This design comes from an exercise in tuning for a short achievable clock period and few clock cycles on the open sky130 flow, not from production work. RTL that was checked went through simulation tests only; none was proved equivalent to the original. Not every run is shown, and edits may drop behaviour that the tests do not exercise. The RTL of run 5 was laid out without a check of its function.

==> design.v <==
`timescale 1ns / 1ps
module myCPU (
    input  wire         cpu_rst,
    input  wire         cpu_clk,
    output wire [13:0]  inst_addr,
    input  wire [31:0]  inst,
    output wire [31:0]  Bus_addr,
    input  wire [31:0]  Bus_rdata,
    output wire         Bus_we,
    output wire [31:0]  Bus_wdata
);
    reg  [13:0] pc;
    reg  [31:0] x_a, x_b, x_s, x_c;    
    reg         x_a1, x_a2, x_b1, x_b2, x_s1, x_s2, x_sl;   
    reg         x_wen, x_ld, x_st, x_br, x_jalr;
    reg  [4:0]  x_rd;
    reg  [8:0]  x_op;                  
    reg  [2:0]  x_f3;
    reg         x_pred;
    reg  [13:0] x_alt;
    reg  [31:0] m_res, m_addr, m_sdata;
    reg         m_wen, m_ld, m_we;
    reg  [4:0]  m_rd;
    reg  [31:0] w_val;
    reg  [31:0] rf [1:31];
    wire [6:0] opc = inst[6:0];
    wire [4:0] rd  = inst[11:7];
    wire [2:0] f3  = inst[14:12];
    wire [4:0] rs1 = inst[19:15];
    wire [4:0] rs2 = inst[24:20];
    wire d_r    = (opc == 7'b0110011);
    wire d_i    = (opc == 7'b0010011);
    wire d_ld   = (opc == 7'b0000011);
    wire d_st   = (opc == 7'b0100011);
    wire d_br   = (opc == 7'b1100011);
    wire d_lui  = (opc == 7'b0110111);
    wire d_jal  = (opc == 7'b1101111);
    wire d_jalr = (opc == 7'b1100111);
    wire use1 = d_r | d_i | d_ld | d_st | d_br | d_jalr;
    wire use2 = d_r | d_br;
    wire d_wen = (d_r | d_i | d_ld | d_lui | d_jal | d_jalr) & (rd != 5'd0);
    wire [31:0] imm_i = {{20{inst[31]}}, inst[31:20]};
    wire [31:0] imm_s = {{20{inst[31]}}, inst[31:25], inst[11:7]};
    wire [13:0] off_b = {{4{inst[31]}}, inst[7], inst[30:25], inst[11:9]};
    wire [13:0] off_j = {inst[15:12], inst[20], inst[30:22]};
    wire [31:0] r1 = (rs1 == 5'd0) ? 32'd0 : rf[rs1];
    wire [31:0] r2 = (rs2 == 5'd0) ? 32'd0 : rf[rs2];
    wire [14:0] pc1  = {1'b0, pc} + 15'd1;
    wire [13:0] tg_b = pc + off_b;
    wire [13:0] tg_j = pc + off_j;
    wire        back = d_br & inst[31];
    wire        pred = d_jal | back;
    wire alu  = d_r | d_i;
    wire sh_r = (f3 == 3'b101);
    wire sub  = d_r & inst[30] & (f3 == 3'b000);
    wire [8:0] d_op;
    assign d_op[0] = (alu & (f3 == 3'b000) & ~sub) | d_ld | d_st;
    assign d_op[1] = sub;
    assign d_op[2] = alu & (f3 == 3'b111);
    assign d_op[3] = alu & (f3 == 3'b110);
    assign d_op[4] = alu & (f3 == 3'b100);
    assign d_op[5] = alu & (f3 == 3'b001);
    assign d_op[6] = alu & sh_r & ~inst[30];
    assign d_op[7] = alu & sh_r & inst[30];
    assign d_op[8] = d_lui | d_jal | d_jalr;
    wire [31:0] d_c = d_lui ? {inst[31:12], 12'd0} : {15'd0, pc1, 2'b00};
    wire hx1 = x_wen & (rs1 == x_rd);
    wire hx2 = x_wen & (rs2 == x_rd);
    wire hm1 = m_wen & (rs1 == m_rd);
    wire hm2 = m_wen & (rs2 == m_rd);
    wire stall = x_ld & ((use1 & hx1) | (use2 & hx2));
    wire        redir;
    wire [13:0] redir_pc;
    wire fvalid = ~redir & ~stall;
    always @(posedge cpu_clk or posedge cpu_rst) begin
        if (cpu_rst) begin
            pc <= 14'd0;
        end else if (redir) begin
            pc <= redir_pc;
        end else if (!stall) begin
            if (d_jal)     pc <= tg_j;
            else if (back) pc <= tg_b;
            else           pc <= pc1[13:0];
        end
    end
    assign inst_addr = pc;
    always @(posedge cpu_clk or posedge cpu_rst) begin
        if (cpu_rst) begin
            x_wen <= 1'b0; x_ld <= 1'b0; x_st <= 1'b0; x_br <= 1'b0; x_jalr <= 1'b0;
            x_a <= 32'd0; x_b <= 32'd0; x_s <= 32'd0; x_c <= 32'd0;
            x_a1 <= 1'b0; x_a2 <= 1'b0; x_b1 <= 1'b0; x_b2 <= 1'b0;
            x_s1 <= 1'b0; x_s2 <= 1'b0; x_sl <= 1'b0;
            x_rd <= 5'd0; x_op <= 9'd0; x_f3 <= 3'd0; x_pred <= 1'b0; x_alt <= 14'd0;
        end else begin
            x_wen  <= d_wen  & fvalid;
            x_ld   <= d_ld   & fvalid;
            x_st   <= d_st   & fvalid;
            x_br   <= d_br   & fvalid;
            x_jalr <= d_jalr & fvalid;
            x_a <= r1;
            x_b <= use2 ? r2 : (d_st ? imm_s : imm_i);
            x_s <= r2;
            x_c <= d_c;
            x_a1 <= hx1;
            x_a2 <= ~hx1 & hm1;
            x_b1 <= use2 & hx2;
            x_b2 <= use2 & ~hx2 & hm2;
            x_sl <= hx2 & x_ld;
            x_s1 <= hx2 & ~x_ld;
            x_s2 <= ~hx2 & hm2;
            x_rd <= rd;
            x_op <= d_op;
            x_f3 <= f3;
            x_pred <= back;
            x_alt <= back ? pc1[13:0] : tg_b;
        end
    end
    wire [31:0] a = x_a1 ? m_res : x_a2 ? w_val : x_a;
    wire [31:0] b = x_b1 ? m_res : x_b2 ? w_val : x_b;
    wire [31:0] s = x_sl ? Bus_rdata : x_s1 ? m_res : x_s2 ? w_val : x_s;
    wire [31:0] sum  = a + b;
    wire [31:0] diff = a - b;
    wire [31:0] sll  = a << b[4:0];
    wire [31:0] srl  = a >> b[4:0];
    wire [31:0] sra  = $signed(a) >>> b[4:0];
    wire [31:0] res = ({32{x_op[0]}} & sum)
                    | ({32{x_op[1]}} & diff)
                    | ({32{x_op[2]}} & (a & b))
                    | ({32{x_op[3]}} & (a | b))
                    | ({32{x_op[4]}} & (a ^ b))
                    | ({32{x_op[5]}} & sll)
                    | ({32{x_op[6]}} & srl)
                    | ({32{x_op[7]}} & sra)
                    | ({32{x_op[8]}} & x_c);
    wire eq = (a == b);
    wire lt = ($signed(a) < $signed(b));
    wire taken = (x_f3[2] ? lt : eq) ^ x_f3[0];
    assign redir    = (x_br & (taken ^ x_pred)) | x_jalr;
    assign redir_pc = x_jalr ? sum[15:2] : x_alt;
    always @(posedge cpu_clk or posedge cpu_rst) begin
        if (cpu_rst) begin
            m_res <= 32'd0; m_addr <= 32'd0; m_sdata <= 32'd0;
            m_wen <= 1'b0; m_ld <= 1'b0; m_we <= 1'b0; m_rd <= 5'd0;
        end else begin
            m_res   <= res;
            m_addr  <= sum;
            m_sdata <= s;
            m_wen   <= x_wen;
            m_ld    <= x_ld;
            m_we    <= x_st;
            m_rd    <= x_rd;
        end
    end
    assign Bus_addr  = m_addr;
    assign Bus_wdata = m_sdata;
    assign Bus_we    = m_we;
    wire [31:0] wdata = m_ld ? Bus_rdata : m_res;
    integer i;
    always @(posedge cpu_clk or posedge cpu_rst) begin
        if (cpu_rst) begin
            w_val <= 32'd0;
            for (i = 1; i < 32; i = i + 1) rf[i] <= 32'd0;
        end else begin
            w_val <= wdata;
            if (m_wen) rf[m_rd] <= wdata;
        end
    end
endmodule
==> run.sh <==
#!/bin/bash
# synth_recipe.tcl (not shown) runs the flow's synth.tcl, then flattens the netlist and writes it again
# the make line also repeats each setting of config.mk as NAME=value (left out here)
make -C /OpenROAD-flow-scripts/flow DESIGN_CONFIG=/design/flow/config.mk WORK_HOME=/design/flow/orfs CLKGATE_MAP_FILE= SYNTH_SCRIPT=/design/flow/synth_recipe.tcl finish
==> config.mk <==
export PLATFORM = sky130hd
export DESIGN_NAME = myCPU
export DESIGN_NICKNAME = myCPU
export VERILOG_FILES = /design/flow/design.v
export SDC_FILE = /design/flow/constraint.sdc
export NUM_CORES = 4
export LEC_CHECK = 0
export CAP_MARGIN = 40
export CORE_MARGIN = 2
export CORE_UTILIZATION = 30
export PLACE_DENSITY = 0.5
export SLEW_MARGIN = 40
==> constraint.sdc <==
create_clock -name core_clock -period 10.0 [get_ports {cpu_clk}]
set_input_delay 2.0000 -clock core_clock [delete_from_list [all_inputs] [get_ports {cpu_clk}]]
set_output_delay 2.0000 -clock core_clock [all_outputs]
set_load 0.01 [all_outputs]
run_1/cell_density.png
24 x 24 tiles, from black (low) to pale yellow (high), 0 to 100% covered.
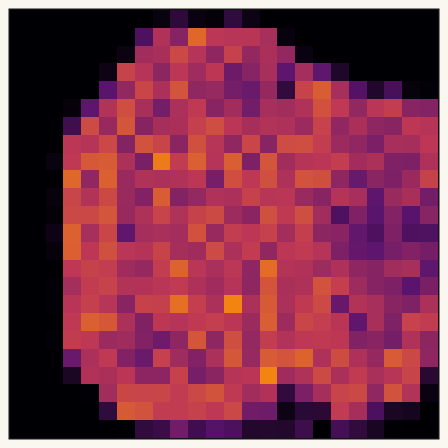
densest ninth of the die: centre
emptiest ninth of the die: upper left
fullest tile: 73%
mean over tiles: 33%
core area: 227000 µm²
Final Util: 35.1%
starting density of the core: 30.2%

run_1/ir_drop.png
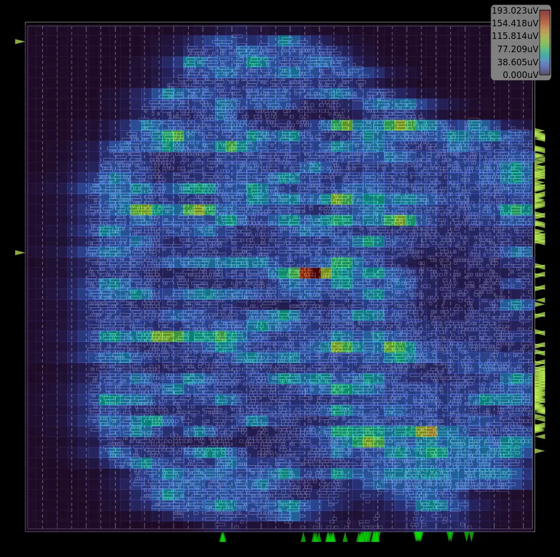

run_1/io_fan.png
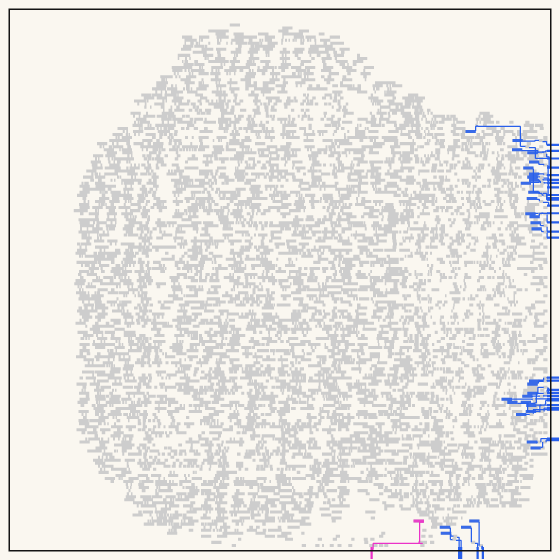
[`Bus_addr`] blue | bits: 32 | direction: output | edge: 28 right, 4 bottom | end cells: 32 | wire: 654 µm
[`Bus_we`] magenta | bits: 1 | direction: output | edge: bottom | end cells: 1 | wire: 73.3 µm
PortBufs: 144
number of top-level pins: 145

run_1/detail.png
Window x 337 to 387, y 96 to 146 µm. Cells in grey, sequential cells in the stronger grey; small squares are vias.
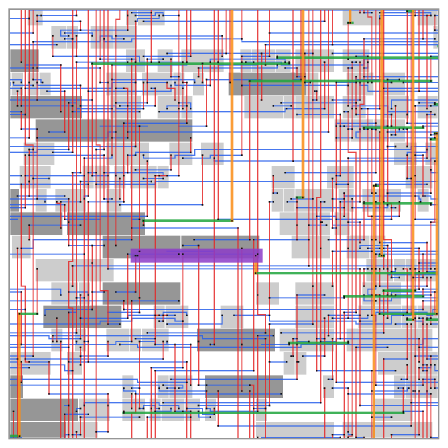
[metal 1] blue
[metal 5] purple
[metal 3] green
[metal 4] orange
[metal 2] red
cells with their middle in the window: 138
most frequent: nand2_1 (19), dfrtp_1 (14), ha_1 (12)
netlist names of flops here include: `m_res` (7), `x_b` (4), `x_c` (2)
sequential cells in the window: 14

==> flow_summary_export.csv, run 1 <==
group,metric,value,unit
route,dr.pass1.iters,13,
synthesis,seq_area_frac_synth,47.8,%
sta,maxSlewViolCount,0,
synthesis,synth_adder_area_share,2.28,%
route,drtIter0Drc,11300,
sta,fin_worst_skew,32.4,ps
setup_path,critPathRequiredTime,10710,ps
global_route,grt.overflow.total,0,
floorplanning,placementRows,175,
setup_path,arrival,6660,ps
job,max_cap_viol_count,0,
setup_path,rr_worst_depth,19,
place,placed_cells_incl_taps,10300,
synthesis,synth_top_cell_by_area,"dfrtp_1",
synthesis,postSynth.asyncResetShare,100,%
setup_path,path_class,"register to register",
synthesis,netlist_top_cells_count,"dfrtp_1 (1311), a21oi_1 (922), nor2_1 (904)",
floorplanning,die-area,233000,µm²
place,place_hpwl,232000,µm
synthesis,syn_nets,7803,
clocking,post_cts_buffers,0,
sta,period_needed,5950,ps
clocking,clock_sinks,1311,
route,drt-wirelength-per-cell,34.5,µm
setup_path,path_depth,19,
synthesis,synth-main-ff-cell,"dfrtp_1",
setup_path,timing.rr.start,"x_b1",
clocking,cts.repair.resized,0,
cells_and_area,instances_no_fill,10600,
setup_path,path_max_fanout,63,
setup_path,crit_chain,"buf_4 > nand2_1 > o21a_2 > buf_4 > inv_2 > buf_4 > ha_1 > inv_1 > fa_1 > nand2b_1 > a21oi_1 > o21ai_0 > a211oi_2 > or4_4 > a211o_1 > o211ai_2 > mux2_4 > nand3_2 > o221a_1",
synthesis,ys_warn_count,2,
setup_path,crit_path_max_incr_delay,540,ps
floorplanning,die_w,483,µm
sta,setup_violations,0,
synthesis,synth.most_common_cell,"dfrtp_1",
route,remaining_drc_errors,0,
sta,rsz0062_at_grt,"false",
setup_path,cp-end-kind,"register",
sta,fmax,168,MHz
setup_path,critPathLaunchType,"register",
clocking,cts_tree,"done",
synthesis,synth_edf_count,0,
clocking,clock_latency,840,ps
clocking,root_buffer,"clkbuf_16",
cells_and_area,layout.nets,7673,
synthesis,synthSimpleGateAreaFrac,13.8,%
cells_and_area,layout-drive-gt1-share,9.74,%
clocking,cts_buffers,151,
setup_path,cp_slowest_cell,"dfrtp_2",
setup_path,endpoint,"pc[13]",
route,wl,367000,µm
route,vias,67000,
global_route,antenna_found_initial,22,
route,ant_nets,0,
outcome,status,"finished clean",
global_route,grt_usage,30.8,%
sta,fin_crit_sh,59.5,%
cells_and_area,design_area,79900,µm²
sta,final_hold_viol_count,0,
synthesis,syn_inst,7614,
setup_path,rrSetupSlack,4050,ps
synthesis,ys_types,100,
global_route,grt_pass1_wl,509000,µm
clocking,clkSlewWorstSetupHoldPaths,60,ps
synthesis,syn_area_per_cell,9.02,µm²
synthesis,ys_ff_latch,1311,
setup_path,crit_start,"x_b1",
clocking,clock_path_buffers,3,
global_route,grt_pass1_vias,63100,
worst_hold_path,hold_class,"register to register",
floorplanning,die_h,483,µm
sta,tns,0,ps
cells_and_area,syn2layout_area_growth,16.3,%
clocking,h-tree-depth,4,
synthesis,ys_top_cells_by_area,"dfrtp_1 (48%), a21oi_1 (6.7%), nor2_1 (4.9%)",
synthesis,muxShareOfSynthArea,4.13,%
synthesis,synth_top_family_by_area,"compound AO/OA/AOI/OAI gates",
sta,worst_slew_margin_rel,29.7,%
clocking,cts_hold_buf,0,
setup_path,path_common_cell,"buf_4",
global_route,grt_max_degree,154,
synthesis,synth_compound_area_share,26.2,%
place,gp_congestion,1.02,
synthesis,synthXorXnorAreaFrac,1.11,%
place,dpl_cell_area,74600,µm²
route,viasPerCell,6.31,
synthesis,synth_top_area_share,47.8,%
setup_path,crit_family,"compound AO/OA/AOI/OAI gates",
worst_hold_path,min_from,"x_st",
setup_path,path_buf_inv,5,
setup_path,rr_endpoint,"pc[13]",
synthesis,syn_area,68700,µm²
sta,tightestPinTransition,1050,ps
Testbench counts for the RTL of run 1, summed over its fixed seeds: cycles 123,878.
[run 1: state kept, by name, indices dropped and copies added (netlist names), 30 cells and up]
register,count
rf,992
m_addr,32
m_res,32
m_sdata,32
w_val,32
x_a,32
x_b,32
x_s,32
x_c,30
[run 1: final cells by class]
type,instances,area (µm²)
clock buffer,208,4270
sequential,1311,32800
inverter,153,578
antenna,10,25.0
clock inverter,59,721
fill,23000,148000
timing repair buffer,405,4000
tap,3009,3760
multi-input combinational,5462,33800
[run 1: metrics by stage]
stage / utilization, % / hold WS, ps / worst slack (ps)
2_1_floorplan: - / 331 / -10130
3_3_place_gp: 32.5 / 408 / 3750
3_5_place_dp: 32.8 / 397 / 3790
4_1_cts: 35.0 / 406 / 4090
5_1_grt: 35.1 / 397 / 3760
6_report: 35.1 / 397 / 4050
[run 1: cells by family after synthesis]
group	count (synthesis)
AO/OA/AOI/OAI	2756
AND/OR/NAND/NOR	2217
adder cells (fa/ha/maj)	123
XOR/XNOR	87
multiplexers	279
buffers and inverters	841
flip-flops	1311
[run 1: layer usage]
layer | vias up | global-route usage, % | wire [µm]
li1 | 27500 | - | -
met1 | 32900 | 40.0 | 144000
met2 | 5044 | 45.9 | 156000
met3 | 1478 | 8.58 | 41000
met4 | 24 | 17.3 | 25400
met5 | - | 0.490 | 403
[run 1: cells in the final DEF (no fill, tap or decap), types with 39 or more instances in the layout]
cell type	count
a21o_1	42
a21oi_1	922
a221oi_1	259
a222oi_1	65
a22o_1	248
a22oi_1	375
buf_4	192
clkbuf_16	155
clkdlybuf4s50_1	141
dfrtp_1	1303
ha_1	119
inv_1	140
mux2i_1	225
nand2_1	766
nand3_1	113
nand4_1	149
nor2_1	831
nor2_4	72
nor3_1	83
o21ai_0	518
o21ai_1	39
xnor2_1	55
[run 1: worst reg2reg max path, stage by stage (launching register included)]
cell	delay, ps
dfrtp_2	540
buf_4	460
nand2_1	110
o21a_2	130
buf_4	360
inv_2	140
buf_4	490
ha_1	310
inv_1	70
fa_1	430
nand2b_1	110
a21oi_1	90
o21ai_0	340
a211oi_2	160
or4_4	490
a211o_1	300
o211ai_2	200
mux2_4	470
nand3_2	310
o221a_1	320
[run 1: worst min-delay path by stage]
| stage | end | slack, ps | depth (start not counted) |
|---|---|---|---|
| after global placement | m_we | 410 | 0 |
| final | m_we | 400 | 0 |
| after floorplan | m_we | 330 | 0 |
| after CTS | m_we | 410 | 0 |
| after global routing | m_we | 400 | 0 |
| after detailed placement | m_we | 400 | 0 |
==> run 2: a larger rewrite; changed files in full <==
removed: run.sh
==> design.v <==
`timescale 1ns / 1ps
module myCPU (
    input  wire         cpu_rst,
    input  wire         cpu_clk,
    output wire [13:0]  inst_addr,
    input  wire [31:0]  inst,
    output wire [31:0]  Bus_addr,
    input  wire [31:0]  Bus_rdata,
    output wire         Bus_we,
    output wire [31:0]  Bus_wdata
);
    reg  [13:0] pc;
    reg  [31:0] x_a, x_b, x_s, x_c;    
    reg         x_a1, x_b1, x_s1, x_sl;   
    reg         x_wen, x_ld, x_st, x_br, x_jalr;
    reg         x_kill;                
    reg  [4:0]  x_rd;
    reg  [8:0]  x_op;                  
    reg  [2:0]  x_f3;
    reg         x_pred;
    reg  [13:0] x_alt;
    reg         x_fwd;                 
    reg         x_dec;                 
    reg  [5:0]  x_bi;                  
    reg  [63:0] bht;
    reg         m_bu, m_bt;
    reg  [5:0]  m_bi;
    reg  [31:0] m_res, m_addr, m_sdata;
    reg         m_wen, m_ld, m_we;
    reg  [4:0]  m_rd;
    reg  [31:0] rf [1:31];
    wire [6:0] opc = inst[6:0];
    wire [4:0] rd  = inst[11:7];
    wire [2:0] f3  = inst[14:12];
    wire [4:0] rs1 = inst[19:15];
    wire [4:0] rs2 = inst[24:20];
    wire d_r    = (opc == 7'b0110011);
    wire d_i    = (opc == 7'b0010011);
    wire d_ld   = (opc == 7'b0000011);
    wire d_st   = (opc == 7'b0100011);
    wire d_br   = (opc == 7'b1100011);
    wire d_lui  = (opc == 7'b0110111);
    wire d_jal  = (opc == 7'b1101111);
    wire d_jalr = (opc == 7'b1100111);
    wire use1 = d_r | d_i | d_ld | d_st | d_br | d_jalr;
    wire use2 = d_r | d_br;
    wire d_wen = (d_r | d_i | d_ld | d_lui | d_jal | d_jalr) & (rd != 5'd0);
    wire [31:0] imm_i = {{20{inst[31]}}, inst[31:20]};
    wire [31:0] imm_s = {{20{inst[31]}}, inst[31:25], inst[11:7]};
    wire [13:0] off_b = {{4{inst[31]}}, inst[7], inst[30:25], inst[11:9]};
    wire [13:0] off_j = {inst[15:12], inst[20], inst[30:22]};
    wire [31:0] wdata;
    wire hm1 = m_wen & (rs1 == m_rd);
    wire hm2 = m_wen & (rs2 == m_rd);
    wire [31:0] r1 = hm1 ? wdata : (rs1 == 5'd0) ? 32'd0 : rf[rs1];
    wire [31:0] r2 = hm2 ? wdata : (rs2 == 5'd0) ? 32'd0 : rf[rs2];
    wire [14:0] pc1  = {1'b0, pc} + 15'd1;
    wire [13:0] tg_b = pc + off_b;
    wire [13:0] tg_j = pc + off_j;
    wire alu  = d_r | d_i;
    wire sh_r = (f3 == 3'b101);
    wire sub  = d_r & inst[30] & (f3 == 3'b000);
    wire [8:0] d_op;
    assign d_op[0] = (alu & (f3 == 3'b000) & ~sub) | d_ld | d_st;
    assign d_op[1] = sub;
    assign d_op[2] = alu & (f3 == 3'b111);
    assign d_op[3] = alu & (f3 == 3'b110);
    assign d_op[4] = alu & (f3 == 3'b100);
    assign d_op[5] = alu & (f3 == 3'b001);
    assign d_op[6] = alu & sh_r & ~inst[30];
    assign d_op[7] = alu & sh_r & inst[30];
    assign d_op[8] = d_lui | d_jal | d_jalr;
    wire [31:0] d_c = d_lui ? {inst[31:12], 12'd0} : {15'd0, pc1, 2'b00};
    wire xv  = ~x_kill;
    wire hx1 = xv & x_wen & (rs1 == x_rd);
    wire hx2 = xv & x_wen & (rs2 == x_rd);
    wire stall = x_ld & ((use1 & hx1) | (use2 & hx2));
    wire        ctr_z, ctr_n;          
    wire        lp1  = hx1 & x_dec & (rs2 == 5'd0);    
    wire        lp2  = hx2 & x_dec & (rs1 == 5'd0);    
    wire        lcnd = f3[2] ? (lp1 ? ctr_n : ~ctr_z & ~ctr_n) : ctr_z;
    wire        pbr  = d_br & ((lp1 | lp2) ? (lcnd ^ f3[0]) : (inst[31] | bht[pc[5:0]]));
    wire        jp   = d_jalr & hx1 & x_op[8];
    wire [13:0] tg_r = x_c[15:2] + imm_i[15:2];
    wire        d_dec = d_i & (f3 == 3'b000) & (inst[31:20] == 12'hfff);
    wire        redir;
    wire [13:0] redir_pc;
    wire [13:0] f_next = stall ? pc : d_jal ? tg_j : jp ? tg_r : pbr ? tg_b : pc1[13:0];
    wire        jr_v = ~x_kill & x_jalr;
    wire [13:0] pc_t = jr_v ? sum[15:2] : (br_v & ~x_pred) ? x_alt : f_next;
    wire [13:0] pc_n = jr_v ? sum[15:2] : (br_v &  x_pred) ? x_alt : f_next;
    always @(posedge cpu_clk or posedge cpu_rst) begin
        if (cpu_rst) pc <= 14'd0;
        else         pc <= taken ? pc_t : pc_n;
    end
    assign inst_addr = pc;
    always @(posedge cpu_clk or posedge cpu_rst) begin
        if (cpu_rst) begin
            x_wen <= 1'b0; x_ld <= 1'b0; x_st <= 1'b0; x_br <= 1'b0; x_jalr <= 1'b0;
            x_kill <= 1'b1;
            x_rd <= 5'd0; x_op <= 9'd0; x_f3 <= 3'd0; x_pred <= 1'b0; x_alt <= 14'd0;
            x_fwd <= 1'b0; x_bi <= 6'd0; x_dec <= 1'b0;
        end else begin
            x_kill <= redir;
            x_wen  <= d_wen  & ~stall;
            x_ld   <= d_ld   & ~stall;
            x_st   <= d_st   & ~stall;
            x_br   <= d_br   & ~stall;
            x_jalr <= d_jalr & ~stall & ~jp;
            x_dec  <= d_dec;
            x_rd <= rd;
            x_op <= d_op;
            x_f3 <= f3;
            x_pred <= pbr;
            x_alt <= pbr ? pc1[13:0] : tg_b;
            x_fwd <= ~inst[31];
            x_bi <= pc[5:0];
        end
    end
    always @(posedge cpu_clk) begin
        x_a <= r1;
        x_b <= use2 ? r2 : (d_st ? imm_s : imm_i);
        x_s <= r2;
        x_c <= d_c;
        x_a1 <= hx1;
        x_b1 <= use2 & hx2;
        x_sl <= hx2 & x_ld;
        x_s1 <= hx2 & ~x_ld;
    end
    wire [31:0] a = x_a1 ? m_res : x_a;
    wire [31:0] b = x_b1 ? m_res : x_b;
    wire [31:0] s = x_sl ? Bus_rdata : x_s1 ? m_res : x_s;
    assign ctr_z = x_a1 ? (m_res == 32'd1) : (x_a == 32'd1);
    assign ctr_n = x_a1 ? (m_res[31] | (m_res == 32'd0)) : (x_a[31] | (x_a == 32'd0));
    function [31:0] ks_add;
        input [31:0] a, b;
        input        ci;
        reg   [31:0] p, g, h;
        integer i, d;
        begin
            h = a ^ b; p = h; g = a & b;
            g[0] = g[0] | (p[0] & ci);
            for (d = 1; d < 32; d = d * 2)
                for (i = 31; i >= d; i = i - 1) begin
                    g[i] = g[i] | (p[i] & g[i-d]);
                    p[i] = p[i] & p[i-d];
                end
            ks_add = h ^ {g[30:0], ci};
        end
    endfunction
    function ks_lt;
        input [31:0] a, b;
        reg   [31:0] x, y, p, g;
        integer i, d;
        begin
            x = a ^ 32'h80000000; y = ~(b ^ 32'h80000000);
            p = x ^ y; g = x & y;
            g[0] = g[0] | p[0];
            for (d = 1; d < 32; d = d * 2)
                for (i = 31; i >= d; i = i - 1) begin
                    g[i] = g[i] | (p[i] & g[i-d]);
                    p[i] = p[i] & p[i-d];
                end
            ks_lt = ~g[31];
        end
    endfunction
    wire [31:0] sum_xx = ks_add(x_a, x_b, 1'b0);
    wire [31:0] sum_mx = ks_add(m_res, x_b, 1'b0);
    wire [31:0] sum_xm = ks_add(x_a, m_res, 1'b0);
    wire [31:0] sum_mm = {m_res[30:0], 1'b0};
    wire [31:0] sum = x_a1 ? (x_b1 ? sum_mm : sum_mx) : (x_b1 ? sum_xm : sum_xx);
    wire [31:0] dif_xx = ks_add(x_a, ~x_b, 1'b1);
    wire [31:0] dif_mx = ks_add(m_res, ~x_b, 1'b1);
    wire [31:0] dif_xm = ks_add(x_a, ~m_res, 1'b1);
    wire [31:0] diff = x_a1 ? (x_b1 ? 32'd0 : dif_mx) : (x_b1 ? dif_xm : dif_xx);
    wire [31:0] sll  = a << b[4:0];
    wire [31:0] srl  = a >> b[4:0];
    wire [31:0] sra  = $signed(a) >>> b[4:0];
    wire [31:0] res = ({32{x_op[0]}} & sum)
                    | ({32{x_op[1]}} & diff)
                    | ({32{x_op[2]}} & (a & b))
                    | ({32{x_op[3]}} & (a | b))
                    | ({32{x_op[4]}} & (a ^ b))
                    | ({32{x_op[5]}} & sll)
                    | ({32{x_op[6]}} & srl)
                    | ({32{x_op[7]}} & sra)
                    | ({32{x_op[8]}} & x_c);
    wire eq_xx = (x_a == x_b);
    wire eq_mx = (m_res == x_b);
    wire eq_xm = (x_a == m_res);
    wire lt_xx = ks_lt(x_a, x_b);
    wire lt_mx = ks_lt(m_res, x_b);
    wire lt_xm = ks_lt(x_a, m_res);
    wire eq = x_a1 ? (x_b1 | eq_mx) : (x_b1 ? eq_xm : eq_xx);
    wire lt = x_a1 ? (~x_b1 & lt_mx) : (x_b1 ? lt_xm : lt_xx);
    wire taken = (x_f3[2] ? lt : eq) ^ x_f3[0];
    wire br_v = ~x_kill & x_br;
    assign redir    = (br_v & (taken ^ x_pred)) | (~x_kill & x_jalr);
    assign redir_pc = x_jalr ? sum[15:2] : x_alt;
    always @(posedge cpu_clk or posedge cpu_rst) begin
        if (cpu_rst) begin
            m_bu <= 1'b0; m_bt <= 1'b0; m_bi <= 6'd0;
            bht <= 64'd0;
        end else begin
            m_bu <= br_v & x_fwd;
            m_bt <= taken;
            m_bi <= x_bi;
            if (m_bu) bht[m_bi] <= m_bt;
        end
    end
    always @(posedge cpu_clk or posedge cpu_rst) begin
        if (cpu_rst) begin
            m_wen <= 1'b0; m_ld <= 1'b0; m_we <= 1'b0; m_rd <= 5'd0;
        end else begin
            m_wen   <= x_wen & ~x_kill;
            m_ld    <= x_ld & ~x_kill;
            m_we    <= x_st & ~x_kill;
            m_rd    <= x_rd;
        end
    end
    always @(posedge cpu_clk) begin
        m_res   <= res;
        m_addr  <= sum;
        m_sdata <= s;
    end
    assign Bus_addr  = m_addr;
    assign Bus_wdata = m_sdata;
    assign Bus_we    = m_we;
    assign wdata = m_ld ? Bus_rdata : m_res;
    integer i;
    always @(posedge cpu_clk or posedge cpu_rst) begin
        if (cpu_rst) begin
            for (i = 1; i < 32; i = i + 1) rf[i] <= 32'd0;
        end else begin
            if (m_wen) rf[m_rd] <= wdata;
        end
    end
endmodule
==> flow/run.sh <==
#!/bin/bash
set -o pipefail
bash standard.sh SETUP_SLACK_MARGIN=7 > standard.log 2>&1
==> standard.sh <==
#!/bin/bash
# synth_recipe.tcl (not shown) runs the flow's synth.tcl, then flattens the netlist and writes it again
# the make line also repeats each setting of config.mk as NAME=value (left out here)
make -C /OpenROAD-flow-scripts/flow DESIGN_CONFIG=/design/flow/config.mk WORK_HOME=/design/flow/orfs CLKGATE_MAP_FILE= SYNTH_SCRIPT=/design/flow/synth_recipe.tcl "${@:-finish}"
==> config.mk <==
export PLATFORM = sky130hd
export DESIGN_NAME = myCPU
export DESIGN_NICKNAME = myCPU
export VERILOG_FILES = /design/flow/design.v
export SDC_FILE = /design/flow/constraint.sdc
export NUM_CORES = 4
export LEC_CHECK = 0
export ABC_CLOCK_PERIOD_IN_PS = 2000
export CAP_MARGIN = 40
export CORE_MARGIN = 2
export CORE_UTILIZATION = 30
export PLACE_DENSITY = 0.5
export SLEW_MARGIN = 40
run_2/detail.png
Window x 362 to 412, y 104 to 154 µm. Cells in grey, sequential cells in the stronger grey; small squares are vias.
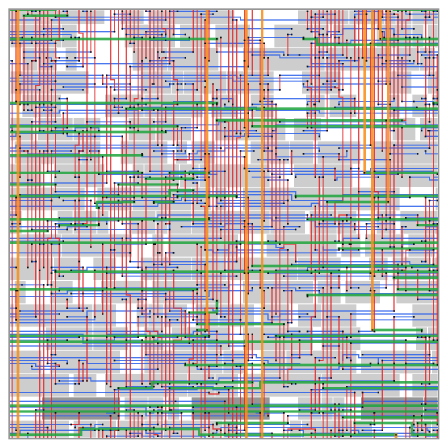
[metal 4] orange
[metal 3] green
[metal 1] blue
[metal 2] red
cells with their middle in the window: 179
most frequent: buf_4 (24), nor2_1 (12), ha_4 (12)
sequential cells in the window: 3

run_2/cell_density.png
26 x 26 tiles, from black (low) to pale yellow (high), 0 to 100% covered.
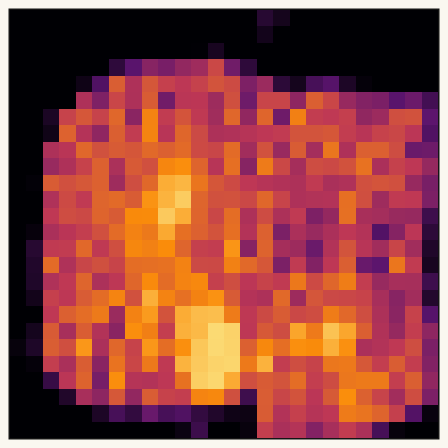
emptiest ninth of the die: upper left
mean over tiles: 40%
nearly empty tiles: 23%
tiles over 75% full: 6.4%
fullest tile: 92%
Final Util: 42.6%
starting density of the core: 30.1%

==> flow_summary_export.csv, run 2 <==
group,metric,value,unit
outcome,status,"finished clean",
synthesis,postSynth.asyncResetShare,83.3,%
cells_and_area,multiInputGateArea,49700,µm²
global_route,grt_max_degree,93,
clocking,clkSlewWorstSetupHoldPaths,70,ps
cells_and_area,top_register,"rf",
sta,hold_slack,338,ps
synthesis,ys_ff_latch,1357,
place,place_hpwl,279000,µm
place,placed_cells_incl_taps,12300,
route,wl,513000,µm
synthesis,netlist_top_cells_count,"dfrtp_1 (1130), nor2_1 (1038), a21oi_1 (991)",
clocking,h-tree-depth,4,
synthesis,syn_area,78800,µm²
sta,fin_worst_skew,57.2,ps
setup_path,rrSetupSlack,5940,ps
floorplanning,die-area,267000,µm²
synthesis,syn_inst,9116,
clocking,root_buffer,"clkbuf_16",
synthesis,ys_warn_count,2,
synthesis,synthSimpleGateAreaFrac,14.8,%
floorplanning,placementRows,188,
cells_and_area,regArea,33100,µm²
clocking,clock_path_buffers,3,
synthesis,synth_adder_area_share,4.91,%
global_route,grt_usage,36.7,%
setup_path,cp_slowest_cell,"or4_4",
setup_path,crit_path_max_incr_delay,580,ps
clocking,cts_hold_buf,0,
route,drt-wirelength-per-cell,37.7,µm
global_route,antenna_found_initial,48,
setup_path,crit_chain,"buf_16 > buf_4 > buf_6 > buf_8 > nand3b_1 > buf_6 > buf_6 > nor2_4 > buf_12 > clkbuf_16 > a22o_1 > a221oi_2 > nand3_1 > or4_4 > o2111ai_2 > o21ai_2 > o21ba_2",
route,vias,88900,
floorplanning,io_pins,145,
synthesis,ys_top_cells_by_area,"dfrtp_1 (36%), a21oi_1 (6.3%), dfxtp_1 (5.7%)",
cells_and_area,layout-drive-gt1-share,29.0,%
floorplanning,die_h,516,µm
clocking,clock_latency,880,ps
route,drtIter0Drc,16100,
synthesis,seq_area_frac_synth,41.7,%
synthesis,synth_top_family_by_area,"compound AO/OA/AOI/OAI gates",
synthesis,muxShareOfSynthArea,3.99,%
global_route,grt.overflow.total,0,
synthesis,ys_types,98,
sta,fin_crit_sh,42.5,%
setup_path,path_max_fanout,7,
place,io_buffer_count,144,
sta,setup_ws,5750,ps
sta,rsz0062_at_grt,"true",
cells_and_area,design_area,111000,µm²
setup_path,cp-end-kind,"register",
cells_and_area,syn2layout_area_growth,41.5,%
synthesis,synth_edf_count,0,
synthesis,syn_area_per_cell,8.64,µm²
cells_and_area,final_common_cell,"dfrtp_1",
sta,tns,0,ps
synthesis,synth_compound_area_share,26.8,%
cells_and_area,instances_no_fill,13600,
cells_and_area,largest_register_ffs,992,
sta,final_hold_viol_count,0,
job,max_cap_viol_count,0,
synthesis,synth-main-ff-cell,"dfrtp_1",
sta,setup_violations,0,
setup_path,rr_worst_depth,13,
cells_and_area,n_fill_cell,25000,
setup_path,critPathRequiredTime,10720,ps
setup_path,arrival,4980,ps
route,viasPerCell,6.54,
sta,fmax,235,MHz
synthesis,synth_top_cell_by_area,"dfrtp_1",
clocking,cts_tree,"done",
place,dpl_cell_area,85800,µm²
setup_path,critPathLaunchType,"input pin",
clocking,cts_buffers,160,
setup_path,crit_start,"inst[20]",
synthesis,synth_top_area_share,35.9,%
synthesis,syn_nets,9486,
global_route,grt_pass1_vias,82100,
setup_path,timing.rr.start,"x_b[17]",
cells_and_area,final_cell_mix,"dfrtp_1 (1113), nor2_1 (932), a21oi_1 (924), nand2_1 (753), o21ai_0 (644)",
sta,maxSlewViolCount,0,
synthesis,synthXorXnorAreaFrac,2.82,%
route,ant_nets,0,
cells_and_area,layout.nets,10300,
sta,period_needed,4250,ps
route,remaining_drc_errors,0,
place,gp_congestion,1.01,
synthesis,synth.most_common_cell,"dfrtp_1",
route,dr.pass1.iters,14,
cells_and_area,top_regs,"rf (992), bht (64)",
setup_path,path_class,"input pin to register",
global_route,grt_pass1_wl,683000,µm
sta,tightestPinTransition,987,ps
clocking,clock_sinks,1357,
sta,worst_slew_margin_rel,34.2,%
floorplanning,core-area,262000,µm²
setup_path,endpoint,"x_b[11]",
setup_path,rr_endpoint,"pc[9]",
worst_hold_path,hold_class,"register to register",
floorplanning,die_w,516,µm
setup_path,path_common_cell,"buf_6",
place,dp_slack,3340,ps
Testbench counts for the RTL of run 2, summed over its fixed seeds: cycles 118,465.
-- run 2: cell count changes after synthesis, moves of 59 or more --
cell	change
a21oi_1	+69
a221oi_1	-79
a22o_1	-93
a22oi_1	+179
clkbuf_1	+86
dfrtp_1	-181
dfxtp_1	+226
ha_1	+176
inv_1	+112
mux2i_1	-59
nand3_1	+95
nor2_1	+134
o21ai_0	+279
xnor2_1	+131
-- run 2: layer usage --
metal	share of wire, %	vias up	wire length [µm]	track usage [%]
met5	0.22	-	1150	1.66
met4	11	36	56900	31.0
met3	15	2855	74400	17.8
met2	40	7935	205000	51.3
met1	34	43000	176000	41.6
li1	-	35100	-	-
-- run 2: what timing repair did --
item | CTS | global route
setup buffers | 642 | 195
resized for setup | 2157 | 567
pin swaps | 450 | 380
setup endpoints to repair | 1068 | 991
gates cloned | 88 | 20
-- run 2: final cells by class --
cell class,instances,area share (%)
diodes,37,0.0830
clock buffers,220,4.09
clock inverters,73,0.973
inverters,260,0.934
multi-input cells,6748,44.6
flip-flops and latches,1357,29.7
well taps,3515,3.94
repair buffers,1377,15.7
repair inverters,1,0.00449
-- run 2: cell families (layout without fill, tap and decap cells) --
| group | Yosys count | after routing |
|---|---|---|
| compound gates | 3290 | 3290 |
| xor+xnor | 254 | 254 |
| fa+ha+maj | 304 | 304 |
| buf+inv | 1017 | 1931 |
| flops | 1357 | 1357 |
| mux | 271 | 272 |
| other cells | 0 | 37 |
| simple gates | 2623 | 2628 |
-- run 2: critical path: cells and delay by family --
kind,cells,cell delay [ps]
buffers and inverters,8,1010
AND/OR/NAND/NOR,4,970
AO/OA/AOI/OAI,5,960
-- run 2: how the worst min path moves through the flow --
stage               startpoint       to  cells past startpoint
floorplan              x_bi[0]  m_bi[0]                      0
global placement       x_bi[1]  m_bi[1]                      0
detailed placement     x_bi[2]  m_bi[2]                      0
CTS                    x_bi[0]  m_bi[0]                      0
global route           x_bi[4]  m_bi[4]                      0
finish                 x_bi[0]  m_bi[0]                      0
run_2/io_fan.png
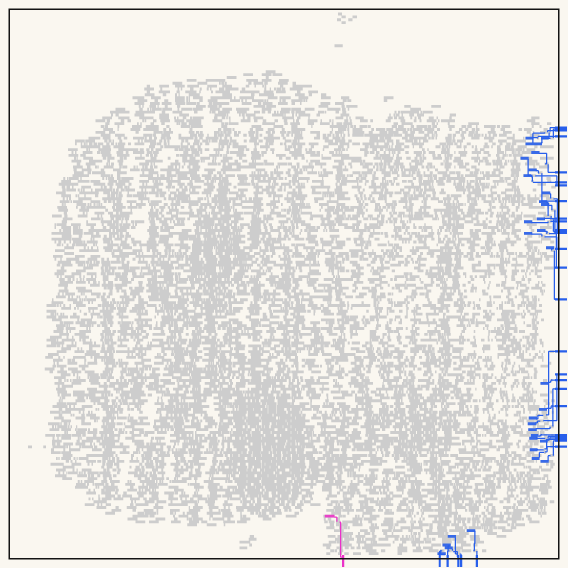

--- run 3 (changed files replaced; the others as in run 2) ---
==> design.v <==
`timescale 1ns / 1ps
module myCPU (
    input  wire         cpu_rst,
    input  wire         cpu_clk,
    output wire [13:0]  inst_addr,
    input  wire [31:0]  inst,
    output wire [31:0]  Bus_addr,
    input  wire [31:0]  Bus_rdata,
    output wire         Bus_we,
    output wire [31:0]  Bus_wdata
);
    function [31:0] ks_add;
        input [31:0] a, b;
        input        ci;
        reg   [31:0] p, g, h;
        integer i, d;
        begin
            h = a ^ b; p = h; g = a & b;
            g[0] = g[0] | (p[0] & ci);
            for (d = 1; d < 32; d = d * 2)
                for (i = 31; i >= d; i = i - 1) begin
                    g[i] = g[i] | (p[i] & g[i-d]);
                    p[i] = p[i] & p[i-d];
                end
            ks_add = h ^ {g[30:0], ci};
        end
    endfunction
    function [13:0] ks_add14;
        input [13:0] a, b;
        reg   [13:0] p, g, h;
        integer i, d;
        begin
            h = a ^ b; p = h; g = a & b;
            for (d = 1; d < 14; d = d * 2)
                for (i = 13; i >= d; i = i - 1) begin
                    g[i] = g[i] | (p[i] & g[i-d]);
                    p[i] = p[i] & p[i-d];
                end
            ks_add14 = h ^ {g[12:0], 1'b0};
        end
    endfunction
    function ks_lt;
        input [31:0] a, b;
        reg   [31:0] x, y, p, g;
        integer i, d;
        begin
            x = a ^ 32'h80000000; y = ~(b ^ 32'h80000000);
            p = x ^ y; g = x & y;
            g[0] = g[0] | p[0];
            for (d = 1; d < 32; d = d * 2)
                for (i = 31; i >= d; i = i - 1) begin
                    g[i] = g[i] | (p[i] & g[i-d]);
                    p[i] = p[i] & p[i-d];
                end
            ks_lt = ~g[31];
        end
    endfunction
    reg  [13:0] pc;
    reg  [31:0] x_a, x_r2, x_imm, x_c;    
    reg         x_uimm;                
    reg         x_a1, x_b1, x_s1, x_sl;   
    reg         x_wen, x_ld, x_st, x_br, x_jalr;
    reg         x_kill;                
    reg  [4:0]  x_rd;
    reg  [8:0]  x_op;                  
    reg  [2:0]  x_f3;
    reg         x_pred;
    reg  [13:0] x_alt;
    reg         x_fwd;                 
    reg  [5:0]  x_bi;                  
    reg         x_dec;                 
    reg  [63:0] bht;
    reg         m_bu, m_bt;
    reg  [5:0]  m_bi;
    reg  [31:0] m_res, m_addr, m_sdata;
    reg         m_wen, m_ld, m_we;
    reg  [4:0]  m_rd;
    reg  [31:0] rf  [1:31];
    wire [31:0] rfn [1:31];
    wire [31:0] wdata;
    genvar gi;
    generate
        for (gi = 1; gi < 32; gi = gi + 1) begin : regs
            assign rfn[gi] = (m_wen && m_rd == gi) ? wdata : rf[gi];
            always @(posedge cpu_clk or posedge cpu_rst) begin
                if (cpu_rst) rf[gi] <= 32'd0;
                else         rf[gi] <= rfn[gi];
            end
        end
    endgenerate
    wire [6:0] opc = inst[6:0];
    wire [4:0] rd  = inst[11:7];
    wire [2:0] f3  = inst[14:12];
    wire [4:0] rs1 = inst[19:15];
    wire [4:0] rs2 = inst[24:20];
    wire d_r    = (opc == 7'b0110011);
    wire d_i    = (opc == 7'b0010011);
    wire d_ld   = (opc == 7'b0000011);
    wire d_st   = (opc == 7'b0100011);
    wire d_br   = (opc == 7'b1100011);
    wire d_lui  = (opc == 7'b0110111);
    wire d_jal  = (opc == 7'b1101111);
    wire d_jalr = (opc == 7'b1100111);
    wire use1 = d_r | d_i | d_ld | d_st | d_br | d_jalr;
    wire use2 = d_r | d_br;
    wire d_wen = (d_r | d_i | d_ld | d_lui | d_jal | d_jalr) & (rd != 5'd0);
    wire [31:0] imm_i = {{20{inst[31]}}, inst[31:20]};
    wire [31:0] imm_s = {{20{inst[31]}}, inst[31:25], inst[11:7]};
    wire [13:0] off_b = {{4{inst[31]}}, inst[7], inst[30:25], inst[11:9]};
    wire [13:0] off_j = {inst[15:12], inst[20], inst[30:22]};
    reg  [31:0] r1, r2;
    integer k;
    always @(*) begin
        r1 = 32'd0; r2 = 32'd0;
        for (k = 1; k < 32; k = k + 1) begin
            r1 = r1 | ({32{rs1 == k}} & rfn[k]);
            r2 = r2 | ({32{rs2 == k}} & rfn[k]);
        end
    end
    wire [14:0] pc1  = {1'b0, pc} + 15'd1;
    wire [13:0] tg_b = ks_add14(pc, off_b);
    wire [13:0] tg_j = ks_add14(pc, off_j);
    wire alu  = d_r | d_i;
    wire sh_r = (f3 == 3'b101);
    wire sub  = d_r & inst[30] & (f3 == 3'b000);
    wire [8:0] d_op;
    assign d_op[0] = (alu & (f3 == 3'b000) & ~sub) | d_ld | d_st;
    assign d_op[1] = sub;
    assign d_op[2] = alu & (f3 == 3'b111);
    assign d_op[3] = alu & (f3 == 3'b110);
    assign d_op[4] = alu & (f3 == 3'b100);
    assign d_op[5] = alu & (f3 == 3'b001);
    assign d_op[6] = alu & sh_r & ~inst[30];
    assign d_op[7] = alu & sh_r & inst[30];
    assign d_op[8] = d_lui | d_jal | d_jalr;
    wire [31:0] d_c = d_lui ? {inst[31:12], 12'd0} : {15'd0, pc1, 2'b00};
    wire xv  = ~x_kill;
    wire hx1 = xv & x_wen & (rs1 == x_rd);
    wire hx2 = xv & x_wen & (rs2 == x_rd);
    wire stall = x_ld & ((use1 & hx1) | (use2 & hx2));
    wire        ctr_z, ctr_n;          
    wire        lp1  = hx1 & x_dec & (rs2 == 5'd0);    
    wire        lp2  = hx2 & x_dec & (rs1 == 5'd0);    
    wire        lcnd = f3[2] ? (lp1 ? ctr_n : ~ctr_z & ~ctr_n) : ctr_z;
    wire        lpt  = lcnd ^ f3[0];
    wire        spt  = inst[31] | bht[pc[5:0]];
    wire        pbr  = d_br & ((lp1 | lp2) ? lpt : spt);
    wire        jp   = d_jalr & hx1 & x_op[8];
    wire [13:0] tg_r = ks_add14(x_c[15:2], imm_i[15:2]);
    wire        d_dec = d_i & (f3 == 3'b000) & (inst[31:20] == 12'hfff);
    wire [13:0] f_st = d_jal ? tg_j : (d_br & spt) ? tg_b : pc1[13:0];
    wire [13:0] f_next = stall ? pc :
                         jp ? tg_r :
                         (d_br & (lp1 | lp2)) ? (lpt ? tg_b : pc1[13:0]) :
                         f_st;
    wire        redir;
    wire [13:0] redir_pc;
    always @(posedge cpu_clk or posedge cpu_rst) begin
        if (cpu_rst) pc <= 14'd0;
        else         pc <= redir ? redir_pc : f_next;
    end
    assign inst_addr = pc;
    always @(posedge cpu_clk or posedge cpu_rst) begin
        if (cpu_rst) begin
            x_wen <= 1'b0; x_ld <= 1'b0; x_st <= 1'b0; x_br <= 1'b0; x_jalr <= 1'b0;
            x_kill <= 1'b1;
            x_rd <= 5'd0; x_op <= 9'd0; x_f3 <= 3'd0; x_pred <= 1'b0; x_alt <= 14'd0;
            x_fwd <= 1'b0; x_bi <= 6'd0; x_dec <= 1'b0;
        end else begin
            x_kill <= redir;
            x_wen  <= d_wen  & ~stall;
            x_ld   <= d_ld   & ~stall;
            x_st   <= d_st   & ~stall;
            x_br   <= d_br   & ~stall;
            x_jalr <= d_jalr & ~stall & ~jp;
            x_dec  <= d_dec;
            x_rd <= rd;
            x_op <= d_op;
            x_f3 <= f3;
            x_pred <= pbr;
            x_alt <= pbr ? pc1[13:0] : tg_b;
            x_fwd <= ~inst[31];
            x_bi <= pc[5:0];
        end
    end
    always @(posedge cpu_clk) begin
        x_a   <= r1;
        x_r2  <= r2;
        x_imm <= d_st ? imm_s : imm_i;
        x_uimm <= ~use2;
        x_c   <= d_c;
        x_a1  <= hx1;
        x_b1  <= use2 & hx2;
        x_sl  <= hx2 & x_ld;
        x_s1  <= hx2 & ~x_ld;
    end
    wire [31:0] bp = x_uimm ? x_imm : x_r2;
    wire [31:0] a  = x_a1 ? m_res : x_a;
    wire [31:0] b  = x_b1 ? m_res : bp;
    wire [31:0] s  = x_sl ? Bus_rdata : x_s1 ? m_res : x_r2;
    assign ctr_z = x_a1 ? (m_res == 32'd1) : (x_a == 32'd1);
    assign ctr_n = x_a1 ? (m_res[31] | (m_res == 32'd0)) : (x_a[31] | (x_a == 32'd0));
    wire [31:0] sum_xx = ks_add(x_a, bp, 1'b0);
    wire [31:0] sum_mx = ks_add(m_res, bp, 1'b0);
    wire [31:0] sum_xm = ks_add(x_a, m_res, 1'b0);
    wire [31:0] sum_mm = {m_res[30:0], 1'b0};
    wire [31:0] sum = x_a1 ? (x_b1 ? sum_mm : sum_mx) : (x_b1 ? sum_xm : sum_xx);
    wire [31:0] dif_xx = ks_add(x_a, ~x_r2, 1'b1);
    wire [31:0] dif_mx = ks_add(m_res, ~x_r2, 1'b1);
    wire [31:0] dif_xm = ks_add(x_a, ~m_res, 1'b1);
    wire [31:0] diff = x_a1 ? (x_b1 ? 32'd0 : dif_mx) : (x_b1 ? dif_xm : dif_xx);
    wire [31:0] sll  = a << b[4:0];
    wire [31:0] srl  = a >> b[4:0];
    wire [31:0] sra  = $signed(a) >>> b[4:0];
    wire [31:0] res = ({32{x_op[0]}} & sum)
                    | ({32{x_op[1]}} & diff)
                    | ({32{x_op[2]}} & (a & b))
                    | ({32{x_op[3]}} & (a | b))
                    | ({32{x_op[4]}} & (a ^ b))
                    | ({32{x_op[5]}} & sll)
                    | ({32{x_op[6]}} & srl)
                    | ({32{x_op[7]}} & sra)
                    | ({32{x_op[8]}} & x_c);
    wire eq_xx = (x_a == x_r2);
    wire eq_mx = (m_res == x_r2);
    wire eq_xm = (x_a == m_res);
    wire lt_xx = ks_lt(x_a, x_r2);
    wire lt_mx = ks_lt(m_res, x_r2);
    wire lt_xm = ks_lt(x_a, m_res);
    wire eq = x_a1 ? (x_b1 | eq_mx) : (x_b1 ? eq_xm : eq_xx);
    wire lt = x_a1 ? (~x_b1 & lt_mx) : (x_b1 ? lt_xm : lt_xx);
    wire taken = (x_f3[2] ? lt : eq) ^ x_f3[0];
    wire br_v = ~x_kill & x_br;
    wire jr_v = ~x_kill & x_jalr;
    assign redir    = (br_v & (taken ^ x_pred)) | jr_v;
    assign redir_pc = jr_v ? sum[15:2] : x_alt;
    always @(posedge cpu_clk or posedge cpu_rst) begin
        if (cpu_rst) begin
            m_bu <= 1'b0; m_bt <= 1'b0; m_bi <= 6'd0;
            bht <= 64'd0;
        end else begin
            m_bu <= br_v & x_fwd;
            m_bt <= taken;
            m_bi <= x_bi;
            if (m_bu) bht[m_bi] <= m_bt;
        end
    end
    always @(posedge cpu_clk or posedge cpu_rst) begin
        if (cpu_rst) begin
            m_wen <= 1'b0; m_ld <= 1'b0; m_we <= 1'b0; m_rd <= 5'd0;
        end else begin
            m_wen   <= x_wen & ~x_kill;
            m_ld    <= x_ld & ~x_kill;
            m_we    <= x_st & ~x_kill;
            m_rd    <= x_rd;
        end
    end
    always @(posedge cpu_clk) begin
        m_res   <= res;
        m_addr  <= sum;
        m_sdata <= s;
    end
    assign Bus_addr  = m_addr;
    assign Bus_wdata = m_sdata;
    assign Bus_we    = m_we;
    assign wdata = m_ld ? Bus_rdata : m_res;
endmodule
==> flow/run.sh <==
#!/bin/bash
bash standard.sh SETUP_SLACK_MARGIN=7 finish > standard.log 2>&1
==> config.mk <==
export PLATFORM = sky130hd
export DESIGN_NAME = myCPU
export DESIGN_NICKNAME = myCPU
export VERILOG_FILES = /design/flow/design.v
export SDC_FILE = /design/flow/constraint.sdc
export NUM_CORES = 4
export LEC_CHECK = 0
export CAP_MARGIN = 40
export CORE_MARGIN = 2
export CORE_UTILIZATION = 20
export PLACE_DENSITY = 0.35
export SLEW_MARGIN = 40
run_3/io_fan.png
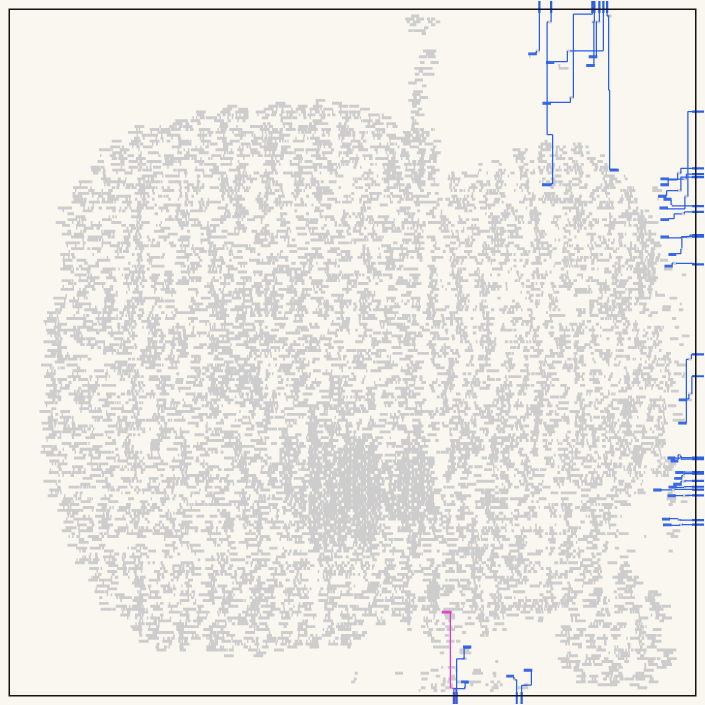
[`Bus_we`] magenta | bits: 1 | direction: output | edge: bottom | end cells: 1 | wire: 80.7 µm
[`Bus_addr`] blue | bits: 32 | direction: output | edge: 21 right, 7 top, 4 bottom | end cells: 32 | wire: 1430 µm

run_3/detail.png
Window x 456 to 506, y 135 to 185 µm. Cells in grey, sequential cells in the stronger grey; small squares are vias.
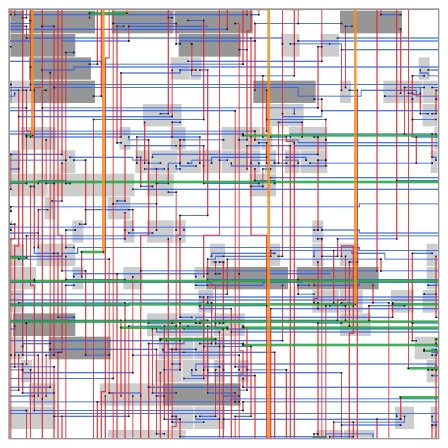
[metal 2] red
[metal 1] blue
[metal 4] orange
[metal 3] green
cells with their middle in the window: 86
netlist names of flops here include: `x_c` (5), `x_imm` (4), `pc` (2)
most frequent: nor2_1 (12), dfxtp_1 (8), nand2_1 (6)
sequential cells in the window: 14

==> flow_summary_export.csv, run 3 <==
group,metric,value,unit
outcome,status,"finished clean",
floorplanning,die_h,641,µm
cells_and_area,layout.nets,11800,
synthesis,synth.most_common_cell,"dfrtp_1",
setup_path,rrSetupSlack,5920,ps
sta,period_needed,4080,ps
sta,fmax,245,MHz
synthesis,syn_nets,10300,
global_route,grt_max_degree,144,
route,dr.pass1.iters,11,
synthesis,ys_types,106,
synthesis,synth-main-ff-cell,"dfrtp_1",
synthesis,syn_area,81100,µm²
sta,tightestPinTransition,1010,ps
floorplanning,io_pins,145,
synthesis,synth_edf_count,0,
route,vias,99200,
floorplanning,die-area,411000,µm²
clocking,clock_sinks,1338,
place,io_buffer_count,144,
clocking,clock_path_buffers,4,
cells_and_area,top_regs,"rf (992), bht (64)",
floorplanning,core-area,403000,µm²
floorplanning,initial_core_util,20.1,%
route,remaining_drc_errors,0,
global_route,antenna_found_initial,100,
global_route,grt_pass1_wl,867000,µm
cells_and_area,final_common_cell,"dfrtp_1",
clocking,root_buffer,"clkbuf_16",
floorplanning,die_w,641,µm
worst_hold_path,hold_class,"register to register",
route,viasPerCell,5.80,
worst_hold_path,worstHoldPathCells,0,
floorplanning,placementRows,233,
cells_and_area,n_fill_cell,41800,
sta,fin_crit_sh,40.8,%
place,gp_congestion,0.959,
route,drt-wirelength-per-cell,40.5,µm
synthesis,synth_top_area_share,34.9,%
sta,rsz0062_at_grt,"true",
sta,worst_slew_margin_rel,32.4,%
synthesis,seq_area_frac_synth,40.0,%
clocking,cts_buffers,181,
cells_and_area,top_register,"rf",
cells_and_area,final_cell_mix,"dfrtp_1 (1112), buf_4 (1043), inv_1 (1021), nand2_1 (982), nor2_1 (733)",
setup_path,critPathLaunchType,"register",
global_route,grt_usage,31.5,%
synthesis,netlist_top_cells_count,"dfrtp_1 (1130), nand2_1 (1102), inv_1 (1055)",
clocking,cts_tree,"done",
sta,setup_violations,0,
sta,final_hold_viol_count,0,
job,max_cap_viol_count,0,
cells_and_area,layout-drive-gt1-share,34.0,%
clocking,h-tree-depth,4,
synthesis,postSynth.asyncResetShare,84.5,%
synthesis,ys_top_cells_by_area,"dfrtp_1 (35%), o21ai_0 (6.3%), dfxtp_1 (5.1%)",
cells_and_area,final_core_util,31.4,%
synthesis,ys_ff_latch,1338,
sta,fin_worst_skew,129,ps
sta,maxSlewViolCount,0,
cells_and_area,syn2layout_area_growth,56.0,%
sta,hold_slack,346,ps
place,dp_slack,3790,ps
setup_path,path_class,"register to register",
setup_path,cp-end-kind,"register",
synthesis,ys_warn_count,2,
sta,setup_ws,5920,ps
route,ant_nets,0,
cells_and_area,design_area,126000,µm²
setup_path,path_max_fanout,5,
place,dpl_cell_area,91500,µm²
cells_and_area,largest_register_ffs,992,
synthesis,syn_inst,9921,
setup_path,arrival,4850,ps
synthesis,syn_area_per_cell,8.17,µm²
setup_path,critPathRequiredTime,10770,ps
place,place_hpwl,383000,µm
global_route,grt.overflow.total,0,
setup_path,rr_worst_depth,15,
clocking,clkSlewWorstSetupHoldPaths,60,ps
synthesis,synth_top_cell_by_area,"dfrtp_1",
route,wl,693000,µm
route,drtIter0Drc,15400,
clocking,clock_latency,990,ps
global_route,grt_pass1_vias,88900,
Testbench counts for the RTL of run 3, summed over its fixed seeds: cycles 118,465.
==> run 3: cell count changes after synthesis, sizes merged, moves of 71 or more <==
| cell | previous run | this run |
|---|---|---|
| a21o | 50 | 121 |
| a21oi | 992 | 668 |
| a221o | 19 | 96 |
| a22o | 155 | 12 |
| a22oi | 554 | 61 |
| clkbuf | 667 | 569 |
| inv | 258 | 1066 |
| nand2 | 780 | 1103 |
| nand3 | 209 | 102 |
| nor2 | 1039 | 847 |
| o21ai | 803 | 1029 |
| o22ai | 33 | 645 |
==> run 3: final cells by class <==
type / count / area (µm²) / area share [%]
flip-flops and latches: 1338 / 32700 / 25.8
diodes: 91 / 228 / 0.180
clock inverters: 62 / 736 / 0.582
inverters: 1072 / 4120 / 3.25
clock buffers: 269 / 5360 / 4.24
repair inverters: 2 / 11.3 / 0.00890
multi-input cells: 6842 / 51300 / 40.6
repair buffers: 2032 / 25200 / 20.0
well taps: 5405 / 6760 / 5.35
==> run 3: path summary, 6_finish.rpt <==
kind / start / end
max: x_r2[7] / m_res[21]
min: x_bi[4] / m_bi[4]
max reg2reg: x_r2[7] / m_res[21]
min reg2reg: x_bi[4] / m_bi[4]
max in group asynchronous: cpu_rst / rf[10][20]
min in group asynchronous: cpu_rst / rf[20][6]
==> run 3: critical path, stage by stage (launching register included) <==
cell and delay, ps:
dfxtp_4 480, clkinvlp_4 220, buf_6 160, o21ai_4 180, ha_4 250, a21o_1 180, a21o_1 230, a21oi_4 320
o2111ai_4 240, nand3_2 130, nand2_1 60, xor2_1 150, mux4_2 550, nand2_2 120, nand3_4 160, or3_4 400
==> run 3: metal layers <==
| metal | GRT usage (%) | share of wire, % |
|---|---|---|
| met4 | 23.6 | 9.6 |
| met2 | 45.6 | 41 |
| met3 | 12.4 | 13 |
| met1 | 37.4 | 37 |
| met5 | 0.0827 | 0.23 |
==> run 3: cells by family (layout without fill, tap and decap cells) <==
group	after synthesis	count (layout)	share of synthesized area (%)
compound gates	3271	3272	25.1
xor+xnor	226	226	2.46
fa+ha+maj	301	301	4.73
buf+inv	1756	3437	8.26
flops	1338	1338	40.0
mux	336	336	4.80
other cells	0	91	0
simple gates	2693	2707	14.7
==> run 3: per-stage QoR <==
stage / TNS (ps) / cells
2_1_floorplan: -8602180 / 9921
3_3_place_gp: 0 / 15200
3_5_place_dp: 0 / 15200
4_1_cts: 0 / 16600
5_1_grt: 0 / 17000
6_report: 0 / 17100
==> run 3: repair_timing <==
item	CTS	global route
setup buffers	956	389
setup endpoints to repair	1351	724
pin swaps	402	357
endpoints found under the hold margin	0	0
gates resized for setup	2955	976
cloned	117	27
hold buffers	0	0
run_3/ir_drop.png
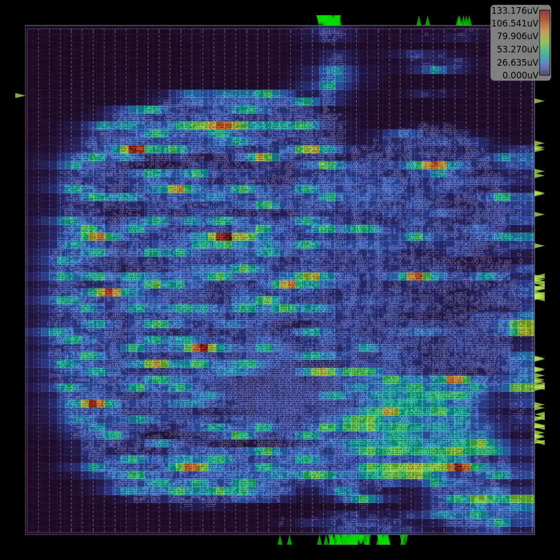

==> run 3 -> run 4 <==
--- a/design.v
+++ b/design.v
@@ -118,8 +118,8 @@
         end
     end
     wire [14:0] pc1  = {1'b0, pc} + 15'd1;
-    wire [13:0] tg_b = ks_add14(pc, off_b);
-    wire [13:0] tg_j = ks_add14(pc, off_j);
+    wire [13:0] tg_b = pc + off_b;
+    wire [13:0] tg_j = pc + off_j;
     wire alu  = d_r | d_i;
     wire sh_r = (f3 == 3'b101);
     wire sub  = d_r & inst[30] & (f3 == 3'b000);
@@ -146,7 +146,7 @@
     wire        spt  = inst[31] | bht[pc[5:0]];
     wire        pbr  = d_br & ((lp1 | lp2) ? lpt : spt);
     wire        jp   = d_jalr & hx1 & x_op[8];
-    wire [13:0] tg_r = ks_add14(x_c[15:2], imm_i[15:2]);
+    wire [13:0] tg_r = x_c[15:2] + imm_i[15:2];
     wire        d_dec = d_i & (f3 == 3'b000) & (inst[31:20] == 12'hfff);
     wire [13:0] f_st = d_jal ? tg_j : (d_br & spt) ? tg_b : pc1[13:0];
     wire [13:0] f_next = stall ? pc :
@@ -200,11 +200,15 @@
     wire [31:0] s  = x_sl ? Bus_rdata : x_s1 ? m_res : x_r2;
     assign ctr_z = x_a1 ? (m_res == 32'd1) : (x_a == 32'd1);
     assign ctr_n = x_a1 ? (m_res[31] | (m_res == 32'd0)) : (x_a[31] | (x_a == 32'd0));
-    wire [31:0] sum_xx = ks_add(x_a, bp, 1'b0);
-    wire [31:0] sum_mx = ks_add(m_res, bp, 1'b0);
+    wire [31:0] agu_x = ks_add(x_a, x_imm, 1'b0);
+    wire [31:0] agu_m = ks_add(m_res, x_imm, 1'b0);
+    wire [31:0] agu = x_a1 ? agu_m : agu_x;
+    wire [31:0] sum_xx = ks_add(x_a, x_r2, 1'b0);
+    wire [31:0] sum_mx = ks_add(m_res, x_r2, 1'b0);
     wire [31:0] sum_xm = ks_add(x_a, m_res, 1'b0);
     wire [31:0] sum_mm = {m_res[30:0], 1'b0};
-    wire [31:0] sum = x_a1 ? (x_b1 ? sum_mm : sum_mx) : (x_b1 ? sum_xm : sum_xx);
+    wire [31:0] sum_r = x_a1 ? (x_b1 ? sum_mm : sum_mx) : (x_b1 ? sum_xm : sum_xx);
+    wire [31:0] sum = x_uimm ? agu : sum_r;
     wire [31:0] dif_xx = ks_add(x_a, ~x_r2, 1'b1);
     wire [31:0] dif_mx = ks_add(m_res, ~x_r2, 1'b1);
     wire [31:0] dif_xm = ks_add(x_a, ~m_res, 1'b1);
@@ -233,7 +237,7 @@
     wire br_v = ~x_kill & x_br;
     wire jr_v = ~x_kill & x_jalr;
     assign redir    = (br_v & (taken ^ x_pred)) | jr_v;
-    assign redir_pc = jr_v ? sum[15:2] : x_alt;
+    assign redir_pc = jr_v ? agu[15:2] : x_alt;
     always @(posedge cpu_clk or posedge cpu_rst) begin
         if (cpu_rst) begin
             m_bu <= 1'b0; m_bt <= 1'b0; m_bi <= 6'd0;
@@ -257,7 +261,7 @@
     end
     always @(posedge cpu_clk) begin
         m_res   <= res;
-        m_addr  <= sum;
+        m_addr  <= agu;
         m_sdata <= s;
     end
     assign Bus_addr  = m_addr;
==> flow/run.sh (replaced) <==
#!/bin/bash
bash standard.sh SETUP_SLACK_MARGIN=6.6 finish > standard.log 2>&1
--- a/config.mk
+++ b/config.mk
@@ -7,6 +7,6 @@
 export LEC_CHECK = 0
 export CAP_MARGIN = 40
 export CORE_MARGIN = 2
-export CORE_UTILIZATION = 20
-export PLACE_DENSITY = 0.35
+export CORE_UTILIZATION = 30
+export PLACE_DENSITY = 0.5
 export SLEW_MARGIN = 40
run_4/ir_drop.png
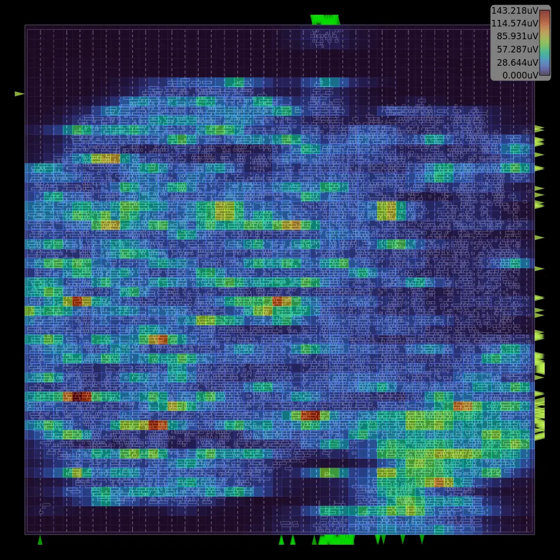

==> flow_summary_export.csv, run 4 <==
group,metric,value,unit
floorplanning,die_w,535,µm
synthesis,ys_types,108,
floorplanning,io_pins,145,
cells_and_area,syn2layout_area_growth,33.0,%
sta,tns,0,ps
synthesis,synth_top_area_share,33.4,%
synthesis,syn_area_per_cell,8.11,µm²
clocking,cts_buffers,167,
route,ant_nets,0,
sta,setup_violations,0,
synthesis,ys_warn_count,2,
place,dp_slack,3890,ps
clocking,cts_tree,"done",
cells_and_area,final_common_cell,"dfrtp_1",
floorplanning,die_h,535,µm
floorplanning,placementRows,194,
cells_and_area,layout-drive-gt1-share,23.4,%
sta,tightestPinTransition,993,ps
synthesis,syn_inst,10400,
synthesis,ys_top_cells_by_area,"dfrtp_1 (33%), o21ai_0 (5.4%), ha_1 (5.2%)",
cells_and_area,instances_no_fill,15000,
route,drt-wirelength-per-cell,37.4,µm
synthesis,synth-main-ff-cell,"dfrtp_1",
synthesis,syn_nets,10900,
synthesis,syn_area,84600,µm²
clocking,clock_sinks,1338,
setup_path,path_max_fanout,4,
cells_and_area,top_register,"rf",
global_route,grt_pass1_vias,86100,
setup_path,path_class,"register to register",
setup_path,arrival,4640,ps
cells_and_area,layout.nets,11500,
clocking,clock_path_buffers,4,
floorplanning,initial_core_util,30.2,%
sta,setup_ws,6130,ps
cells_and_area,largest_register_ffs,992,
route,dr.pass1.iters,13,
worst_hold_path,hold_class,"register to register",
route,vias,96200,
place,io_buffer_count,144,
synthesis,synth_top_cell_by_area,"dfrtp_1",
setup_path,critPathLaunchType,"register",
synthesis,synth_edf_count,0,
place,placed_cells_incl_taps,14000,
cells_and_area,top_regs,"rf (992), bht (64)",
sta,maxSlewViolCount,0,
floorplanning,core-area,280000,µm²
global_route,antenna_found_initial,55,
clocking,clkSlewWorstSetupHoldPaths,60,ps
setup_path,critPathRequiredTime,10770,ps
place,place_hpwl,346000,µm
sta,period_needed,3870,ps
global_route,grt_max_degree,144,
cells_and_area,design_area,113000,µm²
place,gp_congestion,1.05,
clocking,h-tree-depth,4,
sta,hold_slack,347,ps
sta,rsz0062_at_grt,"true",
route,drtIter0Drc,16600,
sta,fin_crit_sh,38.7,%
job,max_cap_viol_count,0,
sta,fmax,258,MHz
synthesis,seq_area_frac_synth,38.3,%
global_route,grt.overflow.total,0,
global_route,grt_usage,35.7,%
outcome,status,"finished clean",
cells_and_area,final_cell_mix,"dfrtp_1 (1111), inv_1 (1102), nand2_1 (1028), nor2_1 (862), o21ai_0 (727)",
sta,fin_worst_skew,87.2,ps
sta,final_hold_viol_count,0,
route,viasPerCell,6.43,
setup_path,cp-end-kind,"register",
cells_and_area,n_fill_cell,27900,
synthesis,synth.most_common_cell,"inv_1",
global_route,grt_pass1_wl,718000,µm
synthesis,postSynth.asyncResetShare,84.5,%
place,dpl_cell_area,92000,µm²
clocking,clock_latency,890,ps
floorplanning,die-area,286000,µm²
synthesis,ys_ff_latch,1338,
clocking,root_buffer,"clkbuf_16",
route,wl,560000,µm
synthesis,netlist_top_cells_count,"inv_1 (1131), dfrtp_1 (1130), nand2_1 (1110)",
sta,worst_slew_margin_rel,33.1,%
route,remaining_drc_errors,0,
Testbench counts for the RTL of run 4, summed over its fixed seeds: cycles 118,465.
run_4/io_fan.png
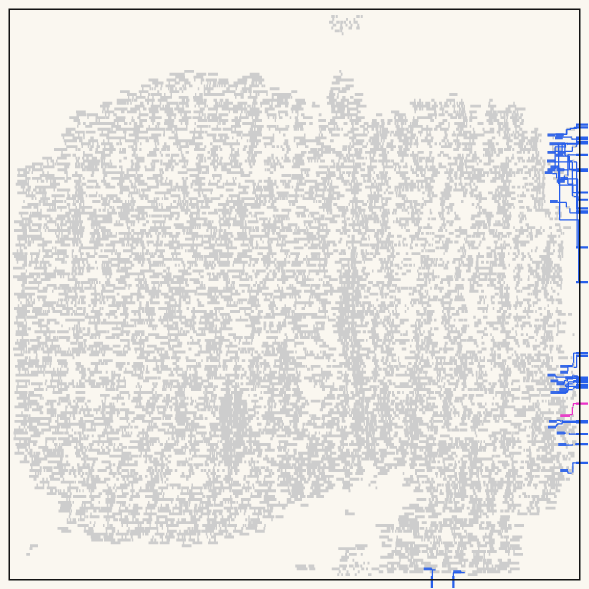
[`Bus_we`] magenta | bits: 1 | direction: output | edge: right | end cells: 1 | wire: 16.7 µm
[`Bus_addr`] blue | bits: 32 | direction: output | edge: 30 right, 2 bottom | end cells: 32 | wire: 997 µm

[run 4: cell types whose count changed after synthesis, sizes merged, moves of 62 or more]
cell | before | now
a21oi | 668 | 764
inv | 1066 | 1135
a21o | 121 | 58
ha | 292 | 354
o21ai | 1029 | 935
nor2 | 847 | 932
[run 4: cells by family (layout without fill, tap and decap cells)]
logic type,after synthesis,count (layout),synth area share (%)
other cells,0,74,0
buf+inv,1864,2596,8.46
mux,378,378,5.06
simple gates,2853,2856,14.9
xor+xnor,290,290,3.02
flops,1338,1338,38.3
fa+ha+maj,365,365,5.49
compound gates,3350,3350,24.7
[run 4: path summary, 6_finish.rpt]
path                       startpoint          to  slack [ps]  cells after the start
max                           x_r2[1]   m_res[31]        6130                     16
min                           x_bi[1]     m_bi[1]         350                      0
max reg2reg                   x_r2[1]   m_res[31]        6130                     16
min reg2reg                   x_bi[1]     m_bi[1]         350                      0
max in group asynchronous     cpu_rst  rf[28][18]        6830                      6
min in group asynchronous     cpu_rst   rf[17][8]        1480                      3
[run 4: stage by stage]
step	utilization (%)
final	40.2
after global placement	32.7
after global routing	40.1
after CTS	37.9
after floorplan	-
after detailed placement	32.9
[run 4: critical path, cell delays in order, from the launching register on]
cell and delay (ps):
dfxtp_4 500, clkinvlp_4 200, buf_6 150, ha_4 240, nand2b_4 150, a221oi_4 330
o2111a_2 340, o21ai_4 90, a21oi_2 160, buf_6 140, a311oi_1 90, buf_4 210
o41ai_4 290, mux2_4 350, a211oi_4 260, a2111oi_4 80, o21ai_1 130
[run 4: cell type report]
cell class	instances	area [µm²]	area share, %
sequential	1338	32700	29.0
antenna	74	185	0.165
multi-input combinational	7239	51400	45.7
clock buffer	225	4800	4.27
inverter	1137	4330	3.85
clock inverter	71	907	0.806
timing repair buffer	1163	13500	12.0
tap	3724	4660	4.14
[run 4: what timing repair did]
action | in CTS | in global routing
hold buffers | 0 | 0
gates resized for setup | 1776 | 748
setup endpoints to repair | 403 | 322
pin swaps | 210 | 219
setup buffers | 300 | 270
gates cloned | 32 | 40
[run 4: metal layers]
metal  GRT usage (%)  part of all wire, %  up-vias
met5           0.600                 0.15        -
li1                -                    -    38200
met3            12.9                   14     2897
met4            25.8                  9.9       40
met2            51.3                   40     8466
met1            43.9                   36    46600
run_4/cell_density.png
27 x 27 tiles, from black (low) to pale yellow (high), 0 to 100% covered.
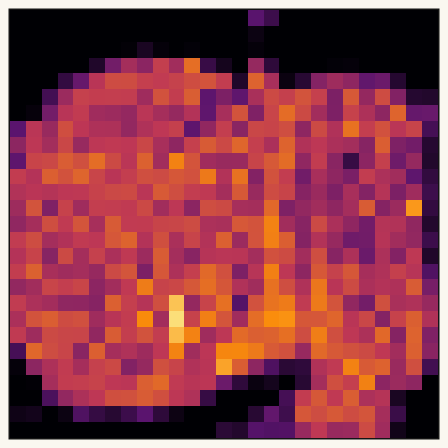

--- run 5 (changed files replaced; the others as in run 4) ---
removed: flow/run.sh
removed: standard.sh
==> design.v <==
`timescale 1ns / 1ps
module ImmGen(
     input [31:7] din,
    input [2:0]  immsel,
    output reg [31:0] imm
    );
    always @(*) begin
        case(immsel)
            3'b000: imm = {{20{din[31]}} , din[31:20]};
            3'b100: imm = {{20{din[31]}} , din[31:25] , din[11:7]};
            3'b001: imm = {{20{din[31]}} , din[7] , din[30:25] , din[11:8] , 1'b0};
            3'b010: imm = {din[31:12] , 12'b0};
            3'b011: imm = {{12{din[31]}} , din[19:12] , din[20], din[30:21], 1'b0};
            3'b101: imm = {27'b0, din[24:20]};
            default: imm = {{20{din[31]}} , din[31:20]};
        endcase
    end
endmodule
`timescale 1ns / 1ps
module Module_ALU(
    input [31:0] dataA,
    input [31:0] dataB,
    input [3:0] ALU_Sel,
    output reg [31:0] result,
    output reg     bool
    );
    always @(*) begin
        case(ALU_Sel) 
            4'b0000:    result = dataA + dataB;
            4'b0001:    result = dataA - dataB;
            4'b0010:    result = dataA & dataB;
            4'b0011:     result = dataA | dataB;
            4'b0100:    result = dataA ^ dataB;
            4'b0101:    result = dataA << dataB[4:0];
            4'b0110:    result = dataA >> dataB[4:0];
            4'b0111:    result = $signed(dataA) >>> dataB[4:0];        
            default:     result = dataA + dataB;
        endcase
    end
    always @(*) begin
        case(ALU_Sel)
            4'b1000:    bool = (dataA == dataB);
            4'b1001:    bool = (dataA != dataB);
            4'b1010:    bool = ($signed(dataA) >= $signed(dataB));
            4'b1011:    bool = ($signed(dataA) < $signed(dataB));
            default:     bool = 1'b0;
        endcase
    end
endmodule
`timescale 1ns / 1ps
module Module_NPC(
    input [31:0] pc,
    input [31:0] offset,
    input br,
    input [31:0] regpc,
    input [2:0] op,
    output reg  [31:0] npc,
    output wire [31:0] pc4
    );
    assign pc4 = pc + 4;
    always@(*) begin
        case (op)
            3'b001: npc = pc4;
            3'b010:   begin
                if(br) npc = pc + offset;
                else   npc = pc4;
            end
            3'b011: npc = pc + offset;
            3'b100:     npc = regpc;
            default:           npc = pc4;
         endcase
    end
endmodule
`timescale 1ns / 1ps
module ProgramCounter(
    input  clk ,
    input  rst,
    input [31:0] imm_pc,         
    input  jmp,                 
    input  stall,              
    output reg [31:0] pc
    );
    wire [31:0] next_pc = jmp ? imm_pc : pc+4;
    always @(posedge clk or posedge rst) begin
        if(rst)           pc <= 0;
        else if(stall & ~jmp)   pc <= pc;
        else              pc <= next_pc;
    end
endmodule
`timescale 1ns / 1ps
module RegisterFile(
    input [4:0] rs1,
    input [4:0] rs2,
    input [4:0] rd,
    input       wen,
    input [31:0] wdata,
    input       rst,
    output [31:0] data1,
    output [31:0] data2,
    input clk
    );
    reg [31:0] registers [31:0];
    assign data1 = (rs1 == 5'b00000) ? 32'b0: registers[rs1];
    assign data2 = (rs2 == 5'b00000) ? 32'b0: registers[rs2];
    integer i;
    always@(posedge clk or posedge rst) begin
        if(rst) begin
            for(i = 0; i < 32; i = i + 1) begin
                registers[i] <= 32'b0;
            end
        end
        else if(wen)
            registers[rd] <= wdata;
    end
endmodule
`timescale 1ns / 1ps
module ControlLogic(
    input [31:0]     inst,
    output reg [2:0] npc_op,
    output reg      RegWEn,
    output reg [2:0] ImmSel,
    output reg [3:0] ALU_Sel,
    output reg       MemWEn,
    output reg       aluD2Sel,
    output reg [1:0] WBSel 
    );
    wire [6:0] opcode;
    wire [2:0] func3;
    wire [6:0] func7;
    assign opcode = inst[6:0];
    assign func7 = inst[31:25];
    assign func3 = inst[14:12];
    always @(*) begin
        npc_op = 3'b000; RegWEn = 1'b0; ImmSel = 3'b000; ALU_Sel = 4'b0000;
        MemWEn = 1'b0; aluD2Sel = 1'b0; WBSel = 2'b00;
        case(inst[6:0])
            7'b0110011: begin    
                case({inst[14:12],inst[31:25]})
                    10'b000_0000000:begin  npc_op = 3'b001;RegWEn = 1'b1; ImmSel = 3'b000;   ALU_Sel = 4'b0000;    MemWEn = 1'b0;    aluD2Sel = 1'b0;    WBSel = 2'b00;  end
                    10'b000_0100000:begin  npc_op = 3'b001;RegWEn = 1'b1; ImmSel = 3'b000;   ALU_Sel = 4'b0001;    MemWEn = 1'b0;    aluD2Sel = 1'b0;    WBSel = 2'b00;  end
                    10'b111_0000000:begin  npc_op = 3'b001;RegWEn = 1'b1; ImmSel = 3'b000;   ALU_Sel = 4'b0010;    MemWEn = 1'b0;    aluD2Sel = 1'b0;    WBSel = 2'b00;  end
                    10'b110_0000000:begin  npc_op = 3'b001;RegWEn = 1'b1; ImmSel = 3'b000;   ALU_Sel = 4'b0011 ;    MemWEn = 1'b0;    aluD2Sel = 1'b0;    WBSel = 2'b00;  end
                    10'b100_0000000:begin  npc_op = 3'b001;RegWEn = 1'b1; ImmSel = 3'b000;   ALU_Sel = 4'b0100;    MemWEn = 1'b0;    aluD2Sel = 1'b0;    WBSel = 2'b00;  end
                    10'b001_0000000:begin  npc_op = 3'b001;RegWEn = 1'b1; ImmSel = 3'b000;   ALU_Sel = 4'b0101;    MemWEn = 1'b0;    aluD2Sel = 1'b0;    WBSel = 2'b00;  end
                    10'b101_0000000:begin  npc_op = 3'b001;RegWEn = 1'b1; ImmSel = 3'b000;   ALU_Sel = 4'b0110;    MemWEn = 1'b0;    aluD2Sel = 1'b0;    WBSel = 2'b00;  end
                    10'b101_0100000:begin  npc_op = 3'b001;RegWEn = 1'b1; ImmSel = 3'b000;   ALU_Sel = 4'b0111;    MemWEn = 1'b0;    aluD2Sel = 1'b0;    WBSel = 2'b00;  end
                endcase
            end
            7'b0010011:begin   
                casez({inst[14:12],inst[31:25]})
                    10'b000_???????: begin  npc_op = 3'b001; RegWEn = 1'b1;  ImmSel = 3'b000;        ALU_Sel = 4'b0000;  MemWEn = 1'b0;  aluD2Sel = 1'b1; WBSel = 2'b00;  end
                    10'b111_???????: begin  npc_op = 3'b001; RegWEn = 1'b1;  ImmSel = 3'b000;        ALU_Sel = 4'b0010;  MemWEn = 1'b0;  aluD2Sel = 1'b1; WBSel = 2'b00;  end
                    10'b110_???????: begin  npc_op = 3'b001; RegWEn = 1'b1;  ImmSel = 3'b000;        ALU_Sel = 4'b0011 ;  MemWEn = 1'b0;  aluD2Sel = 1'b1; WBSel = 2'b00;  end
                    10'b100_???????: begin  npc_op = 3'b001; RegWEn = 1'b1;  ImmSel = 3'b000;        ALU_Sel = 4'b0100;  MemWEn = 1'b0;  aluD2Sel = 1'b1; WBSel = 2'b00;  end
                    10'b001_0000000:begin  npc_op = 3'b001; RegWEn = 1'b1; ImmSel = 3'b101;  ALU_Sel = 4'b0101;  MemWEn = 1'b0;  aluD2Sel = 1'b1; WBSel = 2'b00;  end
                    10'b101_0000000:begin  npc_op = 3'b001; RegWEn = 1'b1; ImmSel = 3'b101;  ALU_Sel = 4'b0110;  MemWEn = 1'b0;  aluD2Sel = 1'b1; WBSel = 2'b00;  end
                    10'b101_0100000:begin  npc_op = 3'b001; RegWEn = 1'b1; ImmSel = 3'b101;  ALU_Sel = 4'b0111;  MemWEn = 1'b0;  aluD2Sel = 1'b1; WBSel = 2'b00;  end
                endcase
            end
            7'b0000011: begin  
                case(inst[14:12])
                    3'b010: begin  npc_op =3'b001;  RegWEn = 1'b1;  ImmSel = 3'b000;   ALU_Sel = 4'b0000;   MemWEn = 1'b0;  aluD2Sel = 1'b1;  WBSel = 2'b01;   end
                endcase
            end
            7'b1100111: begin   
                case(inst[14:12])
                    3'b000: begin  npc_op = 3'b100; RegWEn = 1'b1;   ImmSel = 3'b000;  ALU_Sel = 4'b0000;  MemWEn = 1'b0; aluD2Sel = 1'b1; WBSel =  2'b10;  end    
                endcase
            end
            7'b0100011: begin   
                case(inst[14:12])
                    3'b010:begin npc_op = 3'b001; RegWEn = 1'b0;  ImmSel = 3'b100; ALU_Sel = 4'b0000; MemWEn = 1'b1;  aluD2Sel = 1'b1;    WBSel =  2'b00;  end
                endcase
            end
            7'b1100011:begin     
                case(inst[14:12])
                    3'b000: begin npc_op = 3'b010; RegWEn = 1'b0;   ImmSel = 3'b001;  ALU_Sel = 4'b1000;  MemWEn = 1'b0; aluD2Sel = 1'b0; WBSel =  2'b10;  end
                    3'b001: begin npc_op = 3'b010; RegWEn = 1'b0;   ImmSel = 3'b001;  ALU_Sel = 4'b1001;  MemWEn = 1'b0; aluD2Sel = 1'b0; WBSel =  2'b10;  end
                    3'b100: begin npc_op = 3'b010; RegWEn = 1'b0;   ImmSel = 3'b001;  ALU_Sel = 4'b1011;  MemWEn = 1'b0; aluD2Sel = 1'b0; WBSel =  2'b10;  end
                    3'b101: begin npc_op = 3'b010; RegWEn = 1'b0;   ImmSel = 3'b001;  ALU_Sel = 4'b1010;  MemWEn = 1'b0; aluD2Sel = 1'b0; WBSel =  2'b10;  end
                endcase
            end
            7'b0110111: begin   
                npc_op = 3'b001;  RegWEn = 1'b1;    ImmSel = 3'b010; ALU_Sel = 4'b0000;  MemWEn = 1'b0; aluD2Sel = 1'b0;  WBSel = 2'b11;
            end
            7'b1101111:begin    
                npc_op = 3'b011;  RegWEn = 1'b1;  ImmSel = 3'b011;  ALU_Sel = 4'b0000;    MemWEn = 1'b0;   aluD2Sel = 1'b0;  WBSel = 2'b10;
            end
            default: begin
                npc_op = 3'b000;        
                RegWEn = 1'b0;
                ImmSel = 3'b000;
                ALU_Sel = 4'b0000;
                MemWEn = 1'b0;                 
                aluD2Sel = 1'b0;
                WBSel = 2'b00;
            end
        endcase
    end
endmodule
`timescale 1ns / 1ps
module myCPU (
    input  wire         cpu_rst,
    input  wire         cpu_clk,
    output wire [13:0]  inst_addr,
    input  wire [31:0]  inst,
    output wire [31:0]  Bus_addr,
    input  wire [31:0]  Bus_rdata,
    output wire         Bus_we,
    output wire [31:0]  Bus_wdata
);
    wire  [4:0]        ID_rd, EX_rd, MEM_rd, WB_rd;                          
    wire  [31:0]       EX_d2RF, MEM_d2RF, WB_d2RF;                           
    wire  [31:0]       EX_ALUres, MEM_ALUres, WB_ALUres;
    wire               EX_ALUbool;
    wire  [31:0]       EX_pc4,    MEM_pc4, WB_pc4;
    wire  [31:0]       ID_imm, EX_imm, MEM_imm,WB_imm;
    wire  [31:0]       ID_regdata2, EX_regdata2, MEM_regdata2;           
    wire  [31:0]       ID_regdata1, EX_regdata1;  
    wire  [1:0]        ID_WBSel,  EX_WBSel,  MEM_WBSel, WB_WBSel;
    wire  [31:0]       IF_pc, ID_pc, EX_pc;                      
    wire [31:0] EX_npc;
    wire is_jump;
    wire pipeline_flush;                     
    wire pipeline_stop;
    wire  [31:0]       IF_inst, ID_inst;
    assign IF_inst = inst;                   
    wire [2:0]         ID_npc_op, EX_npc_op;                            
    wire               ID_RegWEn, EX_RegWEn, MEM_RegWEn, WB_RegWEn;           
    wire [2:0]         ID_ImmSel;                            
    wire  [3:0]        ID_ALU_Sel, EX_ALU_Sel;                
    wire               ID_MemWEn, EX_MemWEn, MEM_MemWEn;                     
    wire               ID_aluD2Sel, EX_aluD2Sel;             
    wire [1:0] WBSel;                                        
    wire [4:0] ID_rs1,ID_rs2;
    assign ID_rs1 = ID_inst[19:15];
    assign ID_rs2 = ID_inst[24:20];      
    ProgramCounter PC (
        .clk   (cpu_clk),
        .rst   (cpu_rst),
        .jmp   (is_jump),            
        .stall (pipeline_stop),
        .imm_pc(EX_npc),
        .pc    (IF_pc)
    );
       assign inst_addr = IF_pc[15:2];
    reg [63:0]  IF_ID_REG;         
    always @(posedge cpu_clk or posedge cpu_rst) begin
        if(cpu_rst)        IF_ID_REG <= 0;
        else if(pipeline_flush)    IF_ID_REG <= 0;
        else if(pipeline_stop)     IF_ID_REG <= IF_ID_REG;
        else                       IF_ID_REG <= {IF_inst, IF_pc};
    end
    assign ID_inst = IF_ID_REG[63:32];
    assign ID_pc = IF_ID_REG[31:0];
    RegisterFile RF (
        .rs1           (ID_inst[19:15]),
        .rs2           (ID_inst[24:20]),         
        .rd            (WB_rd),             
        .wen           (WB_RegWEn),                        
        .wdata         (WB_d2RF),              
        .rst           (cpu_rst),
        .clk           (cpu_clk),   
        .data1         (ID_regdata1),                                
        .data2         (ID_regdata2)                             
    );
    ImmGen ImmGenerator (
        .din          (ID_inst[31:7]),
        .immsel       (ID_ImmSel),            
        .imm          (ID_imm)             
    );
    ControlLogic Control (
        .inst          (ID_inst),
        .npc_op        (ID_npc_op),   
        .RegWEn        (ID_RegWEn),
        .ImmSel        (ID_ImmSel),
        .ALU_Sel       (ID_ALU_Sel),
        .MemWEn        (ID_MemWEn),
        .aluD2Sel      (ID_aluD2Sel),
        .WBSel         (ID_WBSel)
    );
    reg [154:0] ID_EX_REG;         
    always @(posedge cpu_clk or posedge cpu_rst) begin
        if(cpu_rst)          ID_EX_REG <= 0;
        else if(pipeline_flush || pipeline_stop)   ID_EX_REG <= 0;
        else                      ID_EX_REG <= {ID_inst[11:7], ID_WBSel, ID_aluD2Sel, ID_MemWEn, ID_ALU_Sel, ID_RegWEn, ID_npc_op, ID_inst[24:15], ID_imm, ID_regdata2, ID_regdata1, ID_pc };
    end 
    assign EX_pc               = ID_EX_REG[31:0];
    assign EX_regdata1         = ID_EX_REG[63:32];
    assign EX_regdata2         = ID_EX_REG[95:64];
    assign EX_imm              = ID_EX_REG[127:96];
    assign EX_npc_op           = ID_EX_REG[140:138];
    assign EX_RegWEn           = ID_EX_REG[141];
    assign EX_ALU_Sel          = ID_EX_REG[145:142];
    assign EX_MemWEn           = ID_EX_REG[146];
    assign EX_aluD2Sel         = ID_EX_REG[147];
    assign EX_WBSel            = ID_EX_REG[149:148];
    assign EX_rd               = ID_EX_REG[154:150];
    wire [31:0] aludata1;
    wire [31:0] aludata2;
    assign aludata1 = EX_regdata1;
    assign aludata2 = (EX_aluD2Sel == 1'b0)? EX_regdata2: EX_imm;
    Module_ALU alu (
        .dataA              (aludata1),          
        .dataB              (aludata2),          
        .ALU_Sel            (EX_ALU_Sel),         
        .result             (EX_ALUres),          
        .bool               (EX_ALUbool)           
    );
    Module_NPC NPC (
        .pc           (EX_pc),
        .offset       (EX_imm),          
        .br           (EX_ALUbool),             
        .regpc        (EX_ALUres),
        .op           (EX_npc_op),
        .npc          (EX_npc),
        .pc4          (EX_pc4)             
    );
    assign is_jump = (EX_npc!=EX_pc4);            
    assign pipeline_flush = is_jump;             
    wire rs1_ID_EX_hazard = (EX_rd == ID_rs1) & EX_RegWEn & EX_rd != 0;
    wire rs2_ID_EX_hazard = (EX_rd == ID_rs2) & EX_RegWEn & EX_rd != 0;
    wire rs1_ID_MEM_hazard = (MEM_rd == ID_rs1) & MEM_RegWEn & MEM_rd != 0;
    wire rs2_ID_MEM_hazard = (MEM_rd == ID_rs2) & MEM_RegWEn & MEM_rd != 0;
    wire rs1_ID_WB_hazard = (WB_rd == ID_rs1) & WB_RegWEn & WB_rd != 0;
    wire rs2_ID_WB_hazard = (WB_rd == ID_rs2) & WB_RegWEn & WB_rd !=0;
    assign  pipeline_stop = rs1_ID_EX_hazard | rs2_ID_EX_hazard | rs1_ID_MEM_hazard | rs2_ID_MEM_hazard |rs1_ID_WB_hazard |rs2_ID_WB_hazard;
    reg [136:0] EX_MEM_REG;                                    
    always@(posedge cpu_clk or posedge cpu_rst) begin
        if(cpu_rst)                EX_MEM_REG <= 0;
        else                      EX_MEM_REG <= {EX_rd, EX_MemWEn, EX_WBSel, EX_RegWEn, EX_pc4, EX_imm, EX_ALUres, EX_regdata2 };
    end
    assign MEM_regdata2      = EX_MEM_REG[31:0];
    assign MEM_ALUres        = EX_MEM_REG[63:32];
    assign MEM_imm           = EX_MEM_REG[95:64];
    assign MEM_pc4           = EX_MEM_REG[127:96];
    assign MEM_RegWEn        = EX_MEM_REG[128];
    assign MEM_WBSel         = EX_MEM_REG[130:129];
    assign MEM_MemWEn        =  EX_MEM_REG[131];
    assign MEM_rd            = EX_MEM_REG[136:132];
    assign  Bus_we = MEM_MemWEn;
    assign  Bus_wdata = MEM_regdata2;
    assign  Bus_addr = MEM_ALUres;
    reg [135:0] MEM_WB_REG;                                 
    always @(posedge cpu_clk or posedge cpu_rst) begin
        if(cpu_rst)            MEM_WB_REG <= 0;
        else                   MEM_WB_REG <={MEM_rd, MEM_WBSel, MEM_RegWEn, MEM_pc4, MEM_imm, MEM_ALUres, Bus_rdata };
    end
    wire [31:0] WB_Memrdata;
    reg [31:0] WB_data_W2RF;
    assign WB_ALUres = MEM_WB_REG[63:32];
    assign WB_imm = MEM_WB_REG[95:64];
    assign WB_Memrdata = MEM_WB_REG[31:0];
    assign WB_pc4 = MEM_WB_REG[127:96];
    assign WB_RegWEn = MEM_WB_REG[128];
    assign WB_WBSel = MEM_WB_REG[130:129];
    assign WB_rd = MEM_WB_REG[135:131];
    always @(*) begin
        case(WB_WBSel)
            2'b00:  WB_data_W2RF = WB_ALUres;
            2'b01:  WB_data_W2RF = WB_Memrdata;   
            2'b10: WB_data_W2RF = WB_pc4;          
            2'b11:  WB_data_W2RF = WB_imm;       
        endcase
    end
    assign WB_d2RF =  WB_data_W2RF;
endmodule
==> run.sh <==
#!/bin/bash
# synth_recipe.tcl (not shown) runs the flow's synth.tcl, then flattens the netlist and writes it again
# the make line also repeats each setting of config.mk as NAME=value (left out here)
make -C /OpenROAD-flow-scripts/flow DESIGN_CONFIG=/design/flow/config.mk WORK_HOME=/design/flow/orfs CLKGATE_MAP_FILE= SYNTH_SCRIPT=/design/flow/synth_recipe.tcl finish
run_5/cell_density.png
26 x 26 tiles, from black (low) to pale yellow (high), 0 to 100% covered.
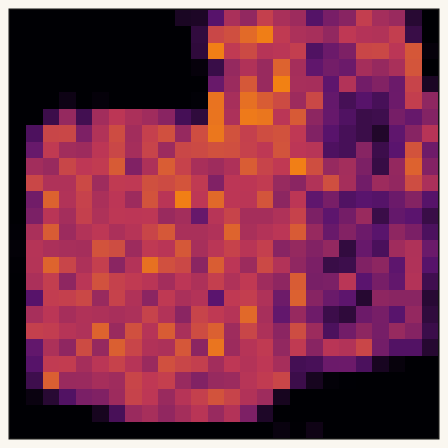
nearly empty tiles: 22%
fullest tile: 72%
emptiest ninth of the die: upper left
mean over tiles: 33%
densest ninth of the die: centre
starting density of the core: 30.2%
Final Util: 35.2%
core area: 262000 µm²

run_5/io_fan.png
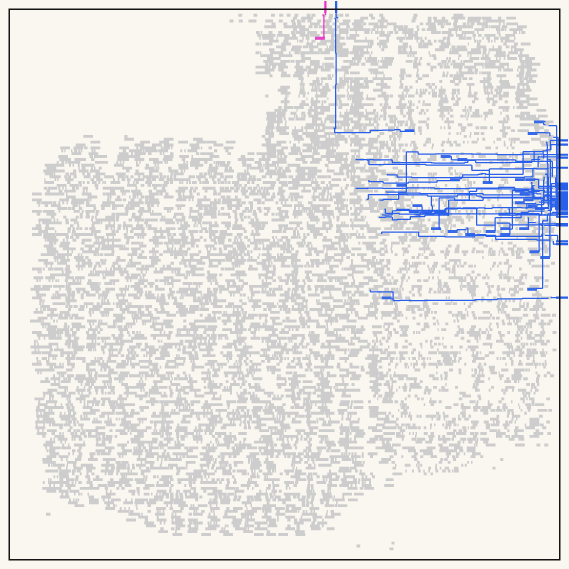
[`Bus_we`] magenta | bits: 1 | direction: output | edge: top | end cells: 1 | wire: 27.0 µm
[`Bus_addr`] blue | bits: 32 | direction: output | edge: 31 right, 1 top | end cells: 32 | wire: 4270 µm

==> flow_summary_export.csv, run 5 <==
group,metric,value,unit
synthesis,syn_area,79100,µm²
cells_and_area,n_fill_cell,26600,
place,io_buffer_count,144,
sta,tns,0,ps
route,vias,76600,
synthesis,synth_compound_area_share,24.4,%
place,place_hpwl,293000,µm
synthesis,synth.most_common_cell,"dfrtp_1",
setup_path,path_max_fanout,66,
floorplanning,die_w,518,µm
clocking,cts_buffers,174,
synthesis,ys_types,99,
setup_path,cp-end-kind,"register",
sta,period_needed,8550,ps
synthesis,syn_inst,8523,
synthesis,ys_top_cells_by_area,"dfrtp_1 (48%), o21ai_0 (7.3%), nand2_1 (6.3%)",
sta,fin_crit_sh,85.5,%
setup_path,critPathLaunchType,"register",
global_route,antenna_found_initial,38,
worst_hold_path,hold_class,"register to register",
route,dr.pass1.iters,12,
synthesis,postSynth.asyncResetShare,100,%
sta,fmax,117,MHz
outcome,status,"finished clean",
global_route,grt_pass1_vias,72200,
global_route,grt_max_degree,152,
route,ant_nets,0,
clocking,cts_tree,"done",
global_route,grt_usage,32.5,%
floorplanning,die-area,268000,µm²
route,viasPerCell,6.36,
clocking,cts.repair.resized,0,
sta,fin_worst_skew,76.6,ps
floorplanning,io_pins,145,
global_route,grt_pass1_wl,615000,µm
clocking,clock_sinks,1506,
sta,tightestPinTransition,978,ps
cells_and_area,largest_register_ffs,992,
clocking,clkSlewWorstSetupHoldPaths,80,ps
synthesis,synth_edf_count,0,
synthesis,synth_top_cell_by_area,"dfrtp_1",
setup_path,rr_endpoint,"ID_EX_REG[48]",
synthesis,syn_area_per_cell,9.29,µm²
setup_path,rr_worst_depth,18,
cells_and_area,layout.nets,8585,
synthesis,synth_top_family_by_area,"compound AO/OA/AOI/OAI gates",
floorplanning,die_h,518,µm
route,remaining_drc_errors,0,
synthesis,synthXorXnorAreaFrac,1.46,%
sta,setup_violations,0,
cells_and_area,top_register,"RF.registers",
worst_hold_path,min_from,"EX_MEM_REG[91]",
cells_and_area,layout-drive-gt1-share,11.5,%
cells_and_area,regArea,37700,µm²
cells_and_area,final_cell_mix,"dfrtp_1 (1499), nand2_1 (1304), o21ai_0 (1112), a22oi_1 (352), a21oi_1 (346)",
global_route,grt.overflow.total,0,
sta,hold_slack,324,ps
synthesis,seq_area_frac_synth,47.6,%
cells_and_area,syn2layout_area_growth,16.6,%
synthesis,synth_top_area_share,47.6,%
cells_and_area,top_regs,"RF.registers (992), ID_EX_REG (145), EX_MEM_REG (137)",
sta,rsz0062_at_grt,"false",
setup_path,timing.rr.start,"ID_EX_REG[147]",
job,max_cap_viol_count,0,
clocking,post_cts_buffers,0,
route,drt-wirelength-per-cell,37.3,µm
clocking,clock_path_buffers,3,
setup_path,critPathRequiredTime,10720,ps
cells_and_area,multiInputGateArea,38700,µm²
route,drtIter0Drc,11500,
sta,final_hold_viol_count,0,
synthesis,synth_adder_area_share,2.15,%
clocking,root_buffer,"clkbuf_16",
synthesis,syn_nets,8723,
worst_hold_path,worstHoldPathCells,0,
worst_hold_path,hold_end,"MEM_WB_REG[91]",
synthesis,ys_ff_latch,1506,
setup_path,path_class,"register to register",
synthesis,ys_warn_count,8,
sta,worst_slew_margin_rel,34.6,%
synthesis,muxShareOfSynthArea,5.10,%
synthesis,synth-main-ff-cell,"dfrtp_1",
clocking,cts_hold_buf,0,
clocking,clock_latency,880,ps
cells_and_area,final_common_cell,"dfrtp_1",
place,gp_congestion,1.02,
setup_path,arrival,9260,ps
sta,maxSlewViolCount,0,
synthesis,synthSimpleGateAreaFrac,14.1,%
clocking,h-tree-depth,4,
route,wl,450000,µm
setup_path,rrSetupSlack,1450,ps
synthesis,netlist_top_cells_count,"dfrtp_1 (1506), nand2_1 (1328), o21ai_0 (1151)",
floorplanning,placementRows,188,
-- run 5: cell count changes after synthesis, moves of 223 or more --
cell,change
a21oi_1,-415
a22oi_1,+304
dfrtp_1,+376
ha_1,-223
inv_1,-955
nor2_1,-556
o21ai_0,+232
o22ai_1,-655
-- run 5: how the worst max path moves through the flow --
stage                   start            end  slack, ps  cells after the start
2_1_floorplan         cpu_rst  EX_MEM_REG[0]     -12860                      1
3_3_place_gp   ID_EX_REG[147]  ID_EX_REG[48]       1410                     22
3_5_place_dp   ID_EX_REG[147]  ID_EX_REG[48]       1730                     18
4_1_cts        ID_EX_REG[147]  ID_EX_REG[48]       1710                     18
5_1_grt        ID_EX_REG[147]  ID_EX_REG[48]       1240                     22
6_report       ID_EX_REG[147]  ID_EX_REG[48]       1450                     18
-- run 5: metal layers --
layer	share of wire [%]	GRT usage [%]	vias up
met2	43	48.2	5618
li1	-	-	31100
met3	12	10.8	1613
met1	38	40.7	38300
met4	7.4	19.8	36
met5	0.097	0.160	-
-- run 5: kinds of logic after synthesis --
kind of cell    count (synthesis)
fa+ha+maj                     134
xor+xnor                      132
mux                           322
simple gates                 2515
compound gates               2927
flops                        1506
buf+inv                       987
-- run 5: per-stage QoR --
stage	cells	util (%)	instance area (µm²)	setup WS [ps]
4_1_cts	12000	35.1	92000	1710
5_1_grt	12000	35.2	92300	1240
6_report	12100	35.2	92300	1450
2_1_floorplan	8523	-	79100	-12860
3_3_place_gp	11700	32.5	85100	1410
3_5_place_dp	11700	32.8	86000	1730
-- run 5: critical path, stage by stage, from the launching register on --
cell and delay [ps]:
dfrtp_4 770, buf_4 400, mux2i_4 300, buf_4 610, ha_1 420, nor4_1 300, nand4_1 400, nor2_1 470
mux2_2 440, or4_1 840, a21oi_2 480, o22ai_1 150, or4_1 510, or4_1 570, a2111oi_2 390, buf_4 220
nand3_4 290, buf_12 330, nor3_1 330
-- run 5: final cells by class --
type / count / share of cell area, %
clock buffer: 263 / 5.57
sequential: 1506 / 40.8
timing repair buffer: 493 / 5.10
multi-input combinational: 6030 / 41.9
inverter: 180 / 0.736
clock inverter: 56 / 0.995
tap: 3515 / 4.76
antenna: 12 / 0.0325

[re-timing with driven ports]
How much do the figures lean on ideal ports? The routed layouts below were timed once more, with nothing changed but the port constraints.
Step 1 assumes that a clkbuf_16 drives the clock port and a buf_2 every other input.
Step 2 moves the port delays by t, midway between the first and last clock arrival at a register: inputs arrive t later, outputs are due t later. That takes back most of the time a late clock gives input paths.
Slacks: ideal / step 1 / step 2; pairs: ideal / step 1.
run | shift t [ns] | setup WS [ns] | hold WS [ns] | pins driven straight from the clock port
run 1 | 0.921 | 4.048 / 4.048 / 3.735 | 0.397 / 0.397 / 0.397 | 1
run 2 | 0.952 | 5.749 / 5.790 / 4.839 | 0.338 / 0.338 / 0.338 | 1
run 3 | 1.046 | 5.923 / 5.923 / 5.043 | 0.346 / 0.346 / 0.346 | 1
run 4 | 0.954 | 6.127 / 6.127 / 5.243 | 0.347 / 0.347 / 0.347 | 1
run 5 | 0.939 | 1.455 / 1.455 / 1.455 | 0.324 / 0.324 / 0.324 | 1
After both steps setup and hold are still met in every run listed. For run 2, which loses most, drivers alone change the setup slack by +0.041 ns; drivers and shift together by -0.910 ns.
